Source: an optimization exercise on an open RTL-to-GDS flow (aim: a short achievable clock period and few clock cycles). Production flows keep margins and buffers that such runs may drop. Only simulation tests tie the RTL to the original design; equivalence was not proved. Some runs may be left out. An edit can pass the tests and still lose a function that they never use.

==> run_1/density.png <==
22 x 22 tiles, from dark blue (low) to red (high), 0 to 100% covered.
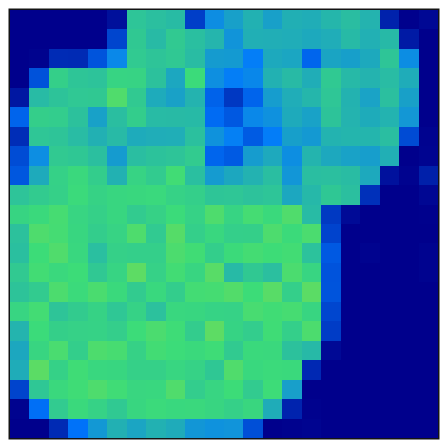
==> run_1/met2.png <==
Scale bar: 200 microns.
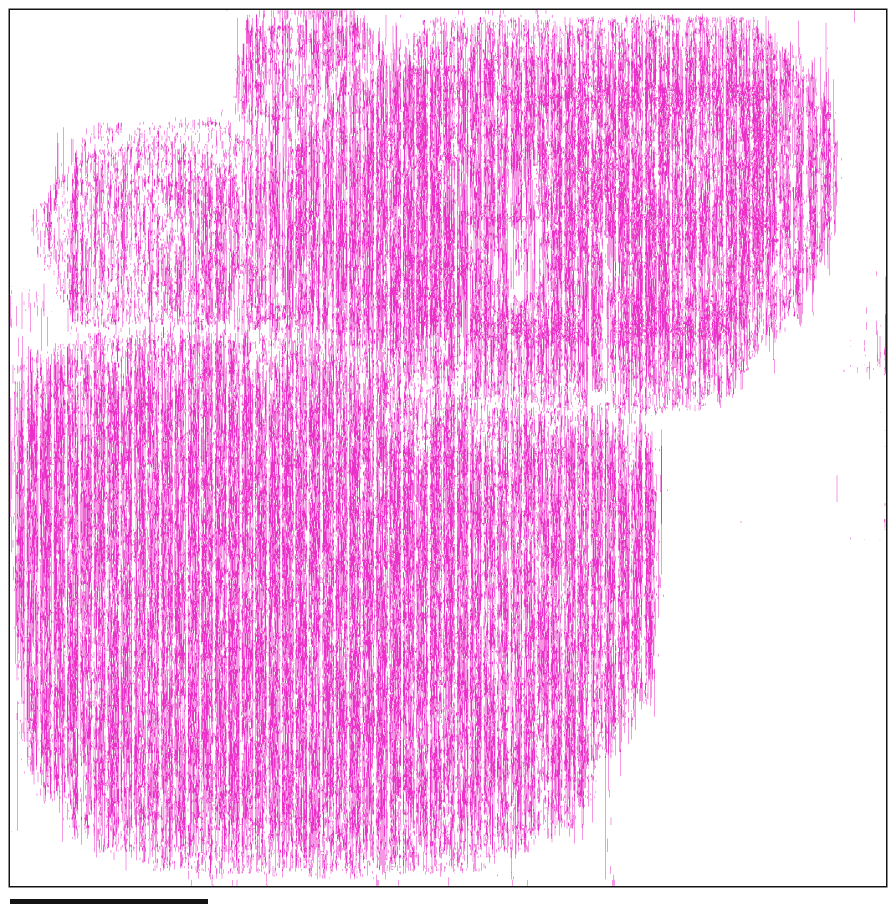
==> run_1/pins.png <==
Pins as bars across the die edge, other pins in grey.
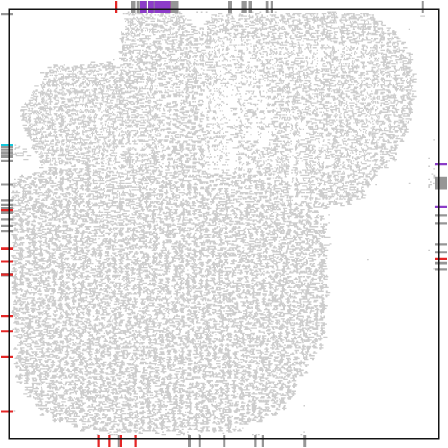
==> design.v <==
module ALU(
    input  [31:0] a,
    input  [31:0] b,
    input         cin,
    input         slt,
    output [31:0] result
    );
    wire [32:0] sum = {1'b0, a} + {1'b0, b} + {32'b0, cin};
    assign result = slt ? {31'b0, ~sum[32]} : sum[31:0];
endmodule
module CSA_Level #(parameter N = 3, parameter M = 2)(
    input  [32*N-1:0] in,
    output [32*M-1:0] out
    );
    localparam G = N / 3;
    genvar g;
    generate
        for (g = 0; g < G; g = g + 1) begin : grp
            wire [31:0] x = in[32*(3*g)   +: 32];
            wire [31:0] y = in[32*(3*g+1) +: 32];
            wire [31:0] z = in[32*(3*g+2) +: 32];
            wire [31:0] mj = (x & y) | (x & z) | (y & z);
            assign out[32*(2*g)   +: 32] = x ^ y ^ z;
            assign out[32*(2*g+1) +: 32] = {mj[30:0], 1'b0};
        end
        if (N % 3 != 0) begin : rest
            assign out[32*M-1 : 32*(2*G)] = in[32*N-1 : 32*(3*G)];
        end
    endgenerate
endmodule
module Mul_CSA(
    input  [31:0] a,
    input  [31:0] b,
    output [31:0] s,
    output [31:0] c
    );
    function integer nxt(input integer n);
        nxt = 2 * (n / 3) + (n % 3);
    endfunction
    localparam L0 = 32;
    localparam L1 = nxt(L0);
    localparam L2 = nxt(L1);
    localparam L3 = nxt(L2);
    localparam L4 = nxt(L3);
    localparam L5 = nxt(L4);
    localparam L6 = nxt(L5);
    localparam L7 = nxt(L6);
    localparam L8 = nxt(L7);
    wire [32*L0-1:0] r0;
    genvar i;
    generate
        for (i = 0; i < 32; i = i + 1) begin : pp
            wire [31:0] sh = a << i;
            assign r0[32*i +: 32] = b[i] ? sh : 32'b0;
        end
    endgenerate
    wire [32*L1-1:0] r1;
    wire [32*L2-1:0] r2;
    wire [32*L3-1:0] r3;
    wire [32*L4-1:0] r4;
    wire [32*L5-1:0] r5;
    wire [32*L6-1:0] r6;
    wire [32*L7-1:0] r7;
    wire [32*L8-1:0] r8;
    CSA_Level #(L0, L1) c1(r0, r1);
    CSA_Level #(L1, L2) c2(r1, r2);
    CSA_Level #(L2, L3) c3(r2, r3);
    CSA_Level #(L3, L4) c4(r3, r4);
    CSA_Level #(L4, L5) c5(r4, r5);
    CSA_Level #(L5, L6) c6(r5, r6);
    CSA_Level #(L6, L7) c7(r6, r7);
    CSA_Level #(L7, L8) c8(r7, r8);
    assign s = r8[31:0];
    assign c = r8[63:32];
endmodule
`timescale 1ns / 1ps
module Adder(
    input [31:0] A,
    input [31:0] B,
    output [31:0] C
    );
    assign C = A + B;
endmodule
module Control_Unit(
    input  [5:0] Opcode,
    output       is_r,
    output       is_addi,
    output       is_lw,
    output       is_sw,
    output       is_beq,
    output       is_j
    );
    assign is_r    = (Opcode == 6'h00);
    assign is_addi = (Opcode == 6'h08);
    assign is_lw   = (Opcode == 6'h23);
    assign is_sw   = (Opcode == 6'h2B);
    assign is_beq  = (Opcode == 6'h04);
    assign is_j    = (Opcode == 6'h02);
endmodule
module Data_Memory(
    input          clk,
    input          reset,
    input  [99:0]  sel,
    input          WE,
    input  [31:0]  WD,
    output [31:0]  RD,
    output [15:0]  test_value
    );
    reg [31:0] mem [0:99];
    wire [31:0] masked [0:99];
    genvar i;
    generate
        for (i = 0; i < 100; i = i + 1) begin : words
            always @(posedge clk, negedge reset) begin
                if (!reset)
                    mem[i] <= 32'b0;
                else if (WE && sel[i])
                    mem[i] <= WD;
            end
            assign masked[i] = sel[i] ? mem[i] : 32'b0;
        end
    endgenerate
    reg [31:0] rd_or;
    integer k;
    always @(*) begin
        rd_or = 32'b0;
        for (k = 0; k < 100; k = k + 1)
            rd_or = rd_or | masked[k];
    end
    assign RD = rd_or;
    assign test_value = mem[0][15:0];
endmodule
`timescale 1ns / 1ps
module Mux
    #(parameter bits_num = 32)(
    input [bits_num-1:0] in1,
    input [bits_num-1:0] in2,
    input sel,
    output [bits_num-1:0] out
    );
    assign out = (sel)?(in1):(in2);
endmodule
`timescale 1ns / 1ps
module Program_Counter(
    input clk,
    input reset,
    input [31:0] PC_in,
    output reg [31:0] PC_out
    );
    always @(posedge clk,negedge reset) begin
        if(!reset)
            PC_out <= 'b0;
        else
            PC_out <= PC_in;
    end
endmodule
module Reg_File(
    input         clk,
    input         reset,
    input  [4:0]  A1,
    input  [4:0]  A2,
    input         WEA,
    input  [4:0]  AA,
    input  [31:0] WDA,
    input         WEB,
    input  [4:0]  AB,
    input  [31:0] WDB,
    output [31:0] RD1,
    output [31:0] RD2
    );
    reg [31:0] r [0:31];
    genvar i;
    generate
        for (i = 0; i < 32; i = i + 1) begin : regs
            always @(posedge clk, negedge reset) begin
                if (!reset)
                    r[i] <= 32'b0;
                else if (WEA && AA == i)
                    r[i] <= WDA;
                else if (WEB && AB == i)
                    r[i] <= WDB;
            end
        end
    endgenerate
    assign RD1 = r[A1];
    assign RD2 = r[A2];
endmodule
`timescale 1ns / 1ps
module Shift_Left_Twice
    #(parameter bits_num = 32)(
    input [bits_num-1:0] in,
    output [bits_num-1:0] out
    );
    assign out = in<<2;
endmodule
`timescale 1ns / 1ps
module Sign_Extend(
    input [15:0] Instr,
    output [31:0] SignImm
    );
    assign SignImm = {{16{Instr[15]}},Instr[15:0]};
endmodule
module Datapath(
    input         clk,
    input         reset,
    input  [31:0] instr,
    output [31:0] pc,
    output        dmem_we,
    output [31:0] dmem_addr,
    output [31:0] dmem_wdata,
    output [15:0] test_value
    );
    reg  [31:2] pc_r;
    wire [31:2] pc4 = pc_r + 30'd1;
    wire f_r, f_addi, f_lw, f_sw, f_beq, f_j;
    Control_Unit cu(
        .Opcode(instr[31:26]),
        .is_r(f_r), .is_addi(f_addi), .is_lw(f_lw), .is_sw(f_sw),
        .is_beq(f_beq), .is_j(f_j)
    );
    wire [31:2] f_jt = {pc4[31:28], instr[25:0]};
    reg  [31:0] d_ir;
    reg  [31:2] d_pc4;
    reg         d_r, d_addi, d_lw, d_sw, d_beq;
    wire [4:0]  rs = d_ir[25:21];
    wire [4:0]  rt = d_ir[20:16];
    wire [4:0]  rd = d_ir[15:11];
    wire [5:0]  fn = d_ir[5:0];
    wire [31:0] imm;
    Sign_Extend se(.Instr(d_ir[15:0]), .SignImm(imm));
    wire d_mul = d_r & (fn == 6'h1C);
    wire d_sub = d_r & (fn == 6'h22);
    wire d_slt = d_r & (fn == 6'h2A);
    wire use_a = d_r | d_addi | d_lw | d_sw | d_beq;
    wire use_b = d_r | d_sw | d_beq;
    wire d_wr  = d_r | d_addi | d_lw;
    wire d_ldst = d_lw | d_sw;
    wire [4:0] d_dst = d_r ? rd : rt;
    reg         x_wa;       
    reg         x_mul;      
    reg  [4:0]  x_rd;
    reg  [31:0] x_a, x_b;
    reg         x_cin, x_slt, x_ld, x_st;
    reg  [99:0] x_sel;
    reg  [31:0] x_addr, x_wdata;
    reg         m_v;
    reg  [4:0]  m_rd;
    reg  [31:0] m_s, m_c;
    wire [31:0] m_res = m_s + m_c;
    wire [31:0] alu_res, ld_data;
    ALU alu(.a(x_a), .b(x_b), .cin(x_cin), .slt(x_slt), .result(alu_res));
    wire [31:0] x_res = x_ld ? ld_data : alu_res;
    wire [31:0] mul_s, mul_c;
    Mul_CSA mul(.a(x_a), .b(x_b), .s(mul_s), .c(mul_c));
    Data_Memory dm(
        .clk(clk), .reset(reset),
        .sel(x_sel), .WE(x_st), .WD(x_wdata),
        .RD(ld_data), .test_value(test_value)
    );
    wire [31:0] rf_a, rf_b;
    Reg_File rf(
        .clk(clk), .reset(reset),
        .A1(rs), .A2(rt),
        .WEA(x_wa), .AA(x_rd), .WDA(x_res),
        .WEB(m_v), .AB(m_rd), .WDB(m_res),
        .RD1(rf_a), .RD2(rf_b)
    );
    wire xa_hit = x_wa  & (x_rd == rs);
    wire xa_mul = x_mul & (x_rd == rs);
    wire ma_hit = m_v   & (m_rd == rs);
    wire xb_hit = x_wa  & (x_rd == rt);
    wire xb_mul = x_mul & (x_rd == rt);
    wire mb_hit = m_v   & (m_rd == rt);
    wire [31:0] a_val = xa_hit ? x_res : ma_hit ? m_res : rf_a;
    wire [31:0] b_val = xb_hit ? x_res : mb_hit ? m_res : rf_b;
    wire stall = (use_a & xa_mul) | (use_b & xb_mul) |
                 (d_ldst & (xa_hit | xa_mul | ma_hit));
    wire go = ~stall;
    wire [31:0] addr = rf_a + imm;
    wire        hi_zero = (addr[31:7] == 25'b0);
    wire [99:0] sel;
    genvar i;
    generate
        for (i = 0; i < 100; i = i + 1) begin : dec
            assign sel[i] = hi_zero & (addr[6:0] == i);
        end
    endgenerate
    wire        taken = d_beq & go & (a_val == b_val);
    wire [31:2] btgt = d_pc4 + imm[29:0];
    always @(posedge clk, negedge reset) begin
        if (!reset) begin
            pc_r  <= 30'b0;
            d_ir  <= 32'b0;
            d_pc4 <= 30'b0;
            d_r <= 1'b0; d_addi <= 1'b0; d_lw <= 1'b0; d_sw <= 1'b0; d_beq <= 1'b0;
        end else if (taken) begin
            pc_r <= btgt;
            d_r <= 1'b0; d_addi <= 1'b0; d_lw <= 1'b0; d_sw <= 1'b0; d_beq <= 1'b0;
        end else if (go) begin
            pc_r  <= f_j ? f_jt : pc4;
            d_ir  <= instr;
            d_pc4 <= pc4;
            d_r <= f_r; d_addi <= f_addi; d_lw <= f_lw; d_sw <= f_sw; d_beq <= f_beq;
        end
    end
    always @(posedge clk, negedge reset) begin
        if (!reset) begin
            x_wa <= 1'b0; x_mul <= 1'b0; x_rd <= 5'b0;
            x_a <= 32'b0; x_b <= 32'b0;
            x_cin <= 1'b0; x_slt <= 1'b0; x_ld <= 1'b0; x_st <= 1'b0;
            x_sel <= 100'b0; x_addr <= 32'b0; x_wdata <= 32'b0;
            m_v <= 1'b0; m_rd <= 5'b0; m_s <= 32'b0; m_c <= 32'b0;
        end else begin
            x_wa   <= go & d_wr & ~d_mul;
            x_mul  <= go & d_mul;
            x_st   <= go & d_sw;
            x_rd   <= d_dst;
            x_a    <= a_val;
            x_b    <= d_addi ? imm : (d_sub | d_slt) ? ~b_val : b_val;
            x_cin  <= d_sub | d_slt;
            x_slt  <= d_slt;
            x_ld   <= d_lw;
            x_sel  <= sel;
            x_addr <= addr;
            x_wdata <= b_val;
            m_v  <= x_mul;
            m_rd <= x_rd;
            m_s  <= mul_s;
            m_c  <= mul_c;
        end
    end
    assign pc         = {pc_r, 2'b00};
    assign dmem_we    = x_st;
    assign dmem_addr  = x_addr;
    assign dmem_wdata = x_wdata;
endmodule
module MIPS_Top(
    input clk,
    input reset,
    input [31:0] instr,
    output [31:0] pc,
    output dmem_we,
    output [31:0] dmem_addr,
    output [31:0] dmem_wdata,
    output [15:0] test_value
    );
    Datapath dp(
        .clk(clk),
        .reset(reset),
        .instr(instr),
        .pc(pc),
        .dmem_we(dmem_we),
        .dmem_addr(dmem_addr),
        .dmem_wdata(dmem_wdata),
        .test_value(test_value)
    );
endmodule
==> run.sh <==
#!/bin/bash
# synth_recipe.tcl (not shown) runs the flow's synth.tcl, then flattens the netlist and writes it again
# the make line also repeats each setting of config.mk as NAME=value (left out here)
make -C /OpenROAD-flow-scripts/flow DESIGN_CONFIG=/design/flow/config.mk WORK_HOME=/design/flow/orfs CLKGATE_MAP_FILE= SYNTH_SCRIPT=/design/flow/synth_recipe.tcl finish
==> config.mk <==
export PLATFORM = sky130hd
export DESIGN_NAME = MIPS_Top
export DESIGN_NICKNAME = MIPS_Top
export VERILOG_FILES = /design/flow/design.v
export SDC_FILE = /design/flow/constraint.sdc
export NUM_CORES = 8
export LEC_CHECK = 0
export CAP_MARGIN = 20
export CORE_MARGIN = 2
export CORE_UTILIZATION = 30
export PLACE_DENSITY = 0.45
export SLEW_MARGIN = 20
==> constraint.sdc <==
create_clock -name core_clock -period 21.0 [get_ports {clk}]
set_input_delay 4.2000 -clock core_clock [delete_from_list [all_inputs] [get_ports {clk}]]
set_output_delay 4.2000 -clock core_clock [all_outputs]
set_load 0.01 [all_outputs]
==> impl_metrics.json, run 1 <==
{
  "cts_setup_buffers": 0,
  "seq_area_share_pct": 43.4,
  "placed_area_sq_um": 248000,
  "nFillCells": 76800,
  "cp.depth": 25,
  "min_to": "dp.m_v$_DFF_PN0_",
  "setup_viol_count_final": 0,
  "drc": 0,
  "r2r_end": "dp.x_sel[74]$_DFF_PN0_",
  "fin_area_sq_um": 267000,
  "critPathMaxFanout": 84,
  "synth_xor_area_share_pct": 0.975,
  "core-area_sq_um": 773000,
  "worstMarginPinSlew_ps": 1330,
  "yosys-top-cells-count": "dfrtp_1 (4615), mux2_2 (3398), nand2_1 (1626)",
  "synth_edf_count": 0,
  "clockBufferCount": 818,
  "finalCriticalPeriod_ps": 10180,
  "synth_top_flop_cell": "dfrtp_1",
  "regMostFlops": "dp.dm.mem",
  "hold_start": "dp.x_mul$_DFF_PN0_",
  "wl_met3_mm": 175,
  "use_met2_pct": 48.5,
  "ys_seq_area_share_pct": 49.6,
  "ys_ff_latch": 4615,
  "status": "finished clean",
  "cp_top_family": "simple AND/OR/NAND/NOR gates",
  "synth_top_family_by_area": "multiplexers",
  "flops_and_latches": 4615,
  "cap_violations": 0,
  "synth-compound-area-share_pct": 14.3,
  "io_buffer_count": 144,
  "fin_tns_setup_ps": 0,
  "synth.distinct_cells": 107,
  "place_ws_ps": 11260,
  "critPathBufInv": 2,
  "avgRoutedWirePerCell_microns": 45.7,
  "finalCritPeriodShare_pct": 48.5,
  "setup.worst_path.class": "reg -> reg",
  "grt_use_total_pct": 34.6,
  "grtUsageMet1_pct": 46.6,
  "n_all_buffers": 916,
  "routed_via_density": 6.45,
  "num_vias": 199000,
  "cts-root-buf": "clkbuf_16",
  "syn_area_per_cell_sq_um": 11.3,
  "drive_gt1_share_pct": 27.4,
  "synthMuxAreaShare_pct": 18.1,
  "place_inst": 29700,
  "synthAdderAreaFrac_pct": 4.73,
  "dieArea_sq_um": 782000,
  "multi_input_area_share_pct": 41.3,
  "hp-class": "reg -> reg",
  "crit_end": "dp.x_sel[74]$_DFF_PN0_",
  "synth_top_area_cell": "dfrtp_1",
  "synthTopCellsByArea": "dfrtp_1 (50%), mux2_2 (16%), a22oi_1 (4.2%)"
}
Testbench counts for the RTL of run 1, summed over its fixed seeds: cycles 63,852.
Back to the opening pictures, density.png:
The fullest tile reaches 54%. The emptiest ninth of the die: south-east. 21% of the tiles are nearly empty.

Back to the opening pictures, met2.png:
The layer carries 568 mm of wire. The layer holds 40% of the routed length.

Back to the opening pictures, pins.png:
Key: purple = pc [pins 32, direction output, edge 30 north, 2 east]; red = test_value [pins 16, direction output, edge 9 west, 4 south, 2 north, 1 east]; cyan = dmem_we [pins 1, direction output, edge west]
All pins by edge: 75 north, 30 west, 27 east, 15 south.

## Run 2: files that changed since run 1, shown whole
removed: run.sh
==> design.v <==
module ALU(
    input  [31:0] a,
    input  [31:0] b,
    input         cin,
    input         slt,
    output [31:0] result
    );
    wire [33:0] sum = {1'b0, a, 1'b1} + {1'b0, b, cin};
    assign result = slt ? {31'b0, ~sum[33]} : sum[32:1];
endmodule
module CSA_Level #(parameter N = 3, parameter M = 2)(
    input  [32*N-1:0] in,
    output [32*M-1:0] out
    );
    localparam G = N / 3;
    genvar g;
    generate
        for (g = 0; g < G; g = g + 1) begin : grp
            wire [31:0] x = in[32*(3*g)   +: 32];
            wire [31:0] y = in[32*(3*g+1) +: 32];
            wire [31:0] z = in[32*(3*g+2) +: 32];
            wire [31:0] mj = (x & y) | (x & z) | (y & z);
            assign out[32*(2*g)   +: 32] = x ^ y ^ z;
            assign out[32*(2*g+1) +: 32] = {mj[30:0], 1'b0};
        end
        if (N % 3 != 0) begin : rest
            assign out[32*M-1 : 32*(2*G)] = in[32*N-1 : 32*(3*G)];
        end
    endgenerate
endmodule
module Mul_CSA(
    input  [31:0] a,
    input  [31:0] b,
    output [31:0] s,
    output [31:0] c
    );
    function integer nxt(input integer n);
        nxt = 2 * (n / 3) + (n % 3);
    endfunction
    localparam L0 = 32;
    localparam L1 = nxt(L0);
    localparam L2 = nxt(L1);
    localparam L3 = nxt(L2);
    localparam L4 = nxt(L3);
    localparam L5 = nxt(L4);
    localparam L6 = nxt(L5);
    localparam L7 = nxt(L6);
    localparam L8 = nxt(L7);
    wire [32*L0-1:0] r0;
    genvar i;
    generate
        for (i = 0; i < 32; i = i + 1) begin : pp
            wire [31:0] sh = a << i;
            assign r0[32*i +: 32] = b[i] ? sh : 32'b0;
        end
    endgenerate
    wire [32*L1-1:0] r1;
    wire [32*L2-1:0] r2;
    wire [32*L3-1:0] r3;
    wire [32*L4-1:0] r4;
    wire [32*L5-1:0] r5;
    wire [32*L6-1:0] r6;
    wire [32*L7-1:0] r7;
    wire [32*L8-1:0] r8;
    CSA_Level #(L0, L1) c1(r0, r1);
    CSA_Level #(L1, L2) c2(r1, r2);
    CSA_Level #(L2, L3) c3(r2, r3);
    CSA_Level #(L3, L4) c4(r3, r4);
    CSA_Level #(L4, L5) c5(r4, r5);
    CSA_Level #(L5, L6) c6(r5, r6);
    CSA_Level #(L6, L7) c7(r6, r7);
    CSA_Level #(L7, L8) c8(r7, r8);
    assign s = r8[31:0];
    assign c = r8[63:32];
endmodule
module Sum_Eq(
    input  [31:0] a,
    input  [31:0] b,
    input         cin,
    input  [31:0] k,
    output        eq
    );
    wire [31:0] h = a ^ b;
    wire [31:0] g = (a & b) | (h & ~k);
    assign eq = ((h ^ k) == {g[30:0], cin});
endmodule
module Branch_Cmp(
    input  [31:0] pa,
    input  [31:0] pb,
    input  [31:0] xa,
    input  [31:0] xb,
    input         xcin,
    input         xslt,
    input         xld,
    input         slt_bit,
    input  [31:0] ld,
    input         fa,
    input         fb,
    output        eq
    );
    wire add_a, add_b;
    Sum_Eq sa(.a(xa), .b(xb), .cin(xcin), .k(pa), .eq(add_a));
    Sum_Eq sb(.a(xa), .b(xb), .cin(xcin), .k(pb), .eq(add_b));
    wire slt_a = (pa[31:1] == 31'b0) & (pa[0] == slt_bit);
    wire slt_b = (pb[31:1] == 31'b0) & (pb[0] == slt_bit);
    wire ld_a  = (ld == pa);
    wire ld_b  = (ld == pb);
    wire x_a = xld ? ld_a : xslt ? slt_a : add_a;
    wire x_b = xld ? ld_b : xslt ? slt_b : add_b;
    wire ab  = (pa == pb);
    assign eq = fa ? (fb | x_b) : (fb ? x_a : ab);
endmodule
`timescale 1ns / 1ps
module Adder(
    input [31:0] A,
    input [31:0] B,
    output [31:0] C
    );
    assign C = A + B;
endmodule
module Control_Unit(
    input  [5:0] Opcode,
    output       is_r,
    output       is_addi,
    output       is_lw,
    output       is_sw,
    output       is_beq,
    output       is_j
    );
    assign is_r    = (Opcode == 6'h00);
    assign is_addi = (Opcode == 6'h08);
    assign is_lw   = (Opcode == 6'h23);
    assign is_sw   = (Opcode == 6'h2B);
    assign is_beq  = (Opcode == 6'h04);
    assign is_j    = (Opcode == 6'h02);
endmodule
module Data_Memory(
    input          clk,
    input          reset,
    input  [99:0]  wsel,
    input          WE,
    input  [31:0]  WD,
    input  [99:0]  rsel,
    output [31:0]  RD,
    output [15:0]  test_value
    );
    reg [31:0] mem [0:99];
    genvar i;
    generate
        for (i = 0; i < 100; i = i + 1) begin : words
            always @(posedge clk, negedge reset) begin
                if (!reset)
                    mem[i] <= 32'b0;
                else if (WE && wsel[i])
                    mem[i] <= WD;
            end
        end
    endgenerate
    reg [31:0] rd_or;
    integer k;
    always @(*) begin
        rd_or = 32'b0;
        for (k = 0; k < 100; k = k + 1)
            rd_or = rd_or | ({32{rsel[k]}} & mem[k]);
    end
    assign RD = rd_or;
    assign test_value = mem[0][15:0];
endmodule
`timescale 1ns / 1ps
module Mux
    #(parameter bits_num = 32)(
    input [bits_num-1:0] in1,
    input [bits_num-1:0] in2,
    input sel,
    output [bits_num-1:0] out
    );
    assign out = (sel)?(in1):(in2);
endmodule
`timescale 1ns / 1ps
module Program_Counter(
    input clk,
    input reset,
    input [31:0] PC_in,
    output reg [31:0] PC_out
    );
    always @(posedge clk,negedge reset) begin
        if(!reset)
            PC_out <= 'b0;
        else
            PC_out <= PC_in;
    end
endmodule
module Reg_File(
    input         clk,
    input         reset,
    input  [31:0] S1,
    input  [31:0] S2,
    input         WEA,
    input  [4:0]  AA,
    input  [31:0] WDA,
    input         WEB,
    input  [4:0]  AB,
    input  [31:0] WDB,
    output [31:0] RD1,
    output [31:0] RD2
    );
    reg [31:0] r [0:31];
    genvar i;
    generate
        for (i = 0; i < 32; i = i + 1) begin : regs
            always @(posedge clk, negedge reset) begin
                if (!reset)
                    r[i] <= 32'b0;
                else if (WEA && AA == i)
                    r[i] <= WDA;
                else if (WEB && AB == i)
                    r[i] <= WDB;
            end
        end
    endgenerate
    reg [31:0] rd1, rd2;
    integer k;
    always @(*) begin
        rd1 = 32'b0;
        rd2 = 32'b0;
        for (k = 0; k < 32; k = k + 1) begin
            rd1 = rd1 | ({32{S1[k]}} & r[k]);
            rd2 = rd2 | ({32{S2[k]}} & r[k]);
        end
    end
    assign RD1 = rd1;
    assign RD2 = rd2;
endmodule
`timescale 1ns / 1ps
module Shift_Left_Twice
    #(parameter bits_num = 32)(
    input [bits_num-1:0] in,
    output [bits_num-1:0] out
    );
    assign out = in<<2;
endmodule
`timescale 1ns / 1ps
module Sign_Extend(
    input [15:0] Instr,
    output [31:0] SignImm
    );
    assign SignImm = {{16{Instr[15]}},Instr[15:0]};
endmodule
module Datapath(
    input         clk,
    input         reset,
    input  [31:0] instr,
    output [31:0] pc,
    output        dmem_we,
    output [31:0] dmem_addr,
    output [31:0] dmem_wdata,
    output [15:0] test_value
    );
    reg  [31:2] pc_r;
    wire [31:2] pc4 = pc_r + 30'd1;
    wire f_r, f_addi, f_lw, f_sw, f_beq, f_j;
    Control_Unit cu(
        .Opcode(instr[31:26]),
        .is_r(f_r), .is_addi(f_addi), .is_lw(f_lw), .is_sw(f_sw),
        .is_beq(f_beq), .is_j(f_j)
    );
    wire [31:2] f_jt = {pc4[31:28], instr[25:0]};
    localparam NF = 2;
    reg  [NF-1:0] fv;
    reg  [31:2]   fkey [0:NF-1];
    reg  [31:2]   ftgt [0:NF-1];
    reg           fptr;
    reg  [31:2]   prev_pc;     
    reg           prev_seq;    
    reg  [31:2]   fold_tgt;
    reg           fold_hit;
    integer fk;
    always @(*) begin
        fold_hit = 1'b0;
        fold_tgt = 30'b0;
        for (fk = 0; fk < NF; fk = fk + 1)
            if (fv[fk] && fkey[fk] == pc_r) begin
                fold_hit = 1'b1;
                fold_tgt = fold_tgt | ftgt[fk];
            end
    end
    reg  [31:0] d_ir;
    reg  [31:2] d_pc4;
    reg  [31:0] d_rs_oh, d_rt_oh;    
    reg         d_r, d_addi, d_lw, d_sw, d_beq;
    wire [4:0]  rs = d_ir[25:21];
    wire [4:0]  rt = d_ir[20:16];
    wire [4:0]  rd = d_ir[15:11];
    wire [5:0]  fn = d_ir[5:0];
    wire [31:0] imm;
    Sign_Extend se(.Instr(d_ir[15:0]), .SignImm(imm));
    wire d_mul = d_r & (fn == 6'h1C);
    wire d_sub = d_r & (fn == 6'h22);
    wire d_slt = d_r & (fn == 6'h2A);
    wire use_a = d_r | d_addi | d_lw | d_sw | d_beq;
    wire use_b = d_r | d_sw | d_beq;
    wire d_wr  = d_r | d_addi | d_lw;
    wire d_ldst = d_lw | d_sw;
    wire [4:0] d_dst = d_r ? rd : rt;
    reg         x_wa;       
    reg         x_mul;      
    reg  [4:0]  x_rd;
    reg  [31:0] x_a, x_b;
    reg         x_cin, x_slt, x_ld, x_st;
    reg  [99:0] x_sel;      
    reg  [31:0] x_addr, x_wdata;    
    reg  [99:0] x_wen;      
    reg  [31:0] x_mwd;      
    reg         m_v;
    reg  [4:0]  m_rd;
    reg  [31:0] m_s, m_c;
    wire [31:0] m_res = m_s + m_c;
    wire [31:0] alu_res, ld_data;
    ALU alu(.a(x_a), .b(x_b), .cin(x_cin), .slt(x_slt), .result(alu_res));
    wire [31:0] x_res = x_ld ? ld_data : alu_res;
    wire [31:0] mul_s, mul_c;
    Mul_CSA mul(.a(x_a), .b(x_b), .s(mul_s), .c(mul_c));
    Data_Memory dm(
        .clk(clk), .reset(reset),
        .wsel(x_wen), .WE(1'b1), .WD(x_mwd),
        .rsel(x_sel), .RD(ld_data), .test_value(test_value)
    );
    wire [31:0] rf_a, rf_b;
    Reg_File rf(
        .clk(clk), .reset(reset),
        .S1(d_rs_oh), .S2(d_rt_oh),
        .WEA(x_wa), .AA(x_rd), .WDA(x_res),
        .WEB(m_v), .AB(m_rd), .WDB(m_res),
        .RD1(rf_a), .RD2(rf_b)
    );
    wire xa_hit = x_wa  & (x_rd == rs);
    wire xa_mul = x_mul & (x_rd == rs);
    wire ma_hit = m_v   & (m_rd == rs);
    wire xb_hit = x_wa  & (x_rd == rt);
    wire xb_mul = x_mul & (x_rd == rt);
    wire mb_hit = m_v   & (m_rd == rt);
    wire [31:0] pa = ma_hit ? m_res : rf_a;
    wire [31:0] pb = mb_hit ? m_res : rf_b;
    wire [31:0] a_val = xa_hit ? x_res : pa;
    wire [31:0] b_val = xb_hit ? x_res : pb;
    wire stall = (use_a & xa_mul) | (use_b & xb_mul) |
                 (d_ldst & (xa_hit | xa_mul | ma_hit));
    wire go = ~stall;
    wire [31:0] addr = rf_a + imm;
    wire [7:0]  lo = {1'b0, rf_a[6:0]} + {1'b0, imm[6:0]};
    wire [31:7] hx = rf_a[31:7] ^ imm[31:7];
    wire [31:7] hc = {rf_a[30:7] | imm[30:7], lo[7]};
    wire        hi_zero = (hx == hc);
    wire [99:0] sel;
    genvar i;
    generate
        for (i = 0; i < 100; i = i + 1) begin : dec
            assign sel[i] = hi_zero & (lo[6:0] == i);
        end
    endgenerate
    wire eq;
    Branch_Cmp bc(
        .pa(pa), .pb(pb),
        .xa(x_a), .xb(x_b), .xcin(x_cin), .xslt(x_slt), .xld(x_ld),
        .slt_bit(alu_res[0]), .ld(ld_data),
        .fa(xa_hit), .fb(xb_hit), .eq(eq)
    );
    wire        taken = d_beq & go & eq;
    wire [31:2] btgt = d_pc4 + imm[29:0];
    always @(posedge clk, negedge reset) begin
        if (!reset)
            pc_r <= 30'b0;
        else
            pc_r <= taken ? btgt : go ? (f_j ? f_jt : fold_hit ? fold_tgt : pc4) : pc_r;
    end
    always @(posedge clk, negedge reset) begin
        if (!reset) begin
            d_r <= 1'b0; d_addi <= 1'b0; d_lw <= 1'b0; d_sw <= 1'b0; d_beq <= 1'b0;
        end else if (taken) begin
            d_r <= 1'b0; d_addi <= 1'b0; d_lw <= 1'b0; d_sw <= 1'b0; d_beq <= 1'b0;
        end else if (go) begin
            d_r <= f_r; d_addi <= f_addi; d_lw <= f_lw; d_sw <= f_sw; d_beq <= f_beq;
        end
    end
    integer fr;
    always @(posedge clk, negedge reset) begin
        if (!reset) begin
            d_ir  <= 32'b0;
            d_pc4 <= 30'b0;
            d_rs_oh <= 32'b0; d_rt_oh <= 32'b0;
            fv <= {NF{1'b0}};
            fptr <= 0;
            prev_pc <= 30'b0;
            for (fr = 0; fr < NF; fr = fr + 1) begin
                fkey[fr] <= 30'b0;
                ftgt[fr] <= 30'b0;
            end
        end else if (go) begin
            d_ir  <= instr;
            d_pc4 <= pc4;
            d_rs_oh <= 32'b1 << instr[25:21];
            d_rt_oh <= 32'b1 << instr[20:16];
            prev_pc <= pc_r;
            if (f_j && prev_seq) begin
                fv[fptr]   <= 1'b1;
                fkey[fptr] <= prev_pc;
                ftgt[fptr] <= f_jt;
                fptr <= ~fptr;
            end
        end
    end
    always @(posedge clk, negedge reset) begin
        if (!reset)
            prev_seq <= 1'b0;
        else if (taken)
            prev_seq <= 1'b0;
        else if (go)
            prev_seq <= ~f_j & ~fold_hit;
    end
    always @(posedge clk, negedge reset) begin
        if (!reset) begin
            x_wa <= 1'b0; x_mul <= 1'b0; x_rd <= 5'b0;
            x_a <= 32'b0; x_b <= 32'b0;
            x_cin <= 1'b0; x_slt <= 1'b0; x_ld <= 1'b0; x_st <= 1'b0;
            x_sel <= 100'b0; x_addr <= 32'b0; x_wdata <= 32'b0;
            x_wen <= 100'b0; x_mwd <= 32'b0;
            m_v <= 1'b0; m_rd <= 5'b0; m_s <= 32'b0; m_c <= 32'b0;
        end else begin
            x_wa   <= go & d_wr & ~d_mul;
            x_mul  <= go & d_mul;
            x_st   <= go & d_sw;
            x_rd   <= d_dst;
            x_a    <= a_val;
            x_b    <= d_addi ? imm : (d_sub | d_slt) ? ~b_val : b_val;
            x_cin  <= d_sub | d_slt;
            x_slt  <= d_slt;
            x_ld   <= d_lw;
            x_sel  <= sel;
            x_addr <= addr;
            x_wdata <= b_val;
            x_wen  <= {100{go & d_sw}} & sel;
            if (go & d_sw)
                x_mwd <= b_val;
            m_v  <= x_mul;
            m_rd <= x_rd;
            m_s  <= mul_s;
            m_c  <= mul_c;
        end
    end
    assign pc         = {pc_r, 2'b00};
    assign dmem_we    = x_st;
    assign dmem_addr  = x_addr;
    assign dmem_wdata = x_wdata;
endmodule
module MIPS_Top(
    input clk,
    input reset,
    input [31:0] instr,
    output [31:0] pc,
    output dmem_we,
    output [31:0] dmem_addr,
    output [31:0] dmem_wdata,
    output [15:0] test_value
    );
    Datapath dp(
        .clk(clk),
        .reset(reset),
        .instr(instr),
        .pc(pc),
        .dmem_we(dmem_we),
        .dmem_addr(dmem_addr),
        .dmem_wdata(dmem_wdata),
        .test_value(test_value)
    );
endmodule
==> flow/run.sh <==
#!/bin/bash
# The standard layout (standard.sh, unchanged synthesis), with the
# timing repair steps asked to leave a setup margin, so that they keep
# working on the paths after the design's period is met.
set -euo pipefail
bash standard.sh SETUP_SLACK_MARGIN=15.5 finish > standard.log 2>&1
==> standard.sh <==
#!/bin/bash
# synth_recipe.tcl (not shown) runs the flow's synth.tcl, then flattens the netlist and writes it again
# the make line also repeats each setting of config.mk as NAME=value (left out here)
make -C /OpenROAD-flow-scripts/flow DESIGN_CONFIG=/design/flow/config.mk WORK_HOME=/design/flow/orfs CLKGATE_MAP_FILE= SYNTH_SCRIPT=/design/flow/synth_recipe.tcl "${@:-finish}"
==> config.mk <==
export PLATFORM = sky130hd
export DESIGN_NAME = MIPS_Top
export DESIGN_NICKNAME = MIPS_Top
export VERILOG_FILES = /design/flow/design.v
export SDC_FILE = /design/flow/constraint.sdc
export NUM_CORES = 8
export LEC_CHECK = 0
export CAP_MARGIN = 20
export CORE_MARGIN = 2
export CORE_UTILIZATION = 45
export PLACE_DENSITY = 0.55
export SLEW_MARGIN = 20
==> run 2 against run 1 <==
Effect of this change: register-to-register slack better by 3700 ps; worst setup slack better by 3700 ps; clock skew is 2.9 ps higher; still clean; routed wire length is 3.0% lower; design area is 5.3% higher; flip-flop and latch count is 350 higher; die area is 29% lower; critical path type unchanged; utilization is 17 points higher.
==> impl_metrics.json, run 2 <==
{
  "synth_xor_area_share_pct": 1.72,
  "cts_setup_buffers": 188,
  "avgRoutedWirePerCell_microns": 47.0,
  "dieArea_sq_um": 552000,
  "finalCriticalPeriod_ps": 6510,
  "finalCritPeriodShare_pct": 31.0,
  "hp-class": "reg -> reg",
  "r2r_end": "dp.pc_r[24]$_DFFE_PN0P_",
  "setup.worst_path.class": "reg -> reg",
  "use_met2_pct": 64.9,
  "drc": 0,
  "fin_tns_setup_ps": 0,
  "num_vias": 215000,
  "syn_area_per_cell_sq_um": 11.4,
  "status": "finished clean",
  "core-area_sq_um": 545000,
  "placed_area_sq_um": 256000,
  "nFillCells": 48100,
  "cp.depth": 19,
  "synthTopCellsByArea": "dfrtp_1 (51%), mux2_2 (15%), a22oi_1 (4.2%)",
  "cp_top_family": "simple AND/OR/NAND/NOR gates",
  "place_inst": 27500,
  "synthMuxAreaShare_pct": 17.4,
  "n_all_buffers": 1212,
  "worstMarginPinSlew_ps": 1420
}
Testbench counts for the RTL of run 2, summed over its fixed seeds: cycles 60,988.
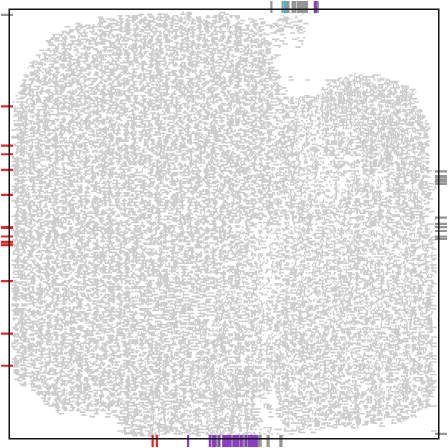
(run_2/pins.png)
Pins as bars across the die edge, other pins in grey.
Key: cyan = dmem_we [pins 1, direction output, edge north]; purple = pc [pins 32, direction output, edge 30 south, 2 north]; red = test_value [pins 16, direction output, edge 14 west, 2 south]

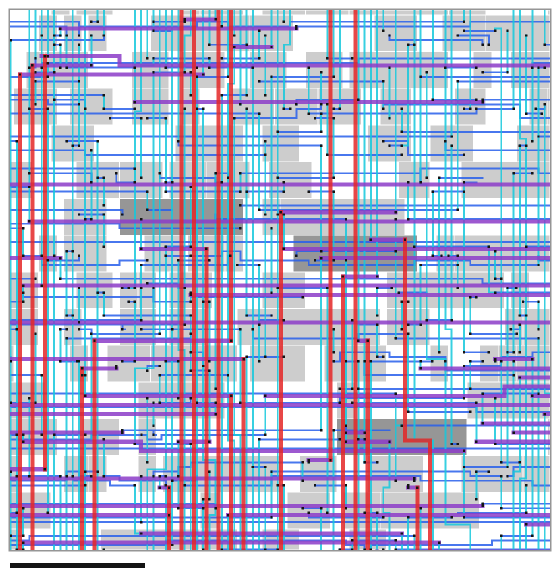
(run_2/zoom.png)
Scale bar: 10 microns. Region (537, 537) to (577, 577) microns. Cells in grey, sequential cells in the stronger grey; small squares are vias.
Key: blue = met1; purple = met3; cyan = met2; red = met4
Netlist names of flops here include dp.x_a (2), dp.m_s (1). 107 logic cells have their middle in the window. Sequential cells in the window: 3. Most frequent: xnor2_1 (27), nand2_1 (16), fa_1 (10).

==> run 2 -> run 3 <==
--- a/design.v
+++ b/design.v
@@ -92,7 +92,5 @@
     input         xcin,
     input         xslt,
-    input         xld,
     input         slt_bit,
-    input  [31:0] ld,
     input         fa,
     input         fb,
@@ -104,8 +102,6 @@
     wire slt_a = (pa[31:1] == 31'b0) & (pa[0] == slt_bit);
     wire slt_b = (pb[31:1] == 31'b0) & (pb[0] == slt_bit);
-    wire ld_a  = (ld == pa);
-    wire ld_b  = (ld == pb);
-    wire x_a = xld ? ld_a : xslt ? slt_a : add_a;
-    wire x_b = xld ? ld_b : xslt ? slt_b : add_b;
+    wire x_a = xslt ? slt_a : add_a;
+    wire x_b = xslt ? slt_b : add_b;
     wire ab  = (pa == pb);
     assign eq = fa ? (fb | x_b) : (fb ? x_a : ab);
@@ -119,4 +115,16 @@
     assign C = A + B;
 endmodule
+module Branch_Target(
+    input  [31:2] pc4,
+    input  [15:0] imm,
+    output [31:2] tgt
+    );
+    wire [16:0] lo = {1'b0, pc4[17:2]} + {1'b0, imm};
+    wire [31:18] hi    = pc4[31:18];
+    wire [31:18] hi_p1 = pc4[31:18] + 14'd1;
+    wire [31:18] hi_m1 = pc4[31:18] - 14'd1;
+    assign tgt[17:2]  = lo[15:0];
+    assign tgt[31:18] = imm[15] ? (lo[16] ? hi : hi_m1) : (lo[16] ? hi_p1 : hi);
+endmodule
 module Control_Unit(
     input  [5:0] Opcode,
@@ -142,6 +150,6 @@
     input  [31:0]  WD,
     input  [99:0]  rsel,
-    output [31:0]  RD,
-    output [15:0]  test_value
+    input  [99:0]  rseln,
+    output [31:0]  RD
     );
     reg [31:0] mem [0:99];
@@ -162,8 +170,7 @@
         rd_or = 32'b0;
         for (k = 0; k < 100; k = k + 1)
-            rd_or = rd_or | ({32{rsel[k]}} & mem[k]);
+            rd_or = rd_or | ({{16{~rseln[k]}}, {16{rsel[k]}}} & mem[k]);
     end
     assign RD = rd_or;
-    assign test_value = mem[0][15:0];
 endmodule
 `timescale 1ns / 1ps
@@ -196,4 +203,6 @@
     input  [31:0] S1,
     input  [31:0] S2,
+    input  [31:0] N1,
+    input  [31:0] N2,
     input         WEA,
     input  [4:0]  AA,
@@ -225,6 +234,6 @@
         rd2 = 32'b0;
         for (k = 0; k < 32; k = k + 1) begin
-            rd1 = rd1 | ({32{S1[k]}} & r[k]);
-            rd2 = rd2 | ({32{S2[k]}} & r[k]);
+            rd1 = rd1 | ({{16{~N1[k]}}, {16{S1[k]}}} & r[k]);
+            rd2 = rd2 | ({{16{~N2[k]}}, {16{S2[k]}}} & r[k]);
         end
     end
@@ -266,4 +275,9 @@
     );
     wire [31:2] f_jt = {pc4[31:28], instr[25:0]};
+    wire        f_same = f_beq & (instr[25:21] == instr[20:16]);
+    wire [31:2] f_bt;
+    Branch_Target ft(.pc4(pc4), .imm(instr[15:0]), .tgt(f_bt));
+    wire        f_jmp  = f_j | f_same;
+    wire [31:2] f_tgt  = f_j ? f_jt : f_bt;
     localparam NF = 2;
     reg  [NF-1:0] fv;
@@ -288,4 +302,5 @@
     reg  [31:2] d_pc4;
     reg  [31:0] d_rs_oh, d_rt_oh;    
+    reg  [31:0] d_rs_on, d_rt_on;    
     reg         d_r, d_addi, d_lw, d_sw, d_beq;
     wire [4:0]  rs = d_ir[25:21];
@@ -307,7 +322,12 @@
     reg  [4:0]  x_rd;
     reg  [31:0] x_a, x_b;
+    reg  [31:0] x_ma, x_mb;     
     reg         x_cin, x_slt, x_ld, x_st;
     reg  [99:0] x_sel;      
+    reg  [99:0] x_seln;     
     reg  [31:0] x_addr, x_wdata;    
+    reg         w_st;
+    reg  [31:0] w_addr, w_wdata;
+    reg  [15:0] x_tv, tv;
     reg  [99:0] x_wen;      
     reg  [31:0] x_mwd;      
@@ -320,14 +340,14 @@
     wire [31:0] x_res = x_ld ? ld_data : alu_res;
     wire [31:0] mul_s, mul_c;
-    Mul_CSA mul(.a(x_a), .b(x_b), .s(mul_s), .c(mul_c));
+    Mul_CSA mul(.a(x_ma), .b(x_mb), .s(mul_s), .c(mul_c));
     Data_Memory dm(
         .clk(clk), .reset(reset),
         .wsel(x_wen), .WE(1'b1), .WD(x_mwd),
-        .rsel(x_sel), .RD(ld_data), .test_value(test_value)
+        .rsel(x_sel), .rseln(x_seln), .RD(ld_data)
     );
     wire [31:0] rf_a, rf_b;
     Reg_File rf(
         .clk(clk), .reset(reset),
-        .S1(d_rs_oh), .S2(d_rt_oh),
+        .S1(d_rs_oh), .S2(d_rt_oh), .N1(d_rs_on), .N2(d_rt_on),
         .WEA(x_wa), .AA(x_rd), .WDA(x_res),
         .WEB(m_v), .AB(m_rd), .WDB(m_res),
@@ -345,5 +365,7 @@
     wire [31:0] b_val = xb_hit ? x_res : pb;
     wire stall = (use_a & xa_mul) | (use_b & xb_mul) |
-                 (d_ldst & (xa_hit | xa_mul | ma_hit));
+                 (d_ldst & (xa_hit | xa_mul | ma_hit)) |
+                 (d_beq & ((ma_hit & ~xa_hit) | (mb_hit & ~xb_hit))) |
+                 (d_beq & x_ld & (xa_hit | xb_hit));
     wire go = ~stall;
     wire [31:0] addr = rf_a + imm;
@@ -361,16 +383,19 @@
     wire eq;
     Branch_Cmp bc(
-        .pa(pa), .pb(pb),
-        .xa(x_a), .xb(x_b), .xcin(x_cin), .xslt(x_slt), .xld(x_ld),
-        .slt_bit(alu_res[0]), .ld(ld_data),
+        .pa(rf_a), .pb(rf_b),
+        .xa(x_a), .xb(x_b), .xcin(x_cin), .xslt(x_slt),
+        .slt_bit(alu_res[0]),
         .fa(xa_hit), .fb(xb_hit), .eq(eq)
     );
     wire        taken = d_beq & go & eq;
     wire [31:2] btgt = d_pc4 + imm[29:0];
+    wire [31:2] pc_seq = go ? (f_jmp ? f_tgt : fold_hit ? fold_tgt : pc4) : pc_r;
+    wire [31:2] pc_next;
+    Mux #(.bits_num(30)) pc_mux(.in1(btgt), .in2(pc_seq), .sel(taken), .out(pc_next));
     always @(posedge clk, negedge reset) begin
         if (!reset)
             pc_r <= 30'b0;
         else
-            pc_r <= taken ? btgt : go ? (f_j ? f_jt : fold_hit ? fold_tgt : pc4) : pc_r;
+            pc_r <= pc_next;
     end
     always @(posedge clk, negedge reset) begin
@@ -380,7 +405,11 @@
             d_r <= 1'b0; d_addi <= 1'b0; d_lw <= 1'b0; d_sw <= 1'b0; d_beq <= 1'b0;
         end else if (go) begin
-            d_r <= f_r; d_addi <= f_addi; d_lw <= f_lw; d_sw <= f_sw; d_beq <= f_beq;
+            d_r <= f_r; d_addi <= f_addi; d_lw <= f_lw; d_sw <= f_sw; d_beq <= f_beq & ~f_same;
         end
     end
+    reg         learn;
+    reg         d_j;
+    reg  [31:2] pp_pc;
+    wire [31:2] d_jt = {d_pc4[31:28], d_ir[25:0]};
     integer fr;
     always @(posedge clk, negedge reset) begin
@@ -389,11 +418,8 @@
             d_pc4 <= 30'b0;
             d_rs_oh <= 32'b0; d_rt_oh <= 32'b0;
-            fv <= {NF{1'b0}};
-            fptr <= 0;
+            d_rs_on <= 32'b0; d_rt_on <= 32'b0;
+            d_j <= 1'b0;
             prev_pc <= 30'b0;
-            for (fr = 0; fr < NF; fr = fr + 1) begin
-                fkey[fr] <= 30'b0;
-                ftgt[fr] <= 30'b0;
-            end
+            pp_pc <= 30'b0;
         end else if (go) begin
             d_ir  <= instr;
@@ -401,9 +427,26 @@
             d_rs_oh <= 32'b1 << instr[25:21];
             d_rt_oh <= 32'b1 << instr[20:16];
+            d_rs_on <= ~(32'b1 << instr[25:21]);
+            d_rt_on <= ~(32'b1 << instr[20:16]);
+            d_j <= f_j;
             prev_pc <= pc_r;
-            if (f_j && prev_seq) begin
+            pp_pc <= prev_pc;
+        end
+    end
+    always @(posedge clk, negedge reset) begin
+        if (!reset) begin
+            learn <= 1'b0;
+            fv <= {NF{1'b0}};
+            fptr <= 0;
+            for (fr = 0; fr < NF; fr = fr + 1) begin
+                fkey[fr] <= 30'b0;
+                ftgt[fr] <= 30'b0;
+            end
+        end else begin
+            learn <= go & f_jmp & prev_seq;
+            if (learn) begin
                 fv[fptr]   <= 1'b1;
-                fkey[fptr] <= prev_pc;
-                ftgt[fptr] <= f_jt;
+                fkey[fptr] <= pp_pc;
+                ftgt[fptr] <= d_j ? d_jt : btgt;
                 fptr <= ~fptr;
             end
@@ -416,5 +459,5 @@
             prev_seq <= 1'b0;
         else if (go)
-            prev_seq <= ~f_j & ~fold_hit;
+            prev_seq <= ~f_jmp & ~fold_hit;
     end
     always @(posedge clk, negedge reset) begin
@@ -422,6 +465,8 @@
             x_wa <= 1'b0; x_mul <= 1'b0; x_rd <= 5'b0;
             x_a <= 32'b0; x_b <= 32'b0;
+            x_ma <= 32'b0; x_mb <= 32'b0;
             x_cin <= 1'b0; x_slt <= 1'b0; x_ld <= 1'b0; x_st <= 1'b0;
-            x_sel <= 100'b0; x_addr <= 32'b0; x_wdata <= 32'b0;
+            x_sel <= 100'b0; x_seln <= {100{1'b1}};
+            x_addr <= 32'b0; x_wdata <= 32'b0;
             x_wen <= 100'b0; x_mwd <= 32'b0;
             m_v <= 1'b0; m_rd <= 5'b0; m_s <= 32'b0; m_c <= 32'b0;
@@ -432,4 +477,8 @@
             x_rd   <= d_dst;
             x_a    <= a_val;
+            if (go & d_mul) begin
+                x_ma <= a_val;
+                x_mb <= b_val;
+            end
             x_b    <= d_addi ? imm : (d_sub | d_slt) ? ~b_val : b_val;
             x_cin  <= d_sub | d_slt;
@@ -437,4 +486,5 @@
             x_ld   <= d_lw;
             x_sel  <= sel;
+            x_seln <= ~sel;
             x_addr <= addr;
             x_wdata <= b_val;
@@ -449,7 +499,21 @@
     end
     assign pc         = {pc_r, 2'b00};
-    assign dmem_we    = x_st;
-    assign dmem_addr  = x_addr;
-    assign dmem_wdata = x_wdata;
+    always @(posedge clk, negedge reset) begin
+        if (!reset) begin
+            w_st <= 1'b0; w_addr <= 32'b0; w_wdata <= 32'b0;
+            x_tv <= 16'b0; tv <= 16'b0;
+        end else begin
+            w_st    <= x_st;
+            if (x_wen[0])
+                x_tv <= x_mwd[15:0];
+            tv      <= x_tv;
+            w_addr  <= x_addr;
+            w_wdata <= x_wdata;
+        end
+    end
+    assign dmem_we    = w_st;
+    assign dmem_addr  = w_addr;
+    assign dmem_wdata = w_wdata;
+    assign test_value = tv;
 endmodule
 module MIPS_Top(
--- a/config.mk
+++ b/config.mk
@@ -11,2 +11,3 @@
 export PLACE_DENSITY = 0.55
 export SLEW_MARGIN = 20
+export SYNTH_HIERARCHICAL = 1
==> run 3 against run 2 <==
Effect of this change: via count increased by 6.7%; critical path depth decreased by 18.
==> impl_metrics.json, run 3 <==
{
  "synth_top_family_by_area": "multiplexers",
  "core-area_sq_um": 610000,
  "place_ws_ps": 12160,
  "clockBufferCount": 889,
  "flops_and_latches": 5331,
  "cts_setup_buffers": 111,
  "critPathBufInv": 1,
  "synth_xor_area_share_pct": 1.46,
  "drive_gt1_share_pct": 24.9,
  "synthAdderAreaFrac_pct": 8.00,
  "synth-compound-area-share_pct": 11.7,
  "synth_edf_count": 0,
  "cp.depth": 1,
  "io_buffer_count": 144,
  "regMostFlops": "dp.dm.mem",
  "synth_top_flop_cell": "dfrtp_1",
  "synthTopCellsByArea": "dfrtp_1 (48%), mux2_2 (14%), fa_1 (7.2%)",
  "nFillCells": 54500,
  "setup_viol_count_final": 0,
  "min_to": "dp.w_wdata[26]$_DFF_PN0_",
  "grt_use_total_pct": 43.4,
  "yosys-top-cells-count": "dfrtp_1 (5231), mux2_2 (3313), nand2_1 (3056)",
  "ys_ff_latch": 5331,
  "finalCriticalPeriod_ps": 6010,
  "cp_top_family": "flip-flops",
  "grtUsageMet1_pct": 57.5,
  "status": "finished clean",
  "placed_area_sq_um": 286000,
  "fin_tns_setup_ps": 0,
  "critPathMaxFanout": 2,
  "num_vias": 229000,
  "hp-class": "reg -> reg",
  "finalCritPeriodShare_pct": 28.6,
  "routed_via_density": 6.83,
  "wl_met3_mm": 204,
  "dieArea_sq_um": 618000,
  "multi_input_area_share_pct": 42.5,
  "cap_violations": 0,
  "hold_start": "dp.x_wdata[26]$_DFF_PN0_"
}
Testbench counts for the RTL of run 3, summed over its fixed seeds: cycles 60,689.
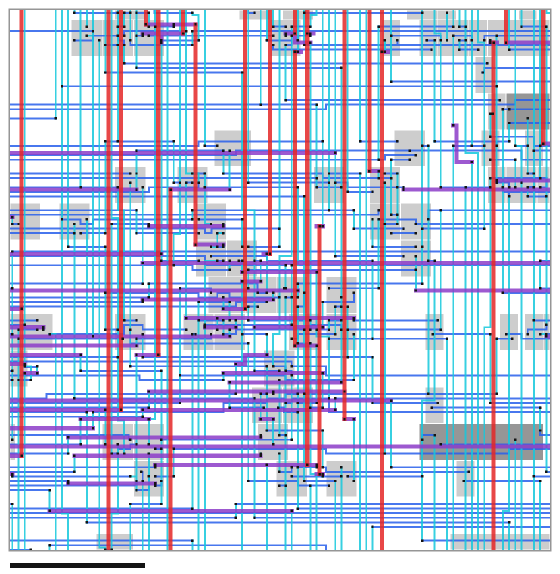
(run_3/zoom.png)
Scale bar: 10 microns. Region (570, 570) to (610, 610) microns. Cells in grey, sequential cells in the stronger grey; small squares are vias.
Key: red = met4; blue = met1; cyan = met2; purple = met3
Sequential cells in the window: 1. Most frequent: o22ai_1 (31), inv_1 (7), nand2_1 (5). Netlist names of flops here include dp.rf.r (1). 56 logic cells have their middle in the window.

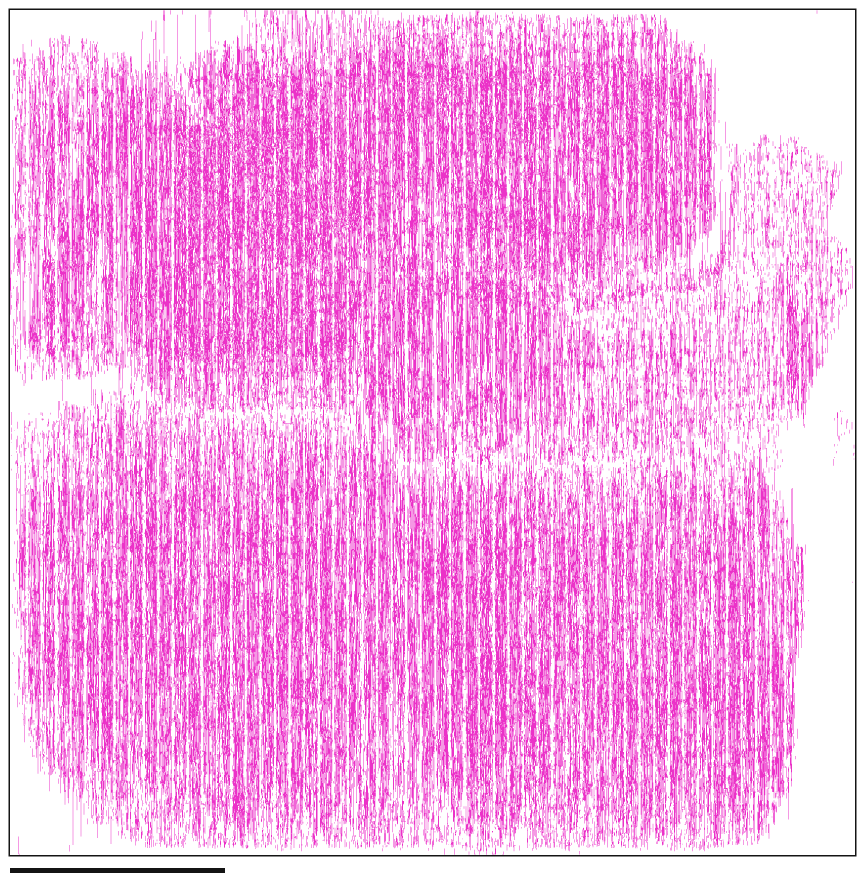
(run_3/met2.png)
Scale bar: 200 microns.
The longest straight run is 196 microns. 22139 nets have wire on it.

==> run 3 -> run 4 <==
--- a/design.v
+++ b/design.v
@@ -143,4 +143,15 @@
     assign is_j    = (Opcode == 6'h02);
 endmodule
+module Early_Beq(
+    input  beq,
+    input  za,
+    input  zb,
+    input  da,
+    input  db,
+    input  dz,
+    output taken
+    );
+    assign taken = beq & ((za & zb) | (dz & ((da & zb) | (db & za))));
+endmodule
 module Data_Memory(
     input          clk,
@@ -212,20 +223,29 @@
     input  [31:0] WDB,
     output [31:0] RD1,
-    output [31:0] RD2
+    output [31:0] RD2,
+    output [31:0] NZ
     );
     reg [31:0] r [0:31];
+    reg [31:0] nz;
+    wire nza = |WDA;
+    wire nzb = |WDB;
     genvar i;
     generate
         for (i = 0; i < 32; i = i + 1) begin : regs
             always @(posedge clk, negedge reset) begin
-                if (!reset)
-                    r[i] <= 32'b0;
-                else if (WEA && AA == i)
-                    r[i] <= WDA;
-                else if (WEB && AB == i)
-                    r[i] <= WDB;
+                if (!reset) begin
+                    r[i]  <= 32'b0;
+                    nz[i] <= 1'b0;
+                end else if (WEA && AA == i) begin
+                    r[i]  <= WDA;
+                    nz[i] <= nza;
+                end else if (WEB && AB == i) begin
+                    r[i]  <= WDB;
+                    nz[i] <= nzb;
+                end
             end
         end
     endgenerate
+    assign NZ = nz;
     reg [31:0] rd1, rd2;
     integer k;
@@ -278,5 +298,4 @@
     wire [31:2] f_bt;
     Branch_Target ft(.pc4(pc4), .imm(instr[15:0]), .tgt(f_bt));
-    wire        f_jmp  = f_j | f_same;
     wire [31:2] f_tgt  = f_j ? f_jt : f_bt;
     localparam NF = 2;
@@ -346,5 +365,5 @@
         .rsel(x_sel), .rseln(x_seln), .RD(ld_data)
     );
-    wire [31:0] rf_a, rf_b;
+    wire [31:0] rf_a, rf_b, nz;
     Reg_File rf(
         .clk(clk), .reset(reset),
@@ -352,5 +371,5 @@
         .WEA(x_wa), .AA(x_rd), .WDA(x_res),
         .WEB(m_v), .AB(m_rd), .WDB(m_res),
-        .RD1(rf_a), .RD2(rf_b)
+        .RD1(rf_a), .RD2(rf_b), .NZ(nz)
     );
     wire xa_hit = x_wa  & (x_rd == rs);
@@ -390,7 +409,23 @@
     wire        taken = d_beq & go & eq;
     wire [31:2] btgt = d_pc4 + imm[29:0];
-    wire [31:2] pc_seq = go ? (f_jmp ? f_tgt : fold_hit ? fold_tgt : pc4) : pc_r;
-    wire [31:2] pc_next;
-    Mux #(.bits_num(30)) pc_mux(.in1(btgt), .in2(pc_seq), .sel(taken), .out(pc_next));
+    wire [4:0] frs = instr[25:21];
+    wire [4:0] frt = instr[20:16];
+    wire d_known = (d_addi | (d_r & ~d_mul)) & ~xa_hit & ~ma_hit &
+                   ~(d_r & (xb_hit | mb_hit));
+    wire z_add;
+    Sum_Eq zsum(.a(rf_a), .b(d_addi ? imm : rf_b), .cin(1'b0), .k(32'b0), .eq(z_add));
+    wire d_zero  = d_sub ? (rf_a == rf_b) : d_slt ? ~(rf_a < rf_b) : z_add;
+    wire dz      = d_known & d_zero;
+    wire [31:0] d_wv  = {32{d_wr}} & (32'b1 << d_dst);
+    wire [31:0] xm_wv = ({32{x_wa | x_mul}} & (32'b1 << x_rd)) | ({32{m_v}} & (32'b1 << m_rd));
+    wire [31:0] z0    = ~d_wv & ~xm_wv & ~nz;
+    wire f_early;
+    Early_Beq eb(.beq(f_beq), .za(z0[frs]), .zb(z0[frt]), .da(d_wv[frs]), .db(d_wv[frt]),
+                 .dz(dz), .taken(f_early));
+    wire f_jmp   = f_j | f_same | f_early;
+    wire [31:2] pc_a = go ? (f_j ? f_jt : fold_hit ? fold_tgt : pc4) : pc_r;
+    wire [31:2] pc_b, pc_next;
+    Mux #(.bits_num(30)) pc_mux_e(.in1(f_bt), .in2(pc_a), .sel(go & (f_same | f_early)), .out(pc_b));
+    Mux #(.bits_num(30)) pc_mux(.in1(btgt), .in2(pc_b), .sel(taken), .out(pc_next));
     always @(posedge clk, negedge reset) begin
         if (!reset)
@@ -405,5 +440,5 @@
             d_r <= 1'b0; d_addi <= 1'b0; d_lw <= 1'b0; d_sw <= 1'b0; d_beq <= 1'b0;
         end else if (go) begin
-            d_r <= f_r; d_addi <= f_addi; d_lw <= f_lw; d_sw <= f_sw; d_beq <= f_beq & ~f_same;
+            d_r <= f_r; d_addi <= f_addi; d_lw <= f_lw; d_sw <= f_sw; d_beq <= f_beq & ~f_same & ~f_early;
         end
     end
@@ -444,5 +479,5 @@
             end
         end else begin
-            learn <= go & f_jmp & prev_seq;
+            learn <= go & (f_j | f_same) & prev_seq;
             if (learn) begin
                 fv[fptr]   <= 1'b1;
==> run 4 against run 3 <==
Effect of this change: critical path type is now reg -> reg; fmax down 1.6%; largest cell class is now multi-input gates; cell count shrank 0.59%; clock skew rose by 32 ps; design area increased by 2.1%; via count fell by 2.9%; sequential share of layout area fell by 0.67 points; still clean on timing, DRC and antenna; area after synthesis up 2.7%; global-route usage is 2.2 points lower.
==> impl_metrics.json, run 4 <==
{
  "cp_top_family": "simple AND/OR/NAND/NOR gates",
  "avgRoutedWirePerCell_microns": 40.1,
  "seq_area_share_pct": 42.3,
  "syn_area_per_cell_sq_um": 11.5,
  "ys_ff_latch": 5363,
  "setup_viol_count_final": 0,
  "synthAdderAreaFrac_pct": 8.15,
  "clockBufferCount": 895,
  "finalCriticalPeriod_ps": 6100,
  "ys_seq_area_share_pct": 47.5,
  "dieArea_sq_um": 635000,
  "hold_start": "dp.x_wdata[0]$_DFF_PN0_",
  "cts-root-buf": "clkbuf_16",
  "finalCritPeriodShare_pct": 29.1,
  "wl_met3_mm": 176,
  "worstMarginPinSlew_ps": 1350,
  "io_buffer_count": 144,
  "critPathBufInv": 5,
  "synth_top_flop_cell": "dfrtp_1",
  "crit_end": "dp.pc_r[15]$_DFF_PN0_",
  "status": "finished clean",
  "use_met2_pct": 56.6,
  "synth_top_area_cell": "dfrtp_1",
  "routed_via_density": 6.67,
  "synth_top_family_by_area": "multiplexers",
  "fin_tns_setup_ps": 0,
  "drive_gt1_share_pct": 25.0,
  "yosys-top-cells-count": "dfrtp_1 (5263), mux2_2 (3356), clkbuf_1 (1566)",
  "synth.distinct_cells": 116,
  "synthTopCellsByArea": "dfrtp_1 (47%), mux2_2 (13%), fa_1 (7.3%)",
  "hp-class": "reg -> reg"
}
Testbench counts for the RTL of run 4, summed over its fixed seeds: cycles 58,670.
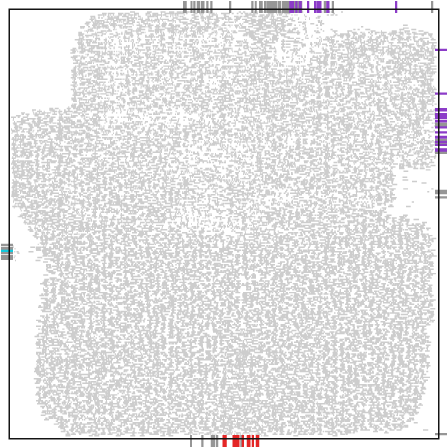
(run_4/pins.png)
Pins as bars across the die edge, other pins in grey.
Key: red = test_value [pins 16, direction output, edge south]; purple = pc [pins 32, direction output, edge 17 east, 15 north]; cyan = dmem_we [pins 1, direction output, edge west]

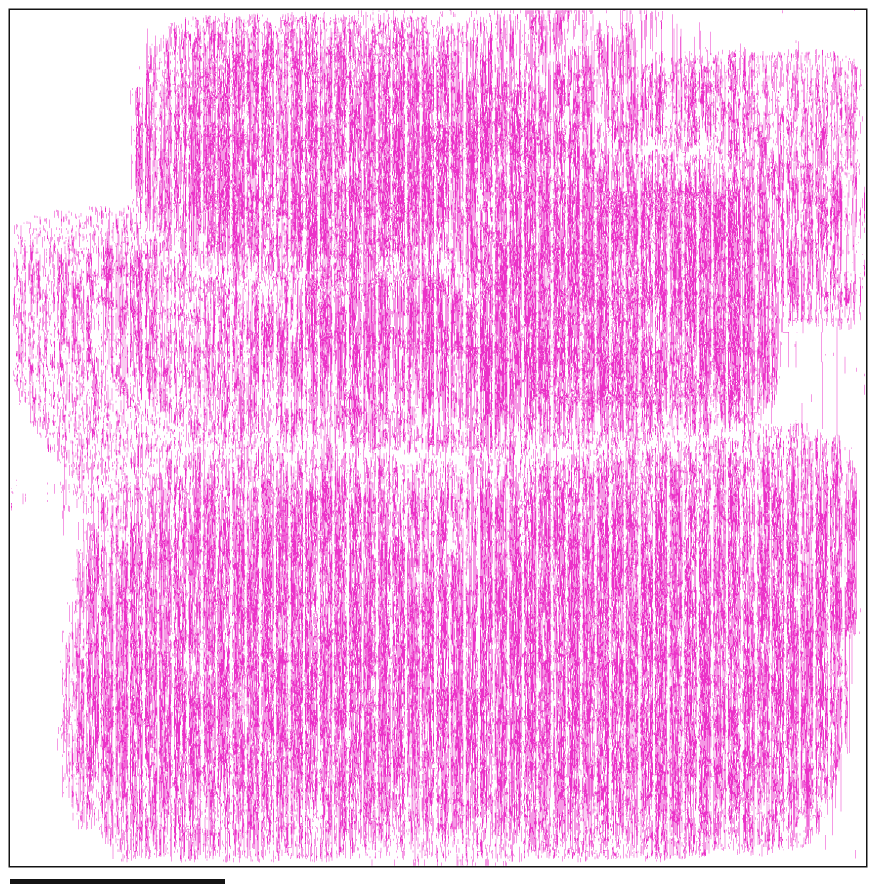
(run_4/met2.png)
Scale bar: 200 microns.
The wires run mostly vertical. 21758 nets have wire on it.

==> run 4 -> run 5 <==
--- a/design.v
+++ b/design.v
@@ -224,10 +224,13 @@
     output [31:0] RD1,
     output [31:0] RD2,
-    output [31:0] NZ
+    output [31:0] NZ,
+    output [31:0] ONE
     );
     reg [31:0] r [0:31];
-    reg [31:0] nz;
+    reg [31:0] nz, one;
     wire nza = |WDA;
     wire nzb = |WDB;
+    wire ona = (WDA == 32'd1);
+    wire onb = (WDB == 32'd1);
     genvar i;
     generate
@@ -235,12 +238,15 @@
             always @(posedge clk, negedge reset) begin
                 if (!reset) begin
-                    r[i]  <= 32'b0;
-                    nz[i] <= 1'b0;
+                    r[i]   <= 32'b0;
+                    nz[i]  <= 1'b0;
+                    one[i] <= 1'b0;
                 end else if (WEA && AA == i) begin
-                    r[i]  <= WDA;
-                    nz[i] <= nza;
+                    r[i]   <= WDA;
+                    nz[i]  <= nza;
+                    one[i] <= ona;
                 end else if (WEB && AB == i) begin
-                    r[i]  <= WDB;
-                    nz[i] <= nzb;
+                    r[i]   <= WDB;
+                    nz[i]  <= nzb;
+                    one[i] <= onb;
                 end
             end
@@ -248,4 +254,5 @@
     endgenerate
     assign NZ = nz;
+    assign ONE = one;
     reg [31:0] rd1, rd2;
     integer k;
@@ -365,5 +372,5 @@
         .rsel(x_sel), .rseln(x_seln), .RD(ld_data)
     );
-    wire [31:0] rf_a, rf_b, nz;
+    wire [31:0] rf_a, rf_b, nz, one;
     Reg_File rf(
         .clk(clk), .reset(reset),
@@ -371,5 +378,5 @@
         .WEA(x_wa), .AA(x_rd), .WDA(x_res),
         .WEB(m_v), .AB(m_rd), .WDB(m_res),
-        .RD1(rf_a), .RD2(rf_b), .NZ(nz)
+        .RD1(rf_a), .RD2(rf_b), .NZ(nz), .ONE(one)
     );
     wire xa_hit = x_wa  & (x_rd == rs);
@@ -411,10 +418,15 @@
     wire [4:0] frs = instr[25:21];
     wire [4:0] frt = instr[20:16];
-    wire d_known = (d_addi | (d_r & ~d_mul)) & ~xa_hit & ~ma_hit &
-                   ~(d_r & (xb_hit | mb_hit));
-    wire z_add;
-    Sum_Eq zsum(.a(rf_a), .b(d_addi ? imm : rf_b), .cin(1'b0), .k(32'b0), .eq(z_add));
-    wire d_zero  = d_sub ? (rf_a == rf_b) : d_slt ? ~(rf_a < rf_b) : z_add;
-    wire dz      = d_known & d_zero;
+    wire d_clean = ~xa_hit & ~ma_hit & ~(d_r & (xb_hit | mb_hit));
+    wire a_zero  = |(d_rs_oh & ~nz);
+    wire a_one   = |(d_rs_oh & one);
+    wire b_zero  = |(d_rt_oh & ~nz);
+    wire imm_m1  = (d_ir[15:0] == 16'hFFFF);
+    wire imm_0   = (d_ir[15:0] == 16'h0000);
+    wire d_same  = (rs == rt);
+    wire dz = d_clean & (
+              (d_addi & ((imm_m1 & a_one) | (imm_0 & a_zero))) |
+              (d_r & ~d_mul & (d_sub | d_slt) & d_same) |
+              (d_r & ~d_mul & ~d_sub & ~d_slt & a_zero & b_zero));
     wire [31:0] d_wv  = {32{d_wr}} & (32'b1 << d_dst);
     wire [31:0] xm_wv = ({32{x_wa | x_mul}} & (32'b1 << x_rd)) | ({32{m_v}} & (32'b1 << m_rd));
==> run 5 against run 4 <==
Effect of this change: flip-flop and latch count is 32 higher; via count is 4.1% higher; clock-buffer cell count is 27 higher; fmax hardly changed; utilization hardly changed; sequential share of layout area is 0.21 points higher; routed wire length is 5.2% higher; synthesized cell count is 2.9% higher; first-iteration DRC count is 11% higher; non-clock buffer count is 43 lower.
==> impl_metrics.json, run 5 <==
{
  "status": "finished clean",
  "synth_xor_area_share_pct": 1.47,
  "synth_top_flop_cell": "dfrtp_1",
  "core-area_sq_um": 628000,
  "synth_top_family_by_area": "multiplexers",
  "syn_area_per_cell_sq_um": 11.2,
  "critPathBufInv": 6,
  "finalCriticalPeriod_ps": 6100,
  "avgRoutedWirePerCell_microns": 41.4,
  "clockBufferCount": 922,
  "synthMuxAreaShare_pct": 15.6,
  "critPathMaxFanout": 30,
  "fin_area_sq_um": 319000,
  "num_vias": 232000,
  "multi_input_area_share_pct": 43.6,
  "grt_use_total_pct": 43.2,
  "cts_setup_buffers": 66,
  "setup_viol_count_final": 0,
  "cp.depth": 20,
  "synth-compound-area-share_pct": 12.1,
  "cts-root-buf": "clkbuf_16",
  "use_met2_pct": 57.7,
  "drive_gt1_share_pct": 24.3,
  "drc": 0,
  "nFillCells": 56000,
  "crit_end": "dp.pc_r[4]$_DFF_PN0_",
  "seq_area_share_pct": 42.5,
  "placed_area_sq_um": 295000
}
Testbench counts for the RTL of run 5, summed over its fixed seeds: cycles 58,767.
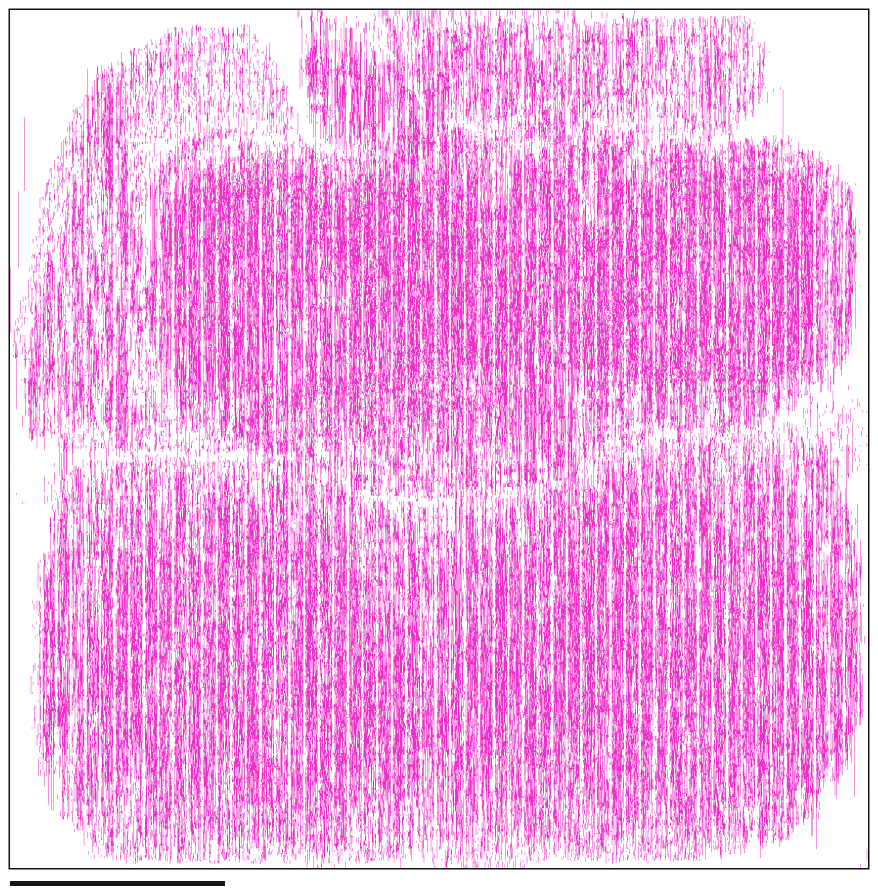
(run_5/met2.png)
Scale bar: 200 microns.
The longest straight run is 149 microns. The layer holds 39% of the routed length. The layer carries 551 mm of wire. 22039 nets have wire on it. The wires run mostly vertical.

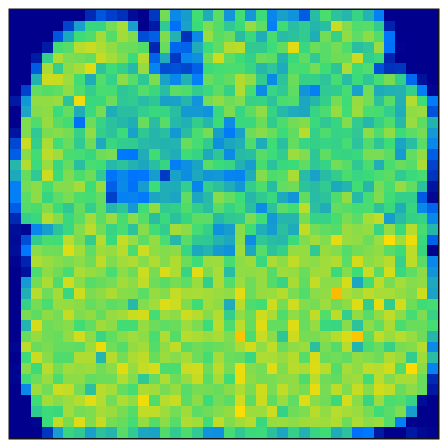
(run_5/density.png)
40 x 40 tiles, from dark blue (low) to red (high), 0 to 100% covered.
0.30% of the tiles are over 75% full. 5.8% of the tiles are nearly empty. The fullest tile reaches 79%. The mean over all tiles is 48%.

==> run 5 -> run 6 <==
--- a/flow/run.sh
+++ b/flow/run.sh
@@ -4,3 +4,3 @@
 # working on the paths after the design's period is met.
 set -euo pipefail
-bash standard.sh SETUP_SLACK_MARGIN=15.5 finish > standard.log 2>&1
+bash standard.sh SETUP_SLACK_MARGIN=16 finish > standard.log 2>&1
==> run 6 against run 5 <==
Effect of this change: hold slack improved by 8.3 ps; critical endpoint is now dp.pc_r[12]$_DFF_PN0_; worst setup slack lost 76 ps; routed wire length grew 1.3%; critical path type is now in -> reg; now fails the layout checks on max-capacitance violations, max-slew violations; global-route usage is 0.58 points higher; non-clock buffer count up 213.
==> impl_metrics.json, run 6 <==
{
  "synth_xor_area_share_pct": 1.47,
  "cts-root-buf": "clkbuf_16",
  "placed_area_sq_um": 295000,
  "failed_checks": "max-capacitance violations, max-slew violations",
  "multi_input_area_share_pct": 43.3,
  "finalCriticalPeriod_ps": 6180,
  "synth_edf_count": 0,
  "ys_seq_area_share_pct": 47.6,
  "crit_end": "dp.pc_r[12]$_DFF_PN0_",
  "io_buffer_count": 144,
  "cp.depth": 13,
  "use_met2_pct": 58.5,
  "fin_tns_setup_ps": 0,
  "flops_and_latches": 5395,
  "n_all_buffers": 1293,
  "nFillCells": 55400,
  "ys_ff_latch": 5395,
  "synthTopCellsByArea": "dfrtp_1 (47%), mux2_2 (13%), fa_1 (7.0%)",
  "setup_viol_count_final": 0,
  "critPathMaxFanout": 8,
  "avgRoutedWirePerCell_microns": 41.7,
  "finalMaxSlewViolations": 4,
  "cts_setup_buffers": 170,
  "cap_violations": 1,
  "synth_top_flop_cell": "dfrtp_1",
  "status": "complete, but fails checks",
  "yosys-top-cells-count": "dfrtp_1 (5295), mux2_2 (3295), nand2_1 (2567)",
  "dieArea_sq_um": 637000,
  "synthMuxAreaShare_pct": 15.6,
  "seq_area_share_pct": 41.8,
  "syn_area_per_cell_sq_um": 11.2,
  "hp-class": "reg -> reg",
  "setup.worst_path.class": "in -> reg",
  "synth_top_area_cell": "dfrtp_1"
}
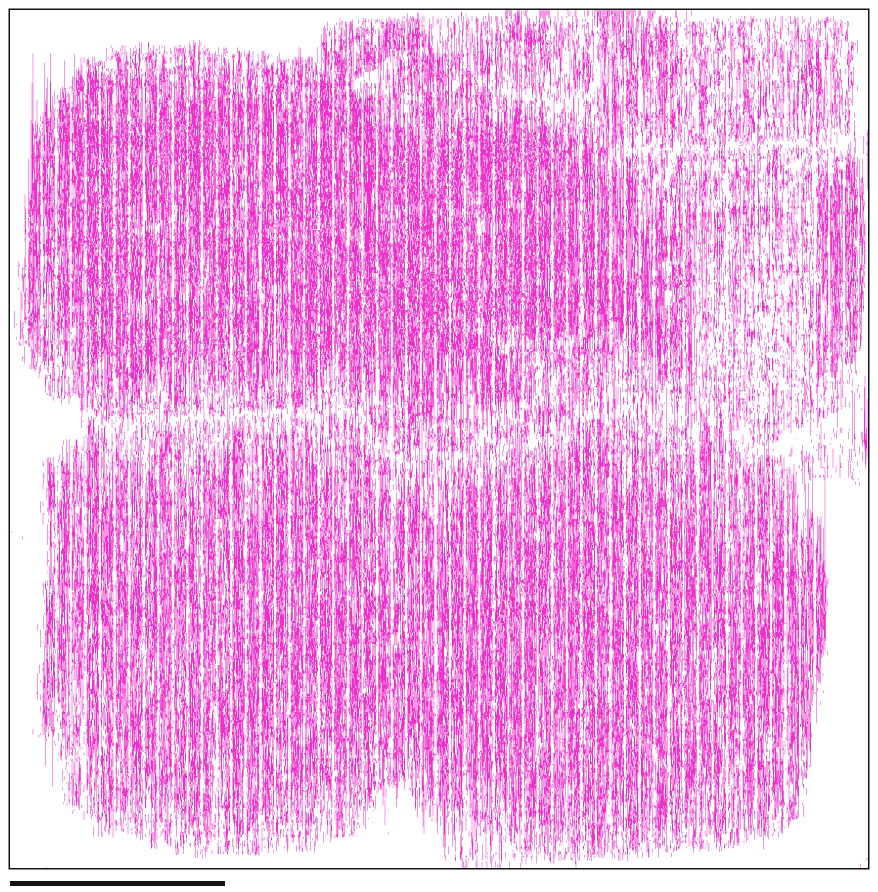
(run_6/met2.png)
Scale bar: 200 microns.
The longest straight run is 190 microns. The layer carries 558 mm of wire. 22346 nets have wire on it. The wires run mostly vertical. The layer holds 39% of the routed length.

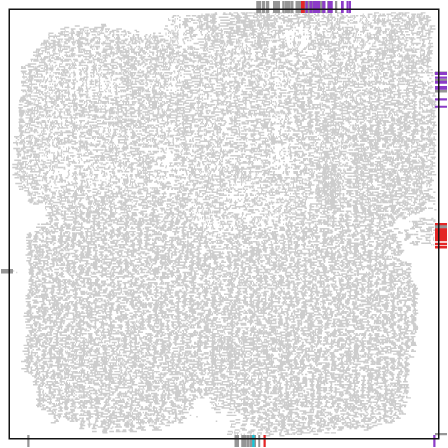
(run_6/pins.png)
Pins as bars across the die edge, other pins in grey.
Key: red = test_value [pins 16, direction output, edge 12 east, 3 north, 1 south]; purple = pc [pins 32, direction output, edge 22 north, 9 east, 1 south]; cyan = dmem_we [pins 1, direction output, edge south]
All pins by edge: 89 north, 38 east, 18 south, 2 west.

==> run 6 -> run 7 <==
--- a/design.v
+++ b/design.v
@@ -154,4 +154,11 @@
     assign taken = beq & ((za & zb) | (dz & ((da & zb) | (db & za))));
 endmodule
+module Bit_Sel(
+    input  [31:0] v,
+    input  [4:0]  s,
+    output        y
+    );
+    assign y = |(v & (32'b1 << s));
+endmodule
 module Data_Memory(
     input          clk,
@@ -433,5 +440,9 @@
     wire [31:0] z0    = ~d_wv & ~xm_wv & ~nz;
     wire f_early;
-    Early_Beq eb(.beq(f_beq), .za(z0[frs]), .zb(z0[frt]), .da(d_wv[frs]), .db(d_wv[frt]),
+    wire za, zb;
+    Bit_Sel sza(.v(z0), .s(frs), .y(za));
+    Bit_Sel szb(.v(z0), .s(frt), .y(zb));
+    Early_Beq eb(.beq(f_beq), .za(za), .zb(zb),
+                 .da(d_wr & (d_dst == frs)), .db(d_wr & (d_dst == frt)),
                  .dz(dz), .taken(f_early));
     wire f_jmp   = f_j | f_same | f_early;
--- a/flow/run.sh
+++ b/flow/run.sh
@@ -4,3 +4,3 @@
 # working on the paths after the design's period is met.
 set -euo pipefail
-bash standard.sh SETUP_SLACK_MARGIN=16 finish > standard.log 2>&1
+bash standard.sh SETUP_SLACK_MARGIN=15.5 finish > standard.log 2>&1
==> run 7 against run 6 <==
Effect of this change: now clean on timing, DRC and antenna; sequential share of layout area rose by 0.62 points; utilization fell by 0.82 points; first-iteration DRC count fell by 5.7%; die area barely moved; global-route usage fell by 0.36 points; worst setup slack got worse by 180 ps; non-clock buffer count fell by 172.
==> impl_metrics.json, run 7 <==
{
  "cap_violations": 0,
  "clockBufferCount": 911,
  "multi_input_area_share_pct": 43.5,
  "use_met2_pct": 57.9,
  "synth_top_family_by_area": "multiplexers",
  "synth_xor_area_share_pct": 1.47,
  "setup_viol_count_final": 0,
  "n_all_buffers": 1121,
  "grtUsageMet1_pct": 57.9,
  "ys_ff_latch": 5395,
  "synthTopCellsByArea": "dfrtp_1 (47%), mux2_2 (13%), fa_1 (7.0%)",
  "synthMuxAreaShare_pct": 15.8,
  "synth_top_flop_cell": "dfrtp_1",
  "avgRoutedWirePerCell_microns": 41.7,
  "cp_top_family": "simple AND/OR/NAND/NOR gates",
  "synthAdderAreaFrac_pct": 7.76,
  "synth.distinct_cells": 128,
  "io_buffer_count": 144,
  "critPathBufInv": 3,
  "status": "finished clean",
  "syn_area_per_cell_sq_um": 11.2,
  "regMostFlops": "dp.dm.mem",
  "fin_area_sq_um": 319000,
  "routed_via_density": 6.87,
  "critPathMaxFanout": 30,
  "cts-root-buf": "clkbuf_16",
  "placed_area_sq_um": 295000,
  "drc": 0,
  "synth_top_area_cell": "dfrtp_1",
  "worstMarginPinSlew_ps": 1420,
  "nFillCells": 56300,
  "num_vias": 233000,
  "setup.worst_path.class": "reg -> reg",
  "drive_gt1_share_pct": 24.5,
  "flops_and_latches": 5395,
  "finalMaxSlewViolations": 0,
  "synth_edf_count": 0,
  "seq_area_share_pct": 42.4,
  "hold_start": "dp.x_addr[20]$_DFF_PN0_",
  "dieArea_sq_um": 637000,
  "place_inst": 32600
}
Testbench counts for the RTL of run 7, summed over its fixed seeds: cycles 58,767.
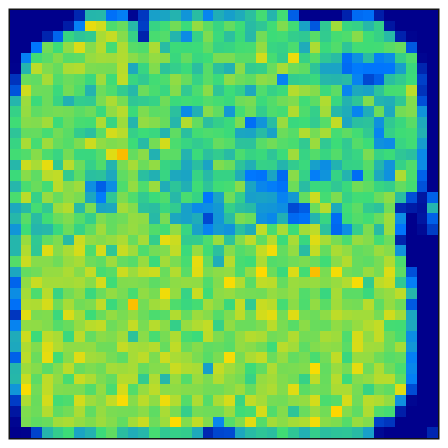
(run_7/density.png)
40 x 40 tiles, from dark blue (low) to red (high), 0 to 100% covered.
The mean over all tiles is 48%. The emptiest ninth of the die: north-east. The fullest tile reaches 79%. 0.30% of the tiles are over 75% full.

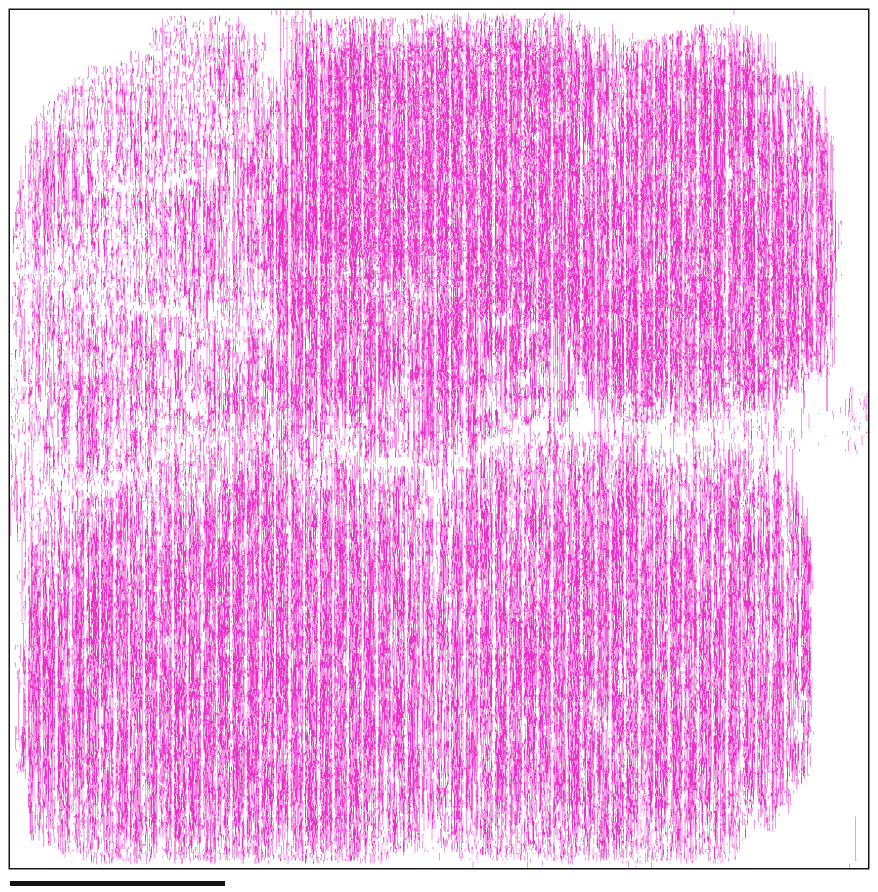
(run_7/met2.png)
Scale bar: 200 microns.
22200 nets have wire on it. The layer carries 552 mm of wire. The wires run mostly vertical. The longest straight run is 245 microns.

==> run 7 -> run 8 <==
--- a/design.v
+++ b/design.v
@@ -401,5 +401,8 @@
                  (d_beq & ((ma_hit & ~xa_hit) | (mb_hit & ~xb_hit))) |
                  (d_beq & x_ld & (xa_hit | xb_hit));
+    reg         kill;
+    reg  [31:2] kill_tgt;
     wire go = ~stall;
+    wire dgo = go & ~kill;      
     wire [31:0] addr = rf_a + imm;
     wire [7:0]  lo = {1'b0, rf_a[6:0]} + {1'b0, imm[6:0]};
@@ -421,5 +424,5 @@
         .fa(xa_hit), .fb(xb_hit), .eq(eq)
     );
-    wire        taken = d_beq & go & eq;
+    wire        taken = d_beq & dgo & eq;
     wire [31:2] btgt = d_pc4 + imm[29:0];
     wire [4:0] frs = instr[25:21];
@@ -450,5 +453,14 @@
     wire [31:2] pc_b, pc_next;
     Mux #(.bits_num(30)) pc_mux_e(.in1(f_bt), .in2(pc_a), .sel(go & (f_same | f_early)), .out(pc_b));
-    Mux #(.bits_num(30)) pc_mux(.in1(btgt), .in2(pc_b), .sel(taken), .out(pc_next));
+    Mux #(.bits_num(30)) pc_mux(.in1(kill_tgt), .in2(pc_b), .sel(kill), .out(pc_next));
+    always @(posedge clk, negedge reset) begin
+        if (!reset) begin
+            kill <= 1'b0;
+            kill_tgt <= 30'b0;
+        end else begin
+            kill <= taken;
+            kill_tgt <= btgt;
+        end
+    end
     always @(posedge clk, negedge reset) begin
         if (!reset)
@@ -460,5 +472,5 @@
         if (!reset) begin
             d_r <= 1'b0; d_addi <= 1'b0; d_lw <= 1'b0; d_sw <= 1'b0; d_beq <= 1'b0;
-        end else if (taken) begin
+        end else if (kill) begin
             d_r <= 1'b0; d_addi <= 1'b0; d_lw <= 1'b0; d_sw <= 1'b0; d_beq <= 1'b0;
         end else if (go) begin
@@ -514,5 +526,5 @@
         if (!reset)
             prev_seq <= 1'b0;
-        else if (taken)
+        else if (kill)
             prev_seq <= 1'b0;
         else if (go)
@@ -530,10 +542,10 @@
             m_v <= 1'b0; m_rd <= 5'b0; m_s <= 32'b0; m_c <= 32'b0;
         end else begin
-            x_wa   <= go & d_wr & ~d_mul;
-            x_mul  <= go & d_mul;
-            x_st   <= go & d_sw;
+            x_wa   <= dgo & d_wr & ~d_mul;
+            x_mul  <= dgo & d_mul;
+            x_st   <= dgo & d_sw;
             x_rd   <= d_dst;
             x_a    <= a_val;
-            if (go & d_mul) begin
+            if (dgo & d_mul) begin
                 x_ma <= a_val;
                 x_mb <= b_val;
@@ -547,6 +559,6 @@
             x_addr <= addr;
             x_wdata <= b_val;
-            x_wen  <= {100{go & d_sw}} & sel;
-            if (go & d_sw)
+            x_wen  <= {100{dgo & d_sw}} & sel;
+            if (dgo & d_sw)
                 x_mwd <= b_val;
             m_v  <= x_mul;
==> run 8 against run 7 <==
Effect of this change: still clean; hold slack lost 20 ps; critical path depth down 16; worst setup slack improved by 290 ps; clock-buffer cell count is 44 higher; largest cell class unchanged.
==> impl_metrics.json, run 8 <==
{
  "synthTopCellsByArea": "dfrtp_1 (47%), mux2_2 (13%), fa_1 (7.0%)",
  "hold_start": "dp.x_tv[2]$_DFFE_PN0P_",
  "wl_met3_mm": 180,
  "status": "finished clean",
  "critPathBufInv": 1,
  "avgRoutedWirePerCell_microns": 41.3,
  "ys_ff_latch": 5426,
  "cp_top_family": "flip-flops",
  "cp.depth": 1,
  "r2r_end": "dp.pc_r[4]$_DFF_PN0_",
  "seq_area_share_pct": 42.6,
  "flops_and_latches": 5426,
  "clockBufferCount": 955,
  "worstMarginPinSlew_ps": 1350,
  "cts_setup_buffers": 55,
  "finalCritPeriodShare_pct": 28.9,
  "fin_tns_setup_ps": 0,
  "cts-root-buf": "clkbuf_16",
  "place_inst": 32900,
  "dieArea_sq_um": 639000,
  "io_buffer_count": 144,
  "multi_input_area_share_pct": 43.5,
  "finalMaxSlewViolations": 0,
  "syn_area_per_cell_sq_um": 11.1,
  "finalCriticalPeriod_ps": 6070,
  "synth_top_flop_cell": "dfrtp_1",
  "synth-compound-area-share_pct": 12.2,
  "n_all_buffers": 1148,
  "synth_top_family_by_area": "multiplexers",
  "synth_edf_count": 0,
  "use_met2_pct": 61.9,
  "drc": 0,
  "nFillCells": 56400
}
Testbench counts for the RTL of run 8, summed over its fixed seeds: cycles 58,910.
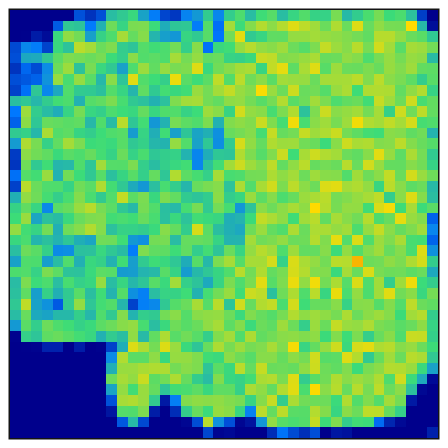
(run_8/density.png)
40 x 40 tiles, from dark blue (low) to red (high), 0 to 100% covered.
The fullest tile reaches 80%. 0.30% of the tiles are over 75% full. 8.3% of the tiles are nearly empty.

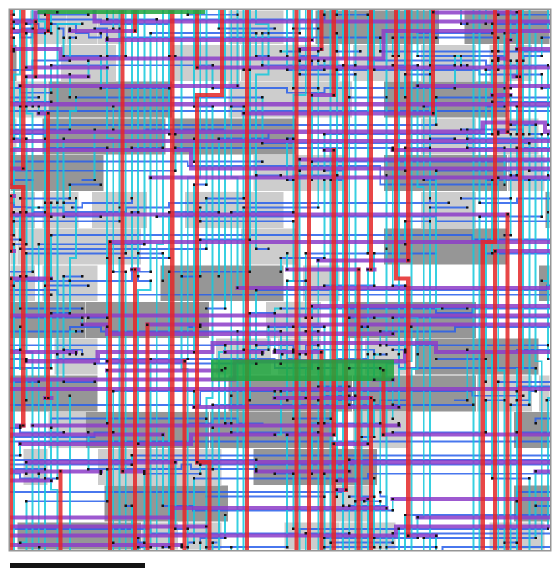
(run_8/zoom.png)
Scale bar: 10 microns. Region (580, 580) to (620, 620) microns. Cells in grey, sequential cells in the stronger grey; small squares are vias.
Key: green = met5; purple = met3; blue = met1; cyan = met2; red = met4
Most frequent: dfrtp_1 (21), mux2_2 (19), a22oi_1 (5). 64 logic cells have their middle in the window. Netlist names of flops here include dp.dm.mem (18), dp.x_sel (4). Sequential cells in the window: 22.

==> run 8 -> run 9 <==
--- a/design.v
+++ b/design.v
@@ -161,4 +161,17 @@
     assign y = |(v & (32'b1 << s));
 endmodule
+module Fetch_Sel(
+    input  en,
+    input  same,
+    input  beq,
+    input  za,
+    input  zb,
+    input  da,
+    input  db,
+    input  dz,
+    output sel
+    );
+    assign sel = en & (same | (beq & ((za & zb) | (dz & ((da & zb) | (db & za))))));
+endmodule
 module Data_Memory(
     input          clk,
@@ -451,7 +464,16 @@
     wire f_jmp   = f_j | f_same | f_early;
     wire [31:2] pc_a = go ? (f_j ? f_jt : fold_hit ? fold_tgt : pc4) : pc_r;
-    wire [31:2] pc_b, pc_next;
-    Mux #(.bits_num(30)) pc_mux_e(.in1(f_bt), .in2(pc_a), .sel(go & (f_same | f_early)), .out(pc_b));
-    Mux #(.bits_num(30)) pc_mux(.in1(kill_tgt), .in2(pc_b), .sel(kill), .out(pc_next));
+    wire [31:2] pc_k, pc_next;
+    Mux #(.bits_num(30)) pc_mux(.in1(kill_tgt), .in2(pc_a), .sel(kill), .out(pc_k));
+    wire fen = go & ~kill;
+    wire da = d_wr & (d_dst == frs);
+    wire db = d_wr & (d_dst == frt);
+    wire sel_lo, sel_hi;
+    Fetch_Sel fs_lo(.en(fen), .same(f_same), .beq(f_beq), .za(za), .zb(zb), .da(da), .db(db),
+                    .dz(dz), .sel(sel_lo));
+    Fetch_Sel fs_hi(.en(fen), .same(f_same), .beq(f_beq), .za(za), .zb(zb), .da(da), .db(db),
+                    .dz(dz), .sel(sel_hi));
+    Mux #(.bits_num(15)) pc_mux_lo(.in1(f_bt[16:2]), .in2(pc_k[16:2]), .sel(sel_lo), .out(pc_next[16:2]));
+    Mux #(.bits_num(15)) pc_mux_hi(.in1(f_bt[31:17]), .in2(pc_k[31:17]), .sel(sel_hi), .out(pc_next[31:17]));
     always @(posedge clk, negedge reset) begin
         if (!reset) begin
==> run 9 against run 8 <==
Effect of this change: sequential share of layout area up 0.11 points; fmax up 1.1%; area after synthesis down 0.12%; critical path type unchanged; still clean; flip-flop and latch count unchanged; utilization up 0.11 points; hold slack better by 31 ps; clock-buffer cell count down 22; cell count down 0.70%.
==> impl_metrics.json, run 9 <==
{
  "regMostFlops": "dp.dm.mem",
  "status": "finished clean",
  "core-area_sq_um": 629000,
  "grtUsageMet1_pct": 57.5,
  "critPathMaxFanout": 1,
  "synth_top_area_cell": "dfrtp_1",
  "min_to": "dp.w_wdata[15]$_DFF_PN0_",
  "synthMuxAreaShare_pct": 15.6,
  "pin_count": 147,
  "use_met2_pct": 57.1,
  "place_ws_ps": 12340,
  "worstMarginPinSlew_ps": 1390,
  "setup_viol_count_final": 0,
  "cp_top_family": "flip-flops",
  "synth_top_flop_cell": "dfrtp_1",
  "synth_edf_count": 0,
  "wl_met3_mm": 203,
  "dieArea_sq_um": 638000,
  "io_buffer_count": 144,
  "finalMaxSlewViolations": 0,
  "r2r_end": "dp.rf.nz[17]$_DFFE_PN0P_",
  "ys_ff_latch": 5426,
  "finalCritPeriodShare_pct": 28.6,
  "avgRoutedWirePerCell_microns": 40.8,
  "placed_area_sq_um": 295000,
  "fin_area_sq_um": 319000,
  "drive_gt1_share_pct": 24.2,
  "hp-class": "reg -> reg",
  "syn_area_per_cell_sq_um": 11.2,
  "routed_via_density": 6.83,
  "fin_tns_setup_ps": 0,
  "multi_input_area_share_pct": 43.3,
  "n_all_buffers": 1082,
  "synth.distinct_cells": 122,
  "clockBufferCount": 933,
  "critPathBufInv": 1,
  "cp.depth": 1,
  "crit_end": "dmem_wdata[3]",
  "seq_area_share_pct": 42.7,
  "cts-root-buf": "clkbuf_16",
  "num_vias": 232000,
  "place_inst": 32600,
  "synth_top_family_by_area": "multiplexers",
  "synthAdderAreaFrac_pct": 7.75,
  "cap_violations": 0,
  "yosys-top-cells-count": "dfrtp_1 (5326), mux2_2 (3313), nand2_1 (2457)",
  "synth-compound-area-share_pct": 12.2,
  "synthTopCellsByArea": "dfrtp_1 (47%), mux2_2 (13%), fa_1 (7.0%)",
  "ys_seq_area_share_pct": 47.8,
  "setup.worst_path.class": "reg -> out",
  "flops_and_latches": 5426,
  "fmax_ghz": 0.167,
  "hold_start": "dp.x_wdata[15]$_DFF_PN0_",
  "drc": 0,
  "cts_setup_buffers": 60
}
Testbench counts for the RTL of run 9, summed over its fixed seeds: cycles 58,910.
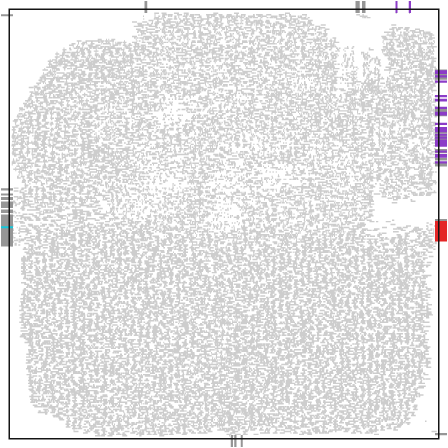
(run_9/pins.png)
Pins as bars across the die edge, other pins in grey.
Key: red = test_value [pins 16, direction output, edge east]; cyan = dmem_we [pins 1, direction output, edge west]; purple = pc [pins 32, direction output, edge 30 east, 2 north]
All pins by edge: 82 east, 53 west, 9 north, 3 south.

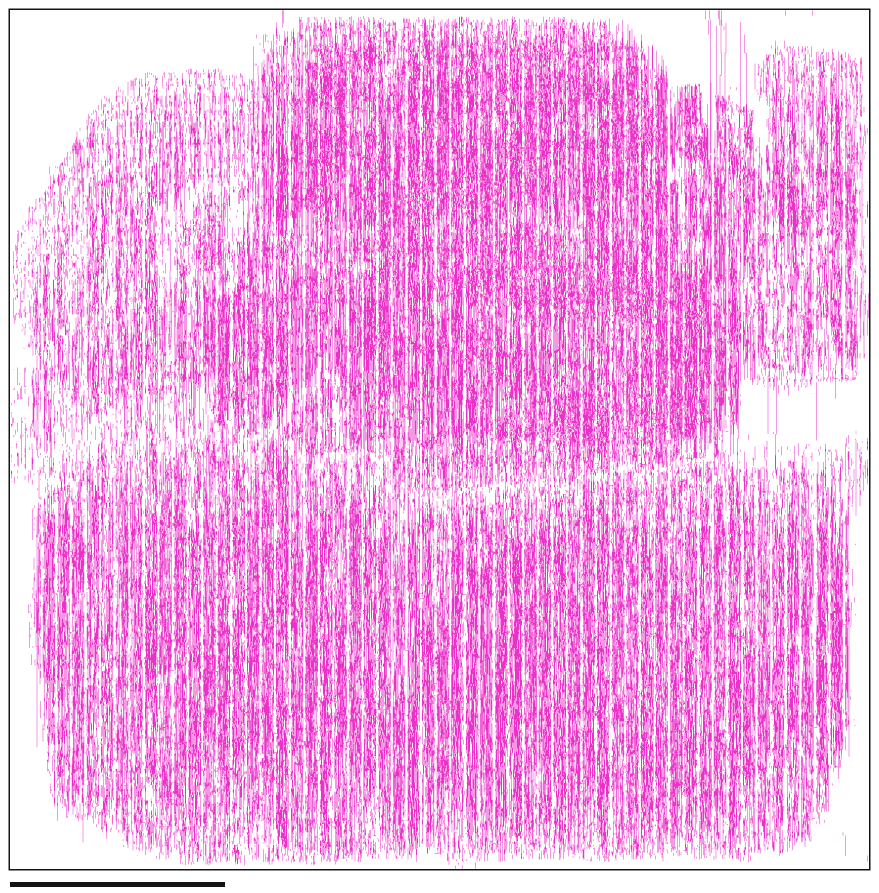
(run_9/met2.png)
Scale bar: 200 microns.
The layer holds 39% of the routed length. 22294 nets have wire on it. The longest straight run is 178 microns. The wires run mostly vertical.

==> run 9 -> run 10 <==
--- a/design.v
+++ b/design.v
@@ -229,4 +229,17 @@
     end
 endmodule
+module PC_Reg(
+    input             clk,
+    input             reset,
+    input      [31:2] d,
+    output reg [31:2] q
+    );
+    always @(posedge clk, negedge reset) begin
+        if (!reset)
+            q <= 30'b0;
+        else
+            q <= d;
+    end
+endmodule
 module Reg_File(
     input         clk,
@@ -590,5 +603,7 @@
         end
     end
-    assign pc         = {pc_r, 2'b00};
+    wire [31:2] pc_o;
+    PC_Reg pc_port(.clk(clk), .reset(reset), .d(pc_next), .q(pc_o));
+    assign pc         = {pc_o, 2'b00};
     always @(posedge clk, negedge reset) begin
         if (!reset) begin
==> flow/run.sh (replaced) <==
#!/bin/bash
# The standard layout (standard.sh, unchanged synthesis), with the
# timing repair steps asked to leave a setup margin, so that they keep
# working on the paths after the design's period is met. After placement,
# the flip-flops that only drive an output port's buffer are moved next to
# that buffer (flow/reloc.tcl), then the standard layout goes on.
set -euo pipefail
odb=orfs/results/${FLOW_PLATFORM}/MIPS_Top/base/3_place.odb
bash standard.sh SETUP_SLACK_MARGIN=15.5 place > standard_place.log 2>&1
ODB=$odb OUT=$odb.reloc openroad -exit flow/reloc.tcl > reloc.log 2>&1
mv $odb.reloc $odb
bash standard.sh SETUP_SLACK_MARGIN=15.5 finish > standard.log 2>&1
==> flow/reloc.tcl (new file) <==
# Put each flip-flop that drives an output port only through the port's
# buffer next to that buffer, then legalize.
read_db $::env(ODB)
set block [ord::get_db_block]
set moved 0
foreach bterm [$block getBTerms] {
  if {[$bterm getIoType] ne "OUTPUT"} continue
  set net [$bterm getNet]
  set buf ""
  foreach it [$net getITerms] { if {[$it isOutputSignal]} { set buf [$it getInst] } }
  if {$buf eq ""} continue
  set in ""
  foreach it [$buf getITerms] { if {[$it isInputSignal] && [$it getNet] ne "NULL"} { set in [$it getNet] } }
  if {$in eq ""} continue
  set drv ""; set nload 0
  foreach it [$in getITerms] {
    if {[$it isOutputSignal]} { set drv [$it getInst] } elseif {[$it isInputSignal]} { incr nload }
  }
  if {$drv eq "" || $nload != 1} continue
  if {![string match "*df*" [[$drv getMaster] getName]]} continue
  set loc [$buf getLocation]
  $drv setLocation [lindex $loc 0] [lindex $loc 1]
  incr moved
}
puts "RELOC moved $moved flops"
detailed_placement
check_placement
write_db $::env(OUT)
==> run 10 against run 9 <==
Effect of this change: design area up 0.14%; fmax up 2.9%; clock skew down 2.3 ps; flip-flop and latch count up 30; register-to-register slack better by 60 ps; area after synthesis up 0.26%; routed wire length up 0.34%; critical endpoint is now test_value[15]; largest cell class unchanged.
==> impl_metrics.json, run 10 <==
{
  "status": "finished clean",
  "fin_tns_setup_ps": 0,
  "grtUsageMet1_pct": 56.8,
  "ys_ff_latch": 5456,
  "worstMarginPinSlew_ps": 1360,
  "use_met2_pct": 57.0,
  "synthMuxAreaShare_pct": 15.5,
  "placed_area_sq_um": 296000,
  "regMostFlops": "dp.dm.mem",
  "routed_via_density": 6.79,
  "clockBufferCount": 926,
  "cp_top_family": "flip-flops",
  "fmax_ghz": 0.171,
  "hp-class": "reg -> reg",
  "r2r_end": "dp.rf.nz[18]$_DFFE_PN0P_",
  "critPathMaxFanout": 1,
  "synth_top_family_by_area": "multiplexers",
  "cts_setup_buffers": 43,
  "drc": 0,
  "place_inst": 32700,
  "critPathBufInv": 1,
  "drive_gt1_share_pct": 24.1,
  "syn_area_per_cell_sq_um": 11.2,
  "seq_area_share_pct": 42.8,
  "synth_top_area_cell": "dfrtp_1",
  "setup_viol_count_final": 0,
  "finalCritPeriodShare_pct": 27.8,
  "synth_xor_area_share_pct": 1.44,
  "synthTopCellsByArea": "dfrtp_1 (47%), mux2_2 (13%), fa_1 (7.0%)",
  "multi_input_area_share_pct": 43.3,
  "min_to": "dp.w_wdata[3]$_DFF_PN0_",
  "num_vias": 231000,
  "flops_and_latches": 5456,
  "n_all_buffers": 1068
}
Testbench counts for the RTL of run 10, summed over its fixed seeds: cycles 58,910.
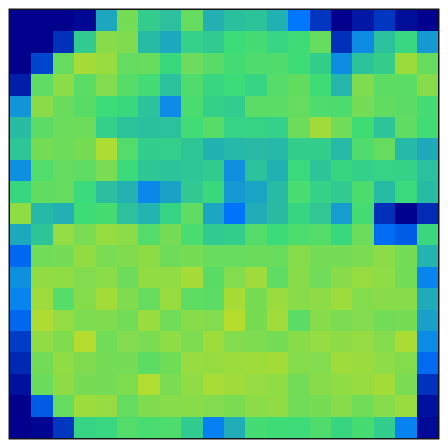
(run_10/density.png)
20 x 20 tiles, from dark blue (low) to red (high), 0 to 100% covered.
The mean over all tiles is 48%. The fullest tile reaches 66%. 3.3% of the tiles are nearly empty. The densest ninth of the die: south.

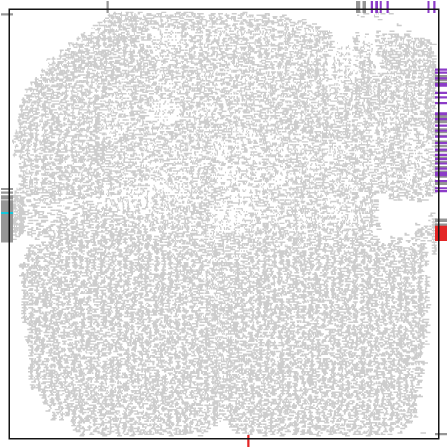
(run_10/pins.png)
Pins as bars across the die edge, other pins in grey.
Key: cyan = dmem_we [pins 1, direction output, edge west]; purple = pc [pins 32, direction output, edge 25 east, 7 north]; red = test_value [pins 16, direction output, edge 15 east, 1 south]
All pins by edge: 76 east, 57 west, 13 north, 1 south.

==> run 10 -> run 11 <==
--- a/design.v
+++ b/design.v
@@ -161,17 +161,4 @@
     assign y = |(v & (32'b1 << s));
 endmodule
-module Fetch_Sel(
-    input  en,
-    input  same,
-    input  beq,
-    input  za,
-    input  zb,
-    input  da,
-    input  db,
-    input  dz,
-    output sel
-    );
-    assign sel = en & (same | (beq & ((za & zb) | (dz & ((da & zb) | (db & za))))));
-endmodule
 module Data_Memory(
     input          clk,
@@ -229,17 +216,4 @@
     end
 endmodule
-module PC_Reg(
-    input             clk,
-    input             reset,
-    input      [31:2] d,
-    output reg [31:2] q
-    );
-    always @(posedge clk, negedge reset) begin
-        if (!reset)
-            q <= 30'b0;
-        else
-            q <= d;
-    end
-endmodule
 module Reg_File(
     input         clk,
@@ -477,16 +451,7 @@
     wire f_jmp   = f_j | f_same | f_early;
     wire [31:2] pc_a = go ? (f_j ? f_jt : fold_hit ? fold_tgt : pc4) : pc_r;
-    wire [31:2] pc_k, pc_next;
-    Mux #(.bits_num(30)) pc_mux(.in1(kill_tgt), .in2(pc_a), .sel(kill), .out(pc_k));
-    wire fen = go & ~kill;
-    wire da = d_wr & (d_dst == frs);
-    wire db = d_wr & (d_dst == frt);
-    wire sel_lo, sel_hi;
-    Fetch_Sel fs_lo(.en(fen), .same(f_same), .beq(f_beq), .za(za), .zb(zb), .da(da), .db(db),
-                    .dz(dz), .sel(sel_lo));
-    Fetch_Sel fs_hi(.en(fen), .same(f_same), .beq(f_beq), .za(za), .zb(zb), .da(da), .db(db),
-                    .dz(dz), .sel(sel_hi));
-    Mux #(.bits_num(15)) pc_mux_lo(.in1(f_bt[16:2]), .in2(pc_k[16:2]), .sel(sel_lo), .out(pc_next[16:2]));
-    Mux #(.bits_num(15)) pc_mux_hi(.in1(f_bt[31:17]), .in2(pc_k[31:17]), .sel(sel_hi), .out(pc_next[31:17]));
+    wire [31:2] pc_b, pc_next;
+    Mux #(.bits_num(30)) pc_mux_e(.in1(f_bt), .in2(pc_a), .sel(go & (f_same | f_early)), .out(pc_b));
+    Mux #(.bits_num(30)) pc_mux(.in1(kill_tgt), .in2(pc_b), .sel(kill), .out(pc_next));
     always @(posedge clk, negedge reset) begin
         if (!reset) begin
@@ -603,7 +568,5 @@
         end
     end
-    wire [31:2] pc_o;
-    PC_Reg pc_port(.clk(clk), .reset(reset), .d(pc_next), .q(pc_o));
-    assign pc         = {pc_o, 2'b00};
+    assign pc         = {pc_r, 2'b00};
     always @(posedge clk, negedge reset) begin
         if (!reset) begin
--- a/config.mk
+++ b/config.mk
@@ -8,6 +8,6 @@
 export CAP_MARGIN = 20
 export CORE_MARGIN = 2
-export CORE_UTILIZATION = 45
-export PLACE_DENSITY = 0.55
+export CORE_UTILIZATION = 52
+export PLACE_DENSITY = 0.62
 export SLEW_MARGIN = 20
 export SYNTH_HIERARCHICAL = 1
==> run 11 against run 10 <==
Effect of this change: clock skew is 13 ps lower; still clean on timing, DRC and antenna; highest routed layer unchanged; critical path depth is 17 higher.
==> impl_metrics.json, run 11 <==
{
  "avgRoutedWirePerCell_microns": 41.4,
  "hold_start": "dp.x_tv[0]$_DFFE_PN0P_",
  "fin_tns_setup_ps": 0,
  "synth_xor_area_share_pct": 1.41,
  "drive_gt1_share_pct": 23.8,
  "hp-class": "reg -> reg",
  "flops_and_latches": 5426,
  "seq_area_share_pct": 42.9,
  "grt_use_total_pct": 48.7,
  "clockBufferCount": 901,
  "placed_area_sq_um": 294000,
  "cp_top_family": "simple AND/OR/NAND/NOR gates",
  "routed_via_density": 7.11,
  "synthMuxAreaShare_pct": 15.2,
  "use_met2_pct": 66.8,
  "finalCriticalPeriod_ps": 6070,
  "crit_end": "dp.kill$_DFF_PN0_",
  "min_to": "dp.tv[0]$_DFF_PN0_",
  "nFillCells": 45300,
  "synth_edf_count": 0,
  "synth-compound-area-share_pct": 12.2,
  "place_ws_ps": 12580,
  "wl_met3_mm": 197,
  "cts_setup_buffers": 76,
  "synth_top_family_by_area": "multiplexers",
  "grtUsageMet1_pct": 59.5,
  "synth_top_area_cell": "dfrtp_1",
  "setup_viol_count_final": 0,
  "finalCritPeriodShare_pct": 28.9,
  "core-area_sq_um": 545000,
  "syn_area_per_cell_sq_um": 11.1,
  "multi_input_area_share_pct": 43.6,
  "synth_top_flop_cell": "dfrtp_1",
  "cp.depth": 18,
  "io_buffer_count": 144,
  "worstMarginPinSlew_ps": 1340,
  "critPathBufInv": 5,
  "synthTopCellsByArea": "dfrtp_1 (47%), mux2_2 (13%), fa_1 (7.0%)",
  "setup.worst_path.class": "reg -> reg",
  "fmax_ghz": 0.165,
  "critPathMaxFanout": 9,
  "status": "finished clean",
  "ys_ff_latch": 5426,
  "dieArea_sq_um": 553000,
  "place_inst": 31700,
  "n_all_buffers": 1095,
  "num_vias": 236000,
  "yosys-top-cells-count": "dfrtp_1 (5326), mux2_2 (3280), nand2_1 (2633)"
}
Testbench counts for the RTL of run 11, summed over its fixed seeds: cycles 58,910.
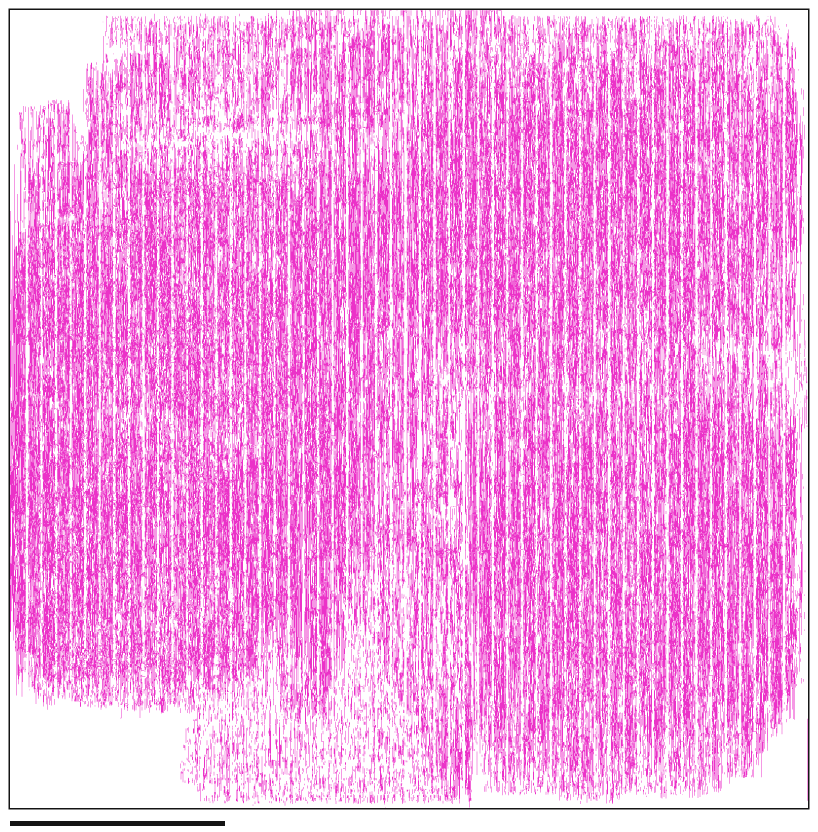
(run_11/met2.png)
Scale bar: 200 microns.
The layer carries 552 mm of wire. The layer holds 40% of the routed length. The longest straight run is 195 microns.

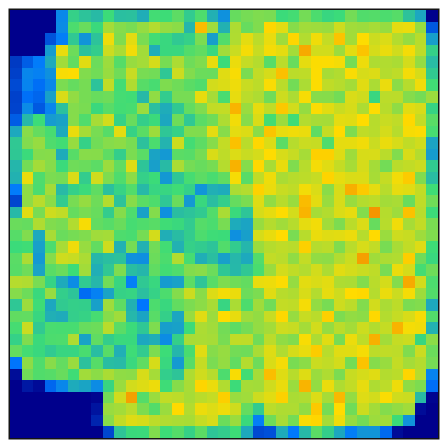
(run_11/density.png)
37 x 37 tiles, from dark blue (low) to red (high), 0 to 100% covered.
The fullest tile reaches 83%. 3.9% of the tiles are nearly empty. 3.9% of the tiles are over 75% full. The emptiest ninth of the die: south-west. The mean over all tiles is 56%.


## Gallery

Ports around the boundary.
Pins as bars across the die edge, other pins in grey.
Plate I
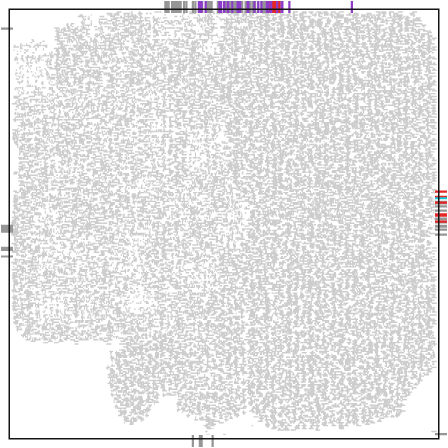
Plate II
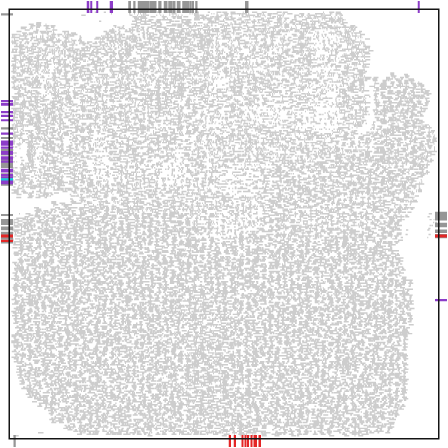
Plate III
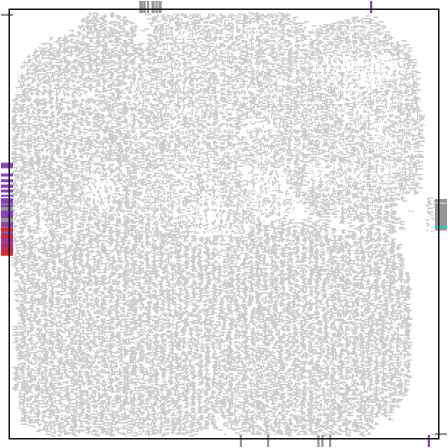
Plate IV
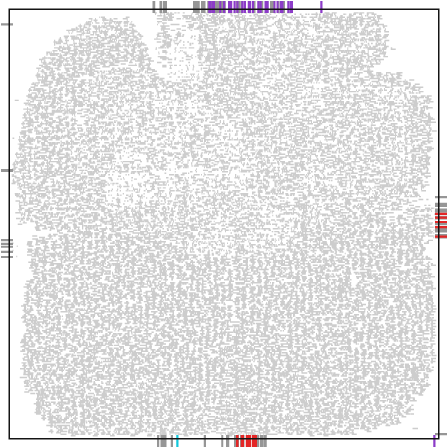
For run 3, see Plate II.
For run 8, see Plate I.
For run 7, see Plate III.
For run 5, see Plate IV.

Key to Plate III:
Key: cyan = dmem_we [pins 1, direction output, edge east]; red = test_value [pins 16, direction output, edge west]; purple = pc [pins 32, direction output, edge 30 west, 1 north, 1 south]
All pins by edge: 94 west, 36 east, 11 north, 6 south.

## re-timing with driven ports
Ports are ideal in the flow. The routed layouts listed here were re-timed in OpenROAD. Step 1 sets driving cells, clkbuf_16 on the clock port and buf_2 on the other inputs (assumed; they add their load-dependent delay and slew). Step 2 adds t to the input delays and takes it off the output delays; t is the mean of the earliest and latest rising clock arrival at the registers after step 1. Input paths then give back, and output paths get back, about the clock's delay inside the block. Three values: ideal, step 1, step 2; two values: the first two.
| run | t (ns) | setup WS [ns] | worst register clock-pin slew, ns |
|---|---|---|---|
| run 1 | 1.278 | 10.822 / 10.822 / 10.822 | 0.07 / 0.07 |
| run 2 | 1.268 | 14.494 / 14.494 / 14.220 | 0.07 / 0.07 |
| run 3 | 1.317 | 14.993 / 14.837 / 13.950 | 0.07 / 0.07 |
| run 4 | 1.302 | 14.896 / 14.860 / 13.680 | 0.07 / 0.07 |
| run 5 | 1.308 | 14.899 / 14.779 / 13.472 | 0.07 / 0.07 |
| run 6 | 1.308 | 14.824 / 14.817 / 13.563 | 0.07 / 0.07 |
| run 7 | 1.294 | 14.642 / 14.642 / 13.396 | 0.07 / 0.07 |
| run 8 | 1.304 | 14.930 / 14.778 / 13.788 | 0.07 / 0.07 |
| run 9 | 1.318 | 14.994 / 14.848 / 14.171 | 0.07 / 0.07 |
| run 10 | 1.257 | 15.163 / 15.013 / 14.153 | 0.07 / 0.07 |
| run 11 | 1.277 | 14.934 / 14.842 / 13.743 | 0.07 / 0.07 |
For run 5, which loses most, drivers alone change the setup slack by -0.120 ns; drivers and shift together by -1.427 ns. The worst setup slack also covers recovery checks on asynchronous resets.
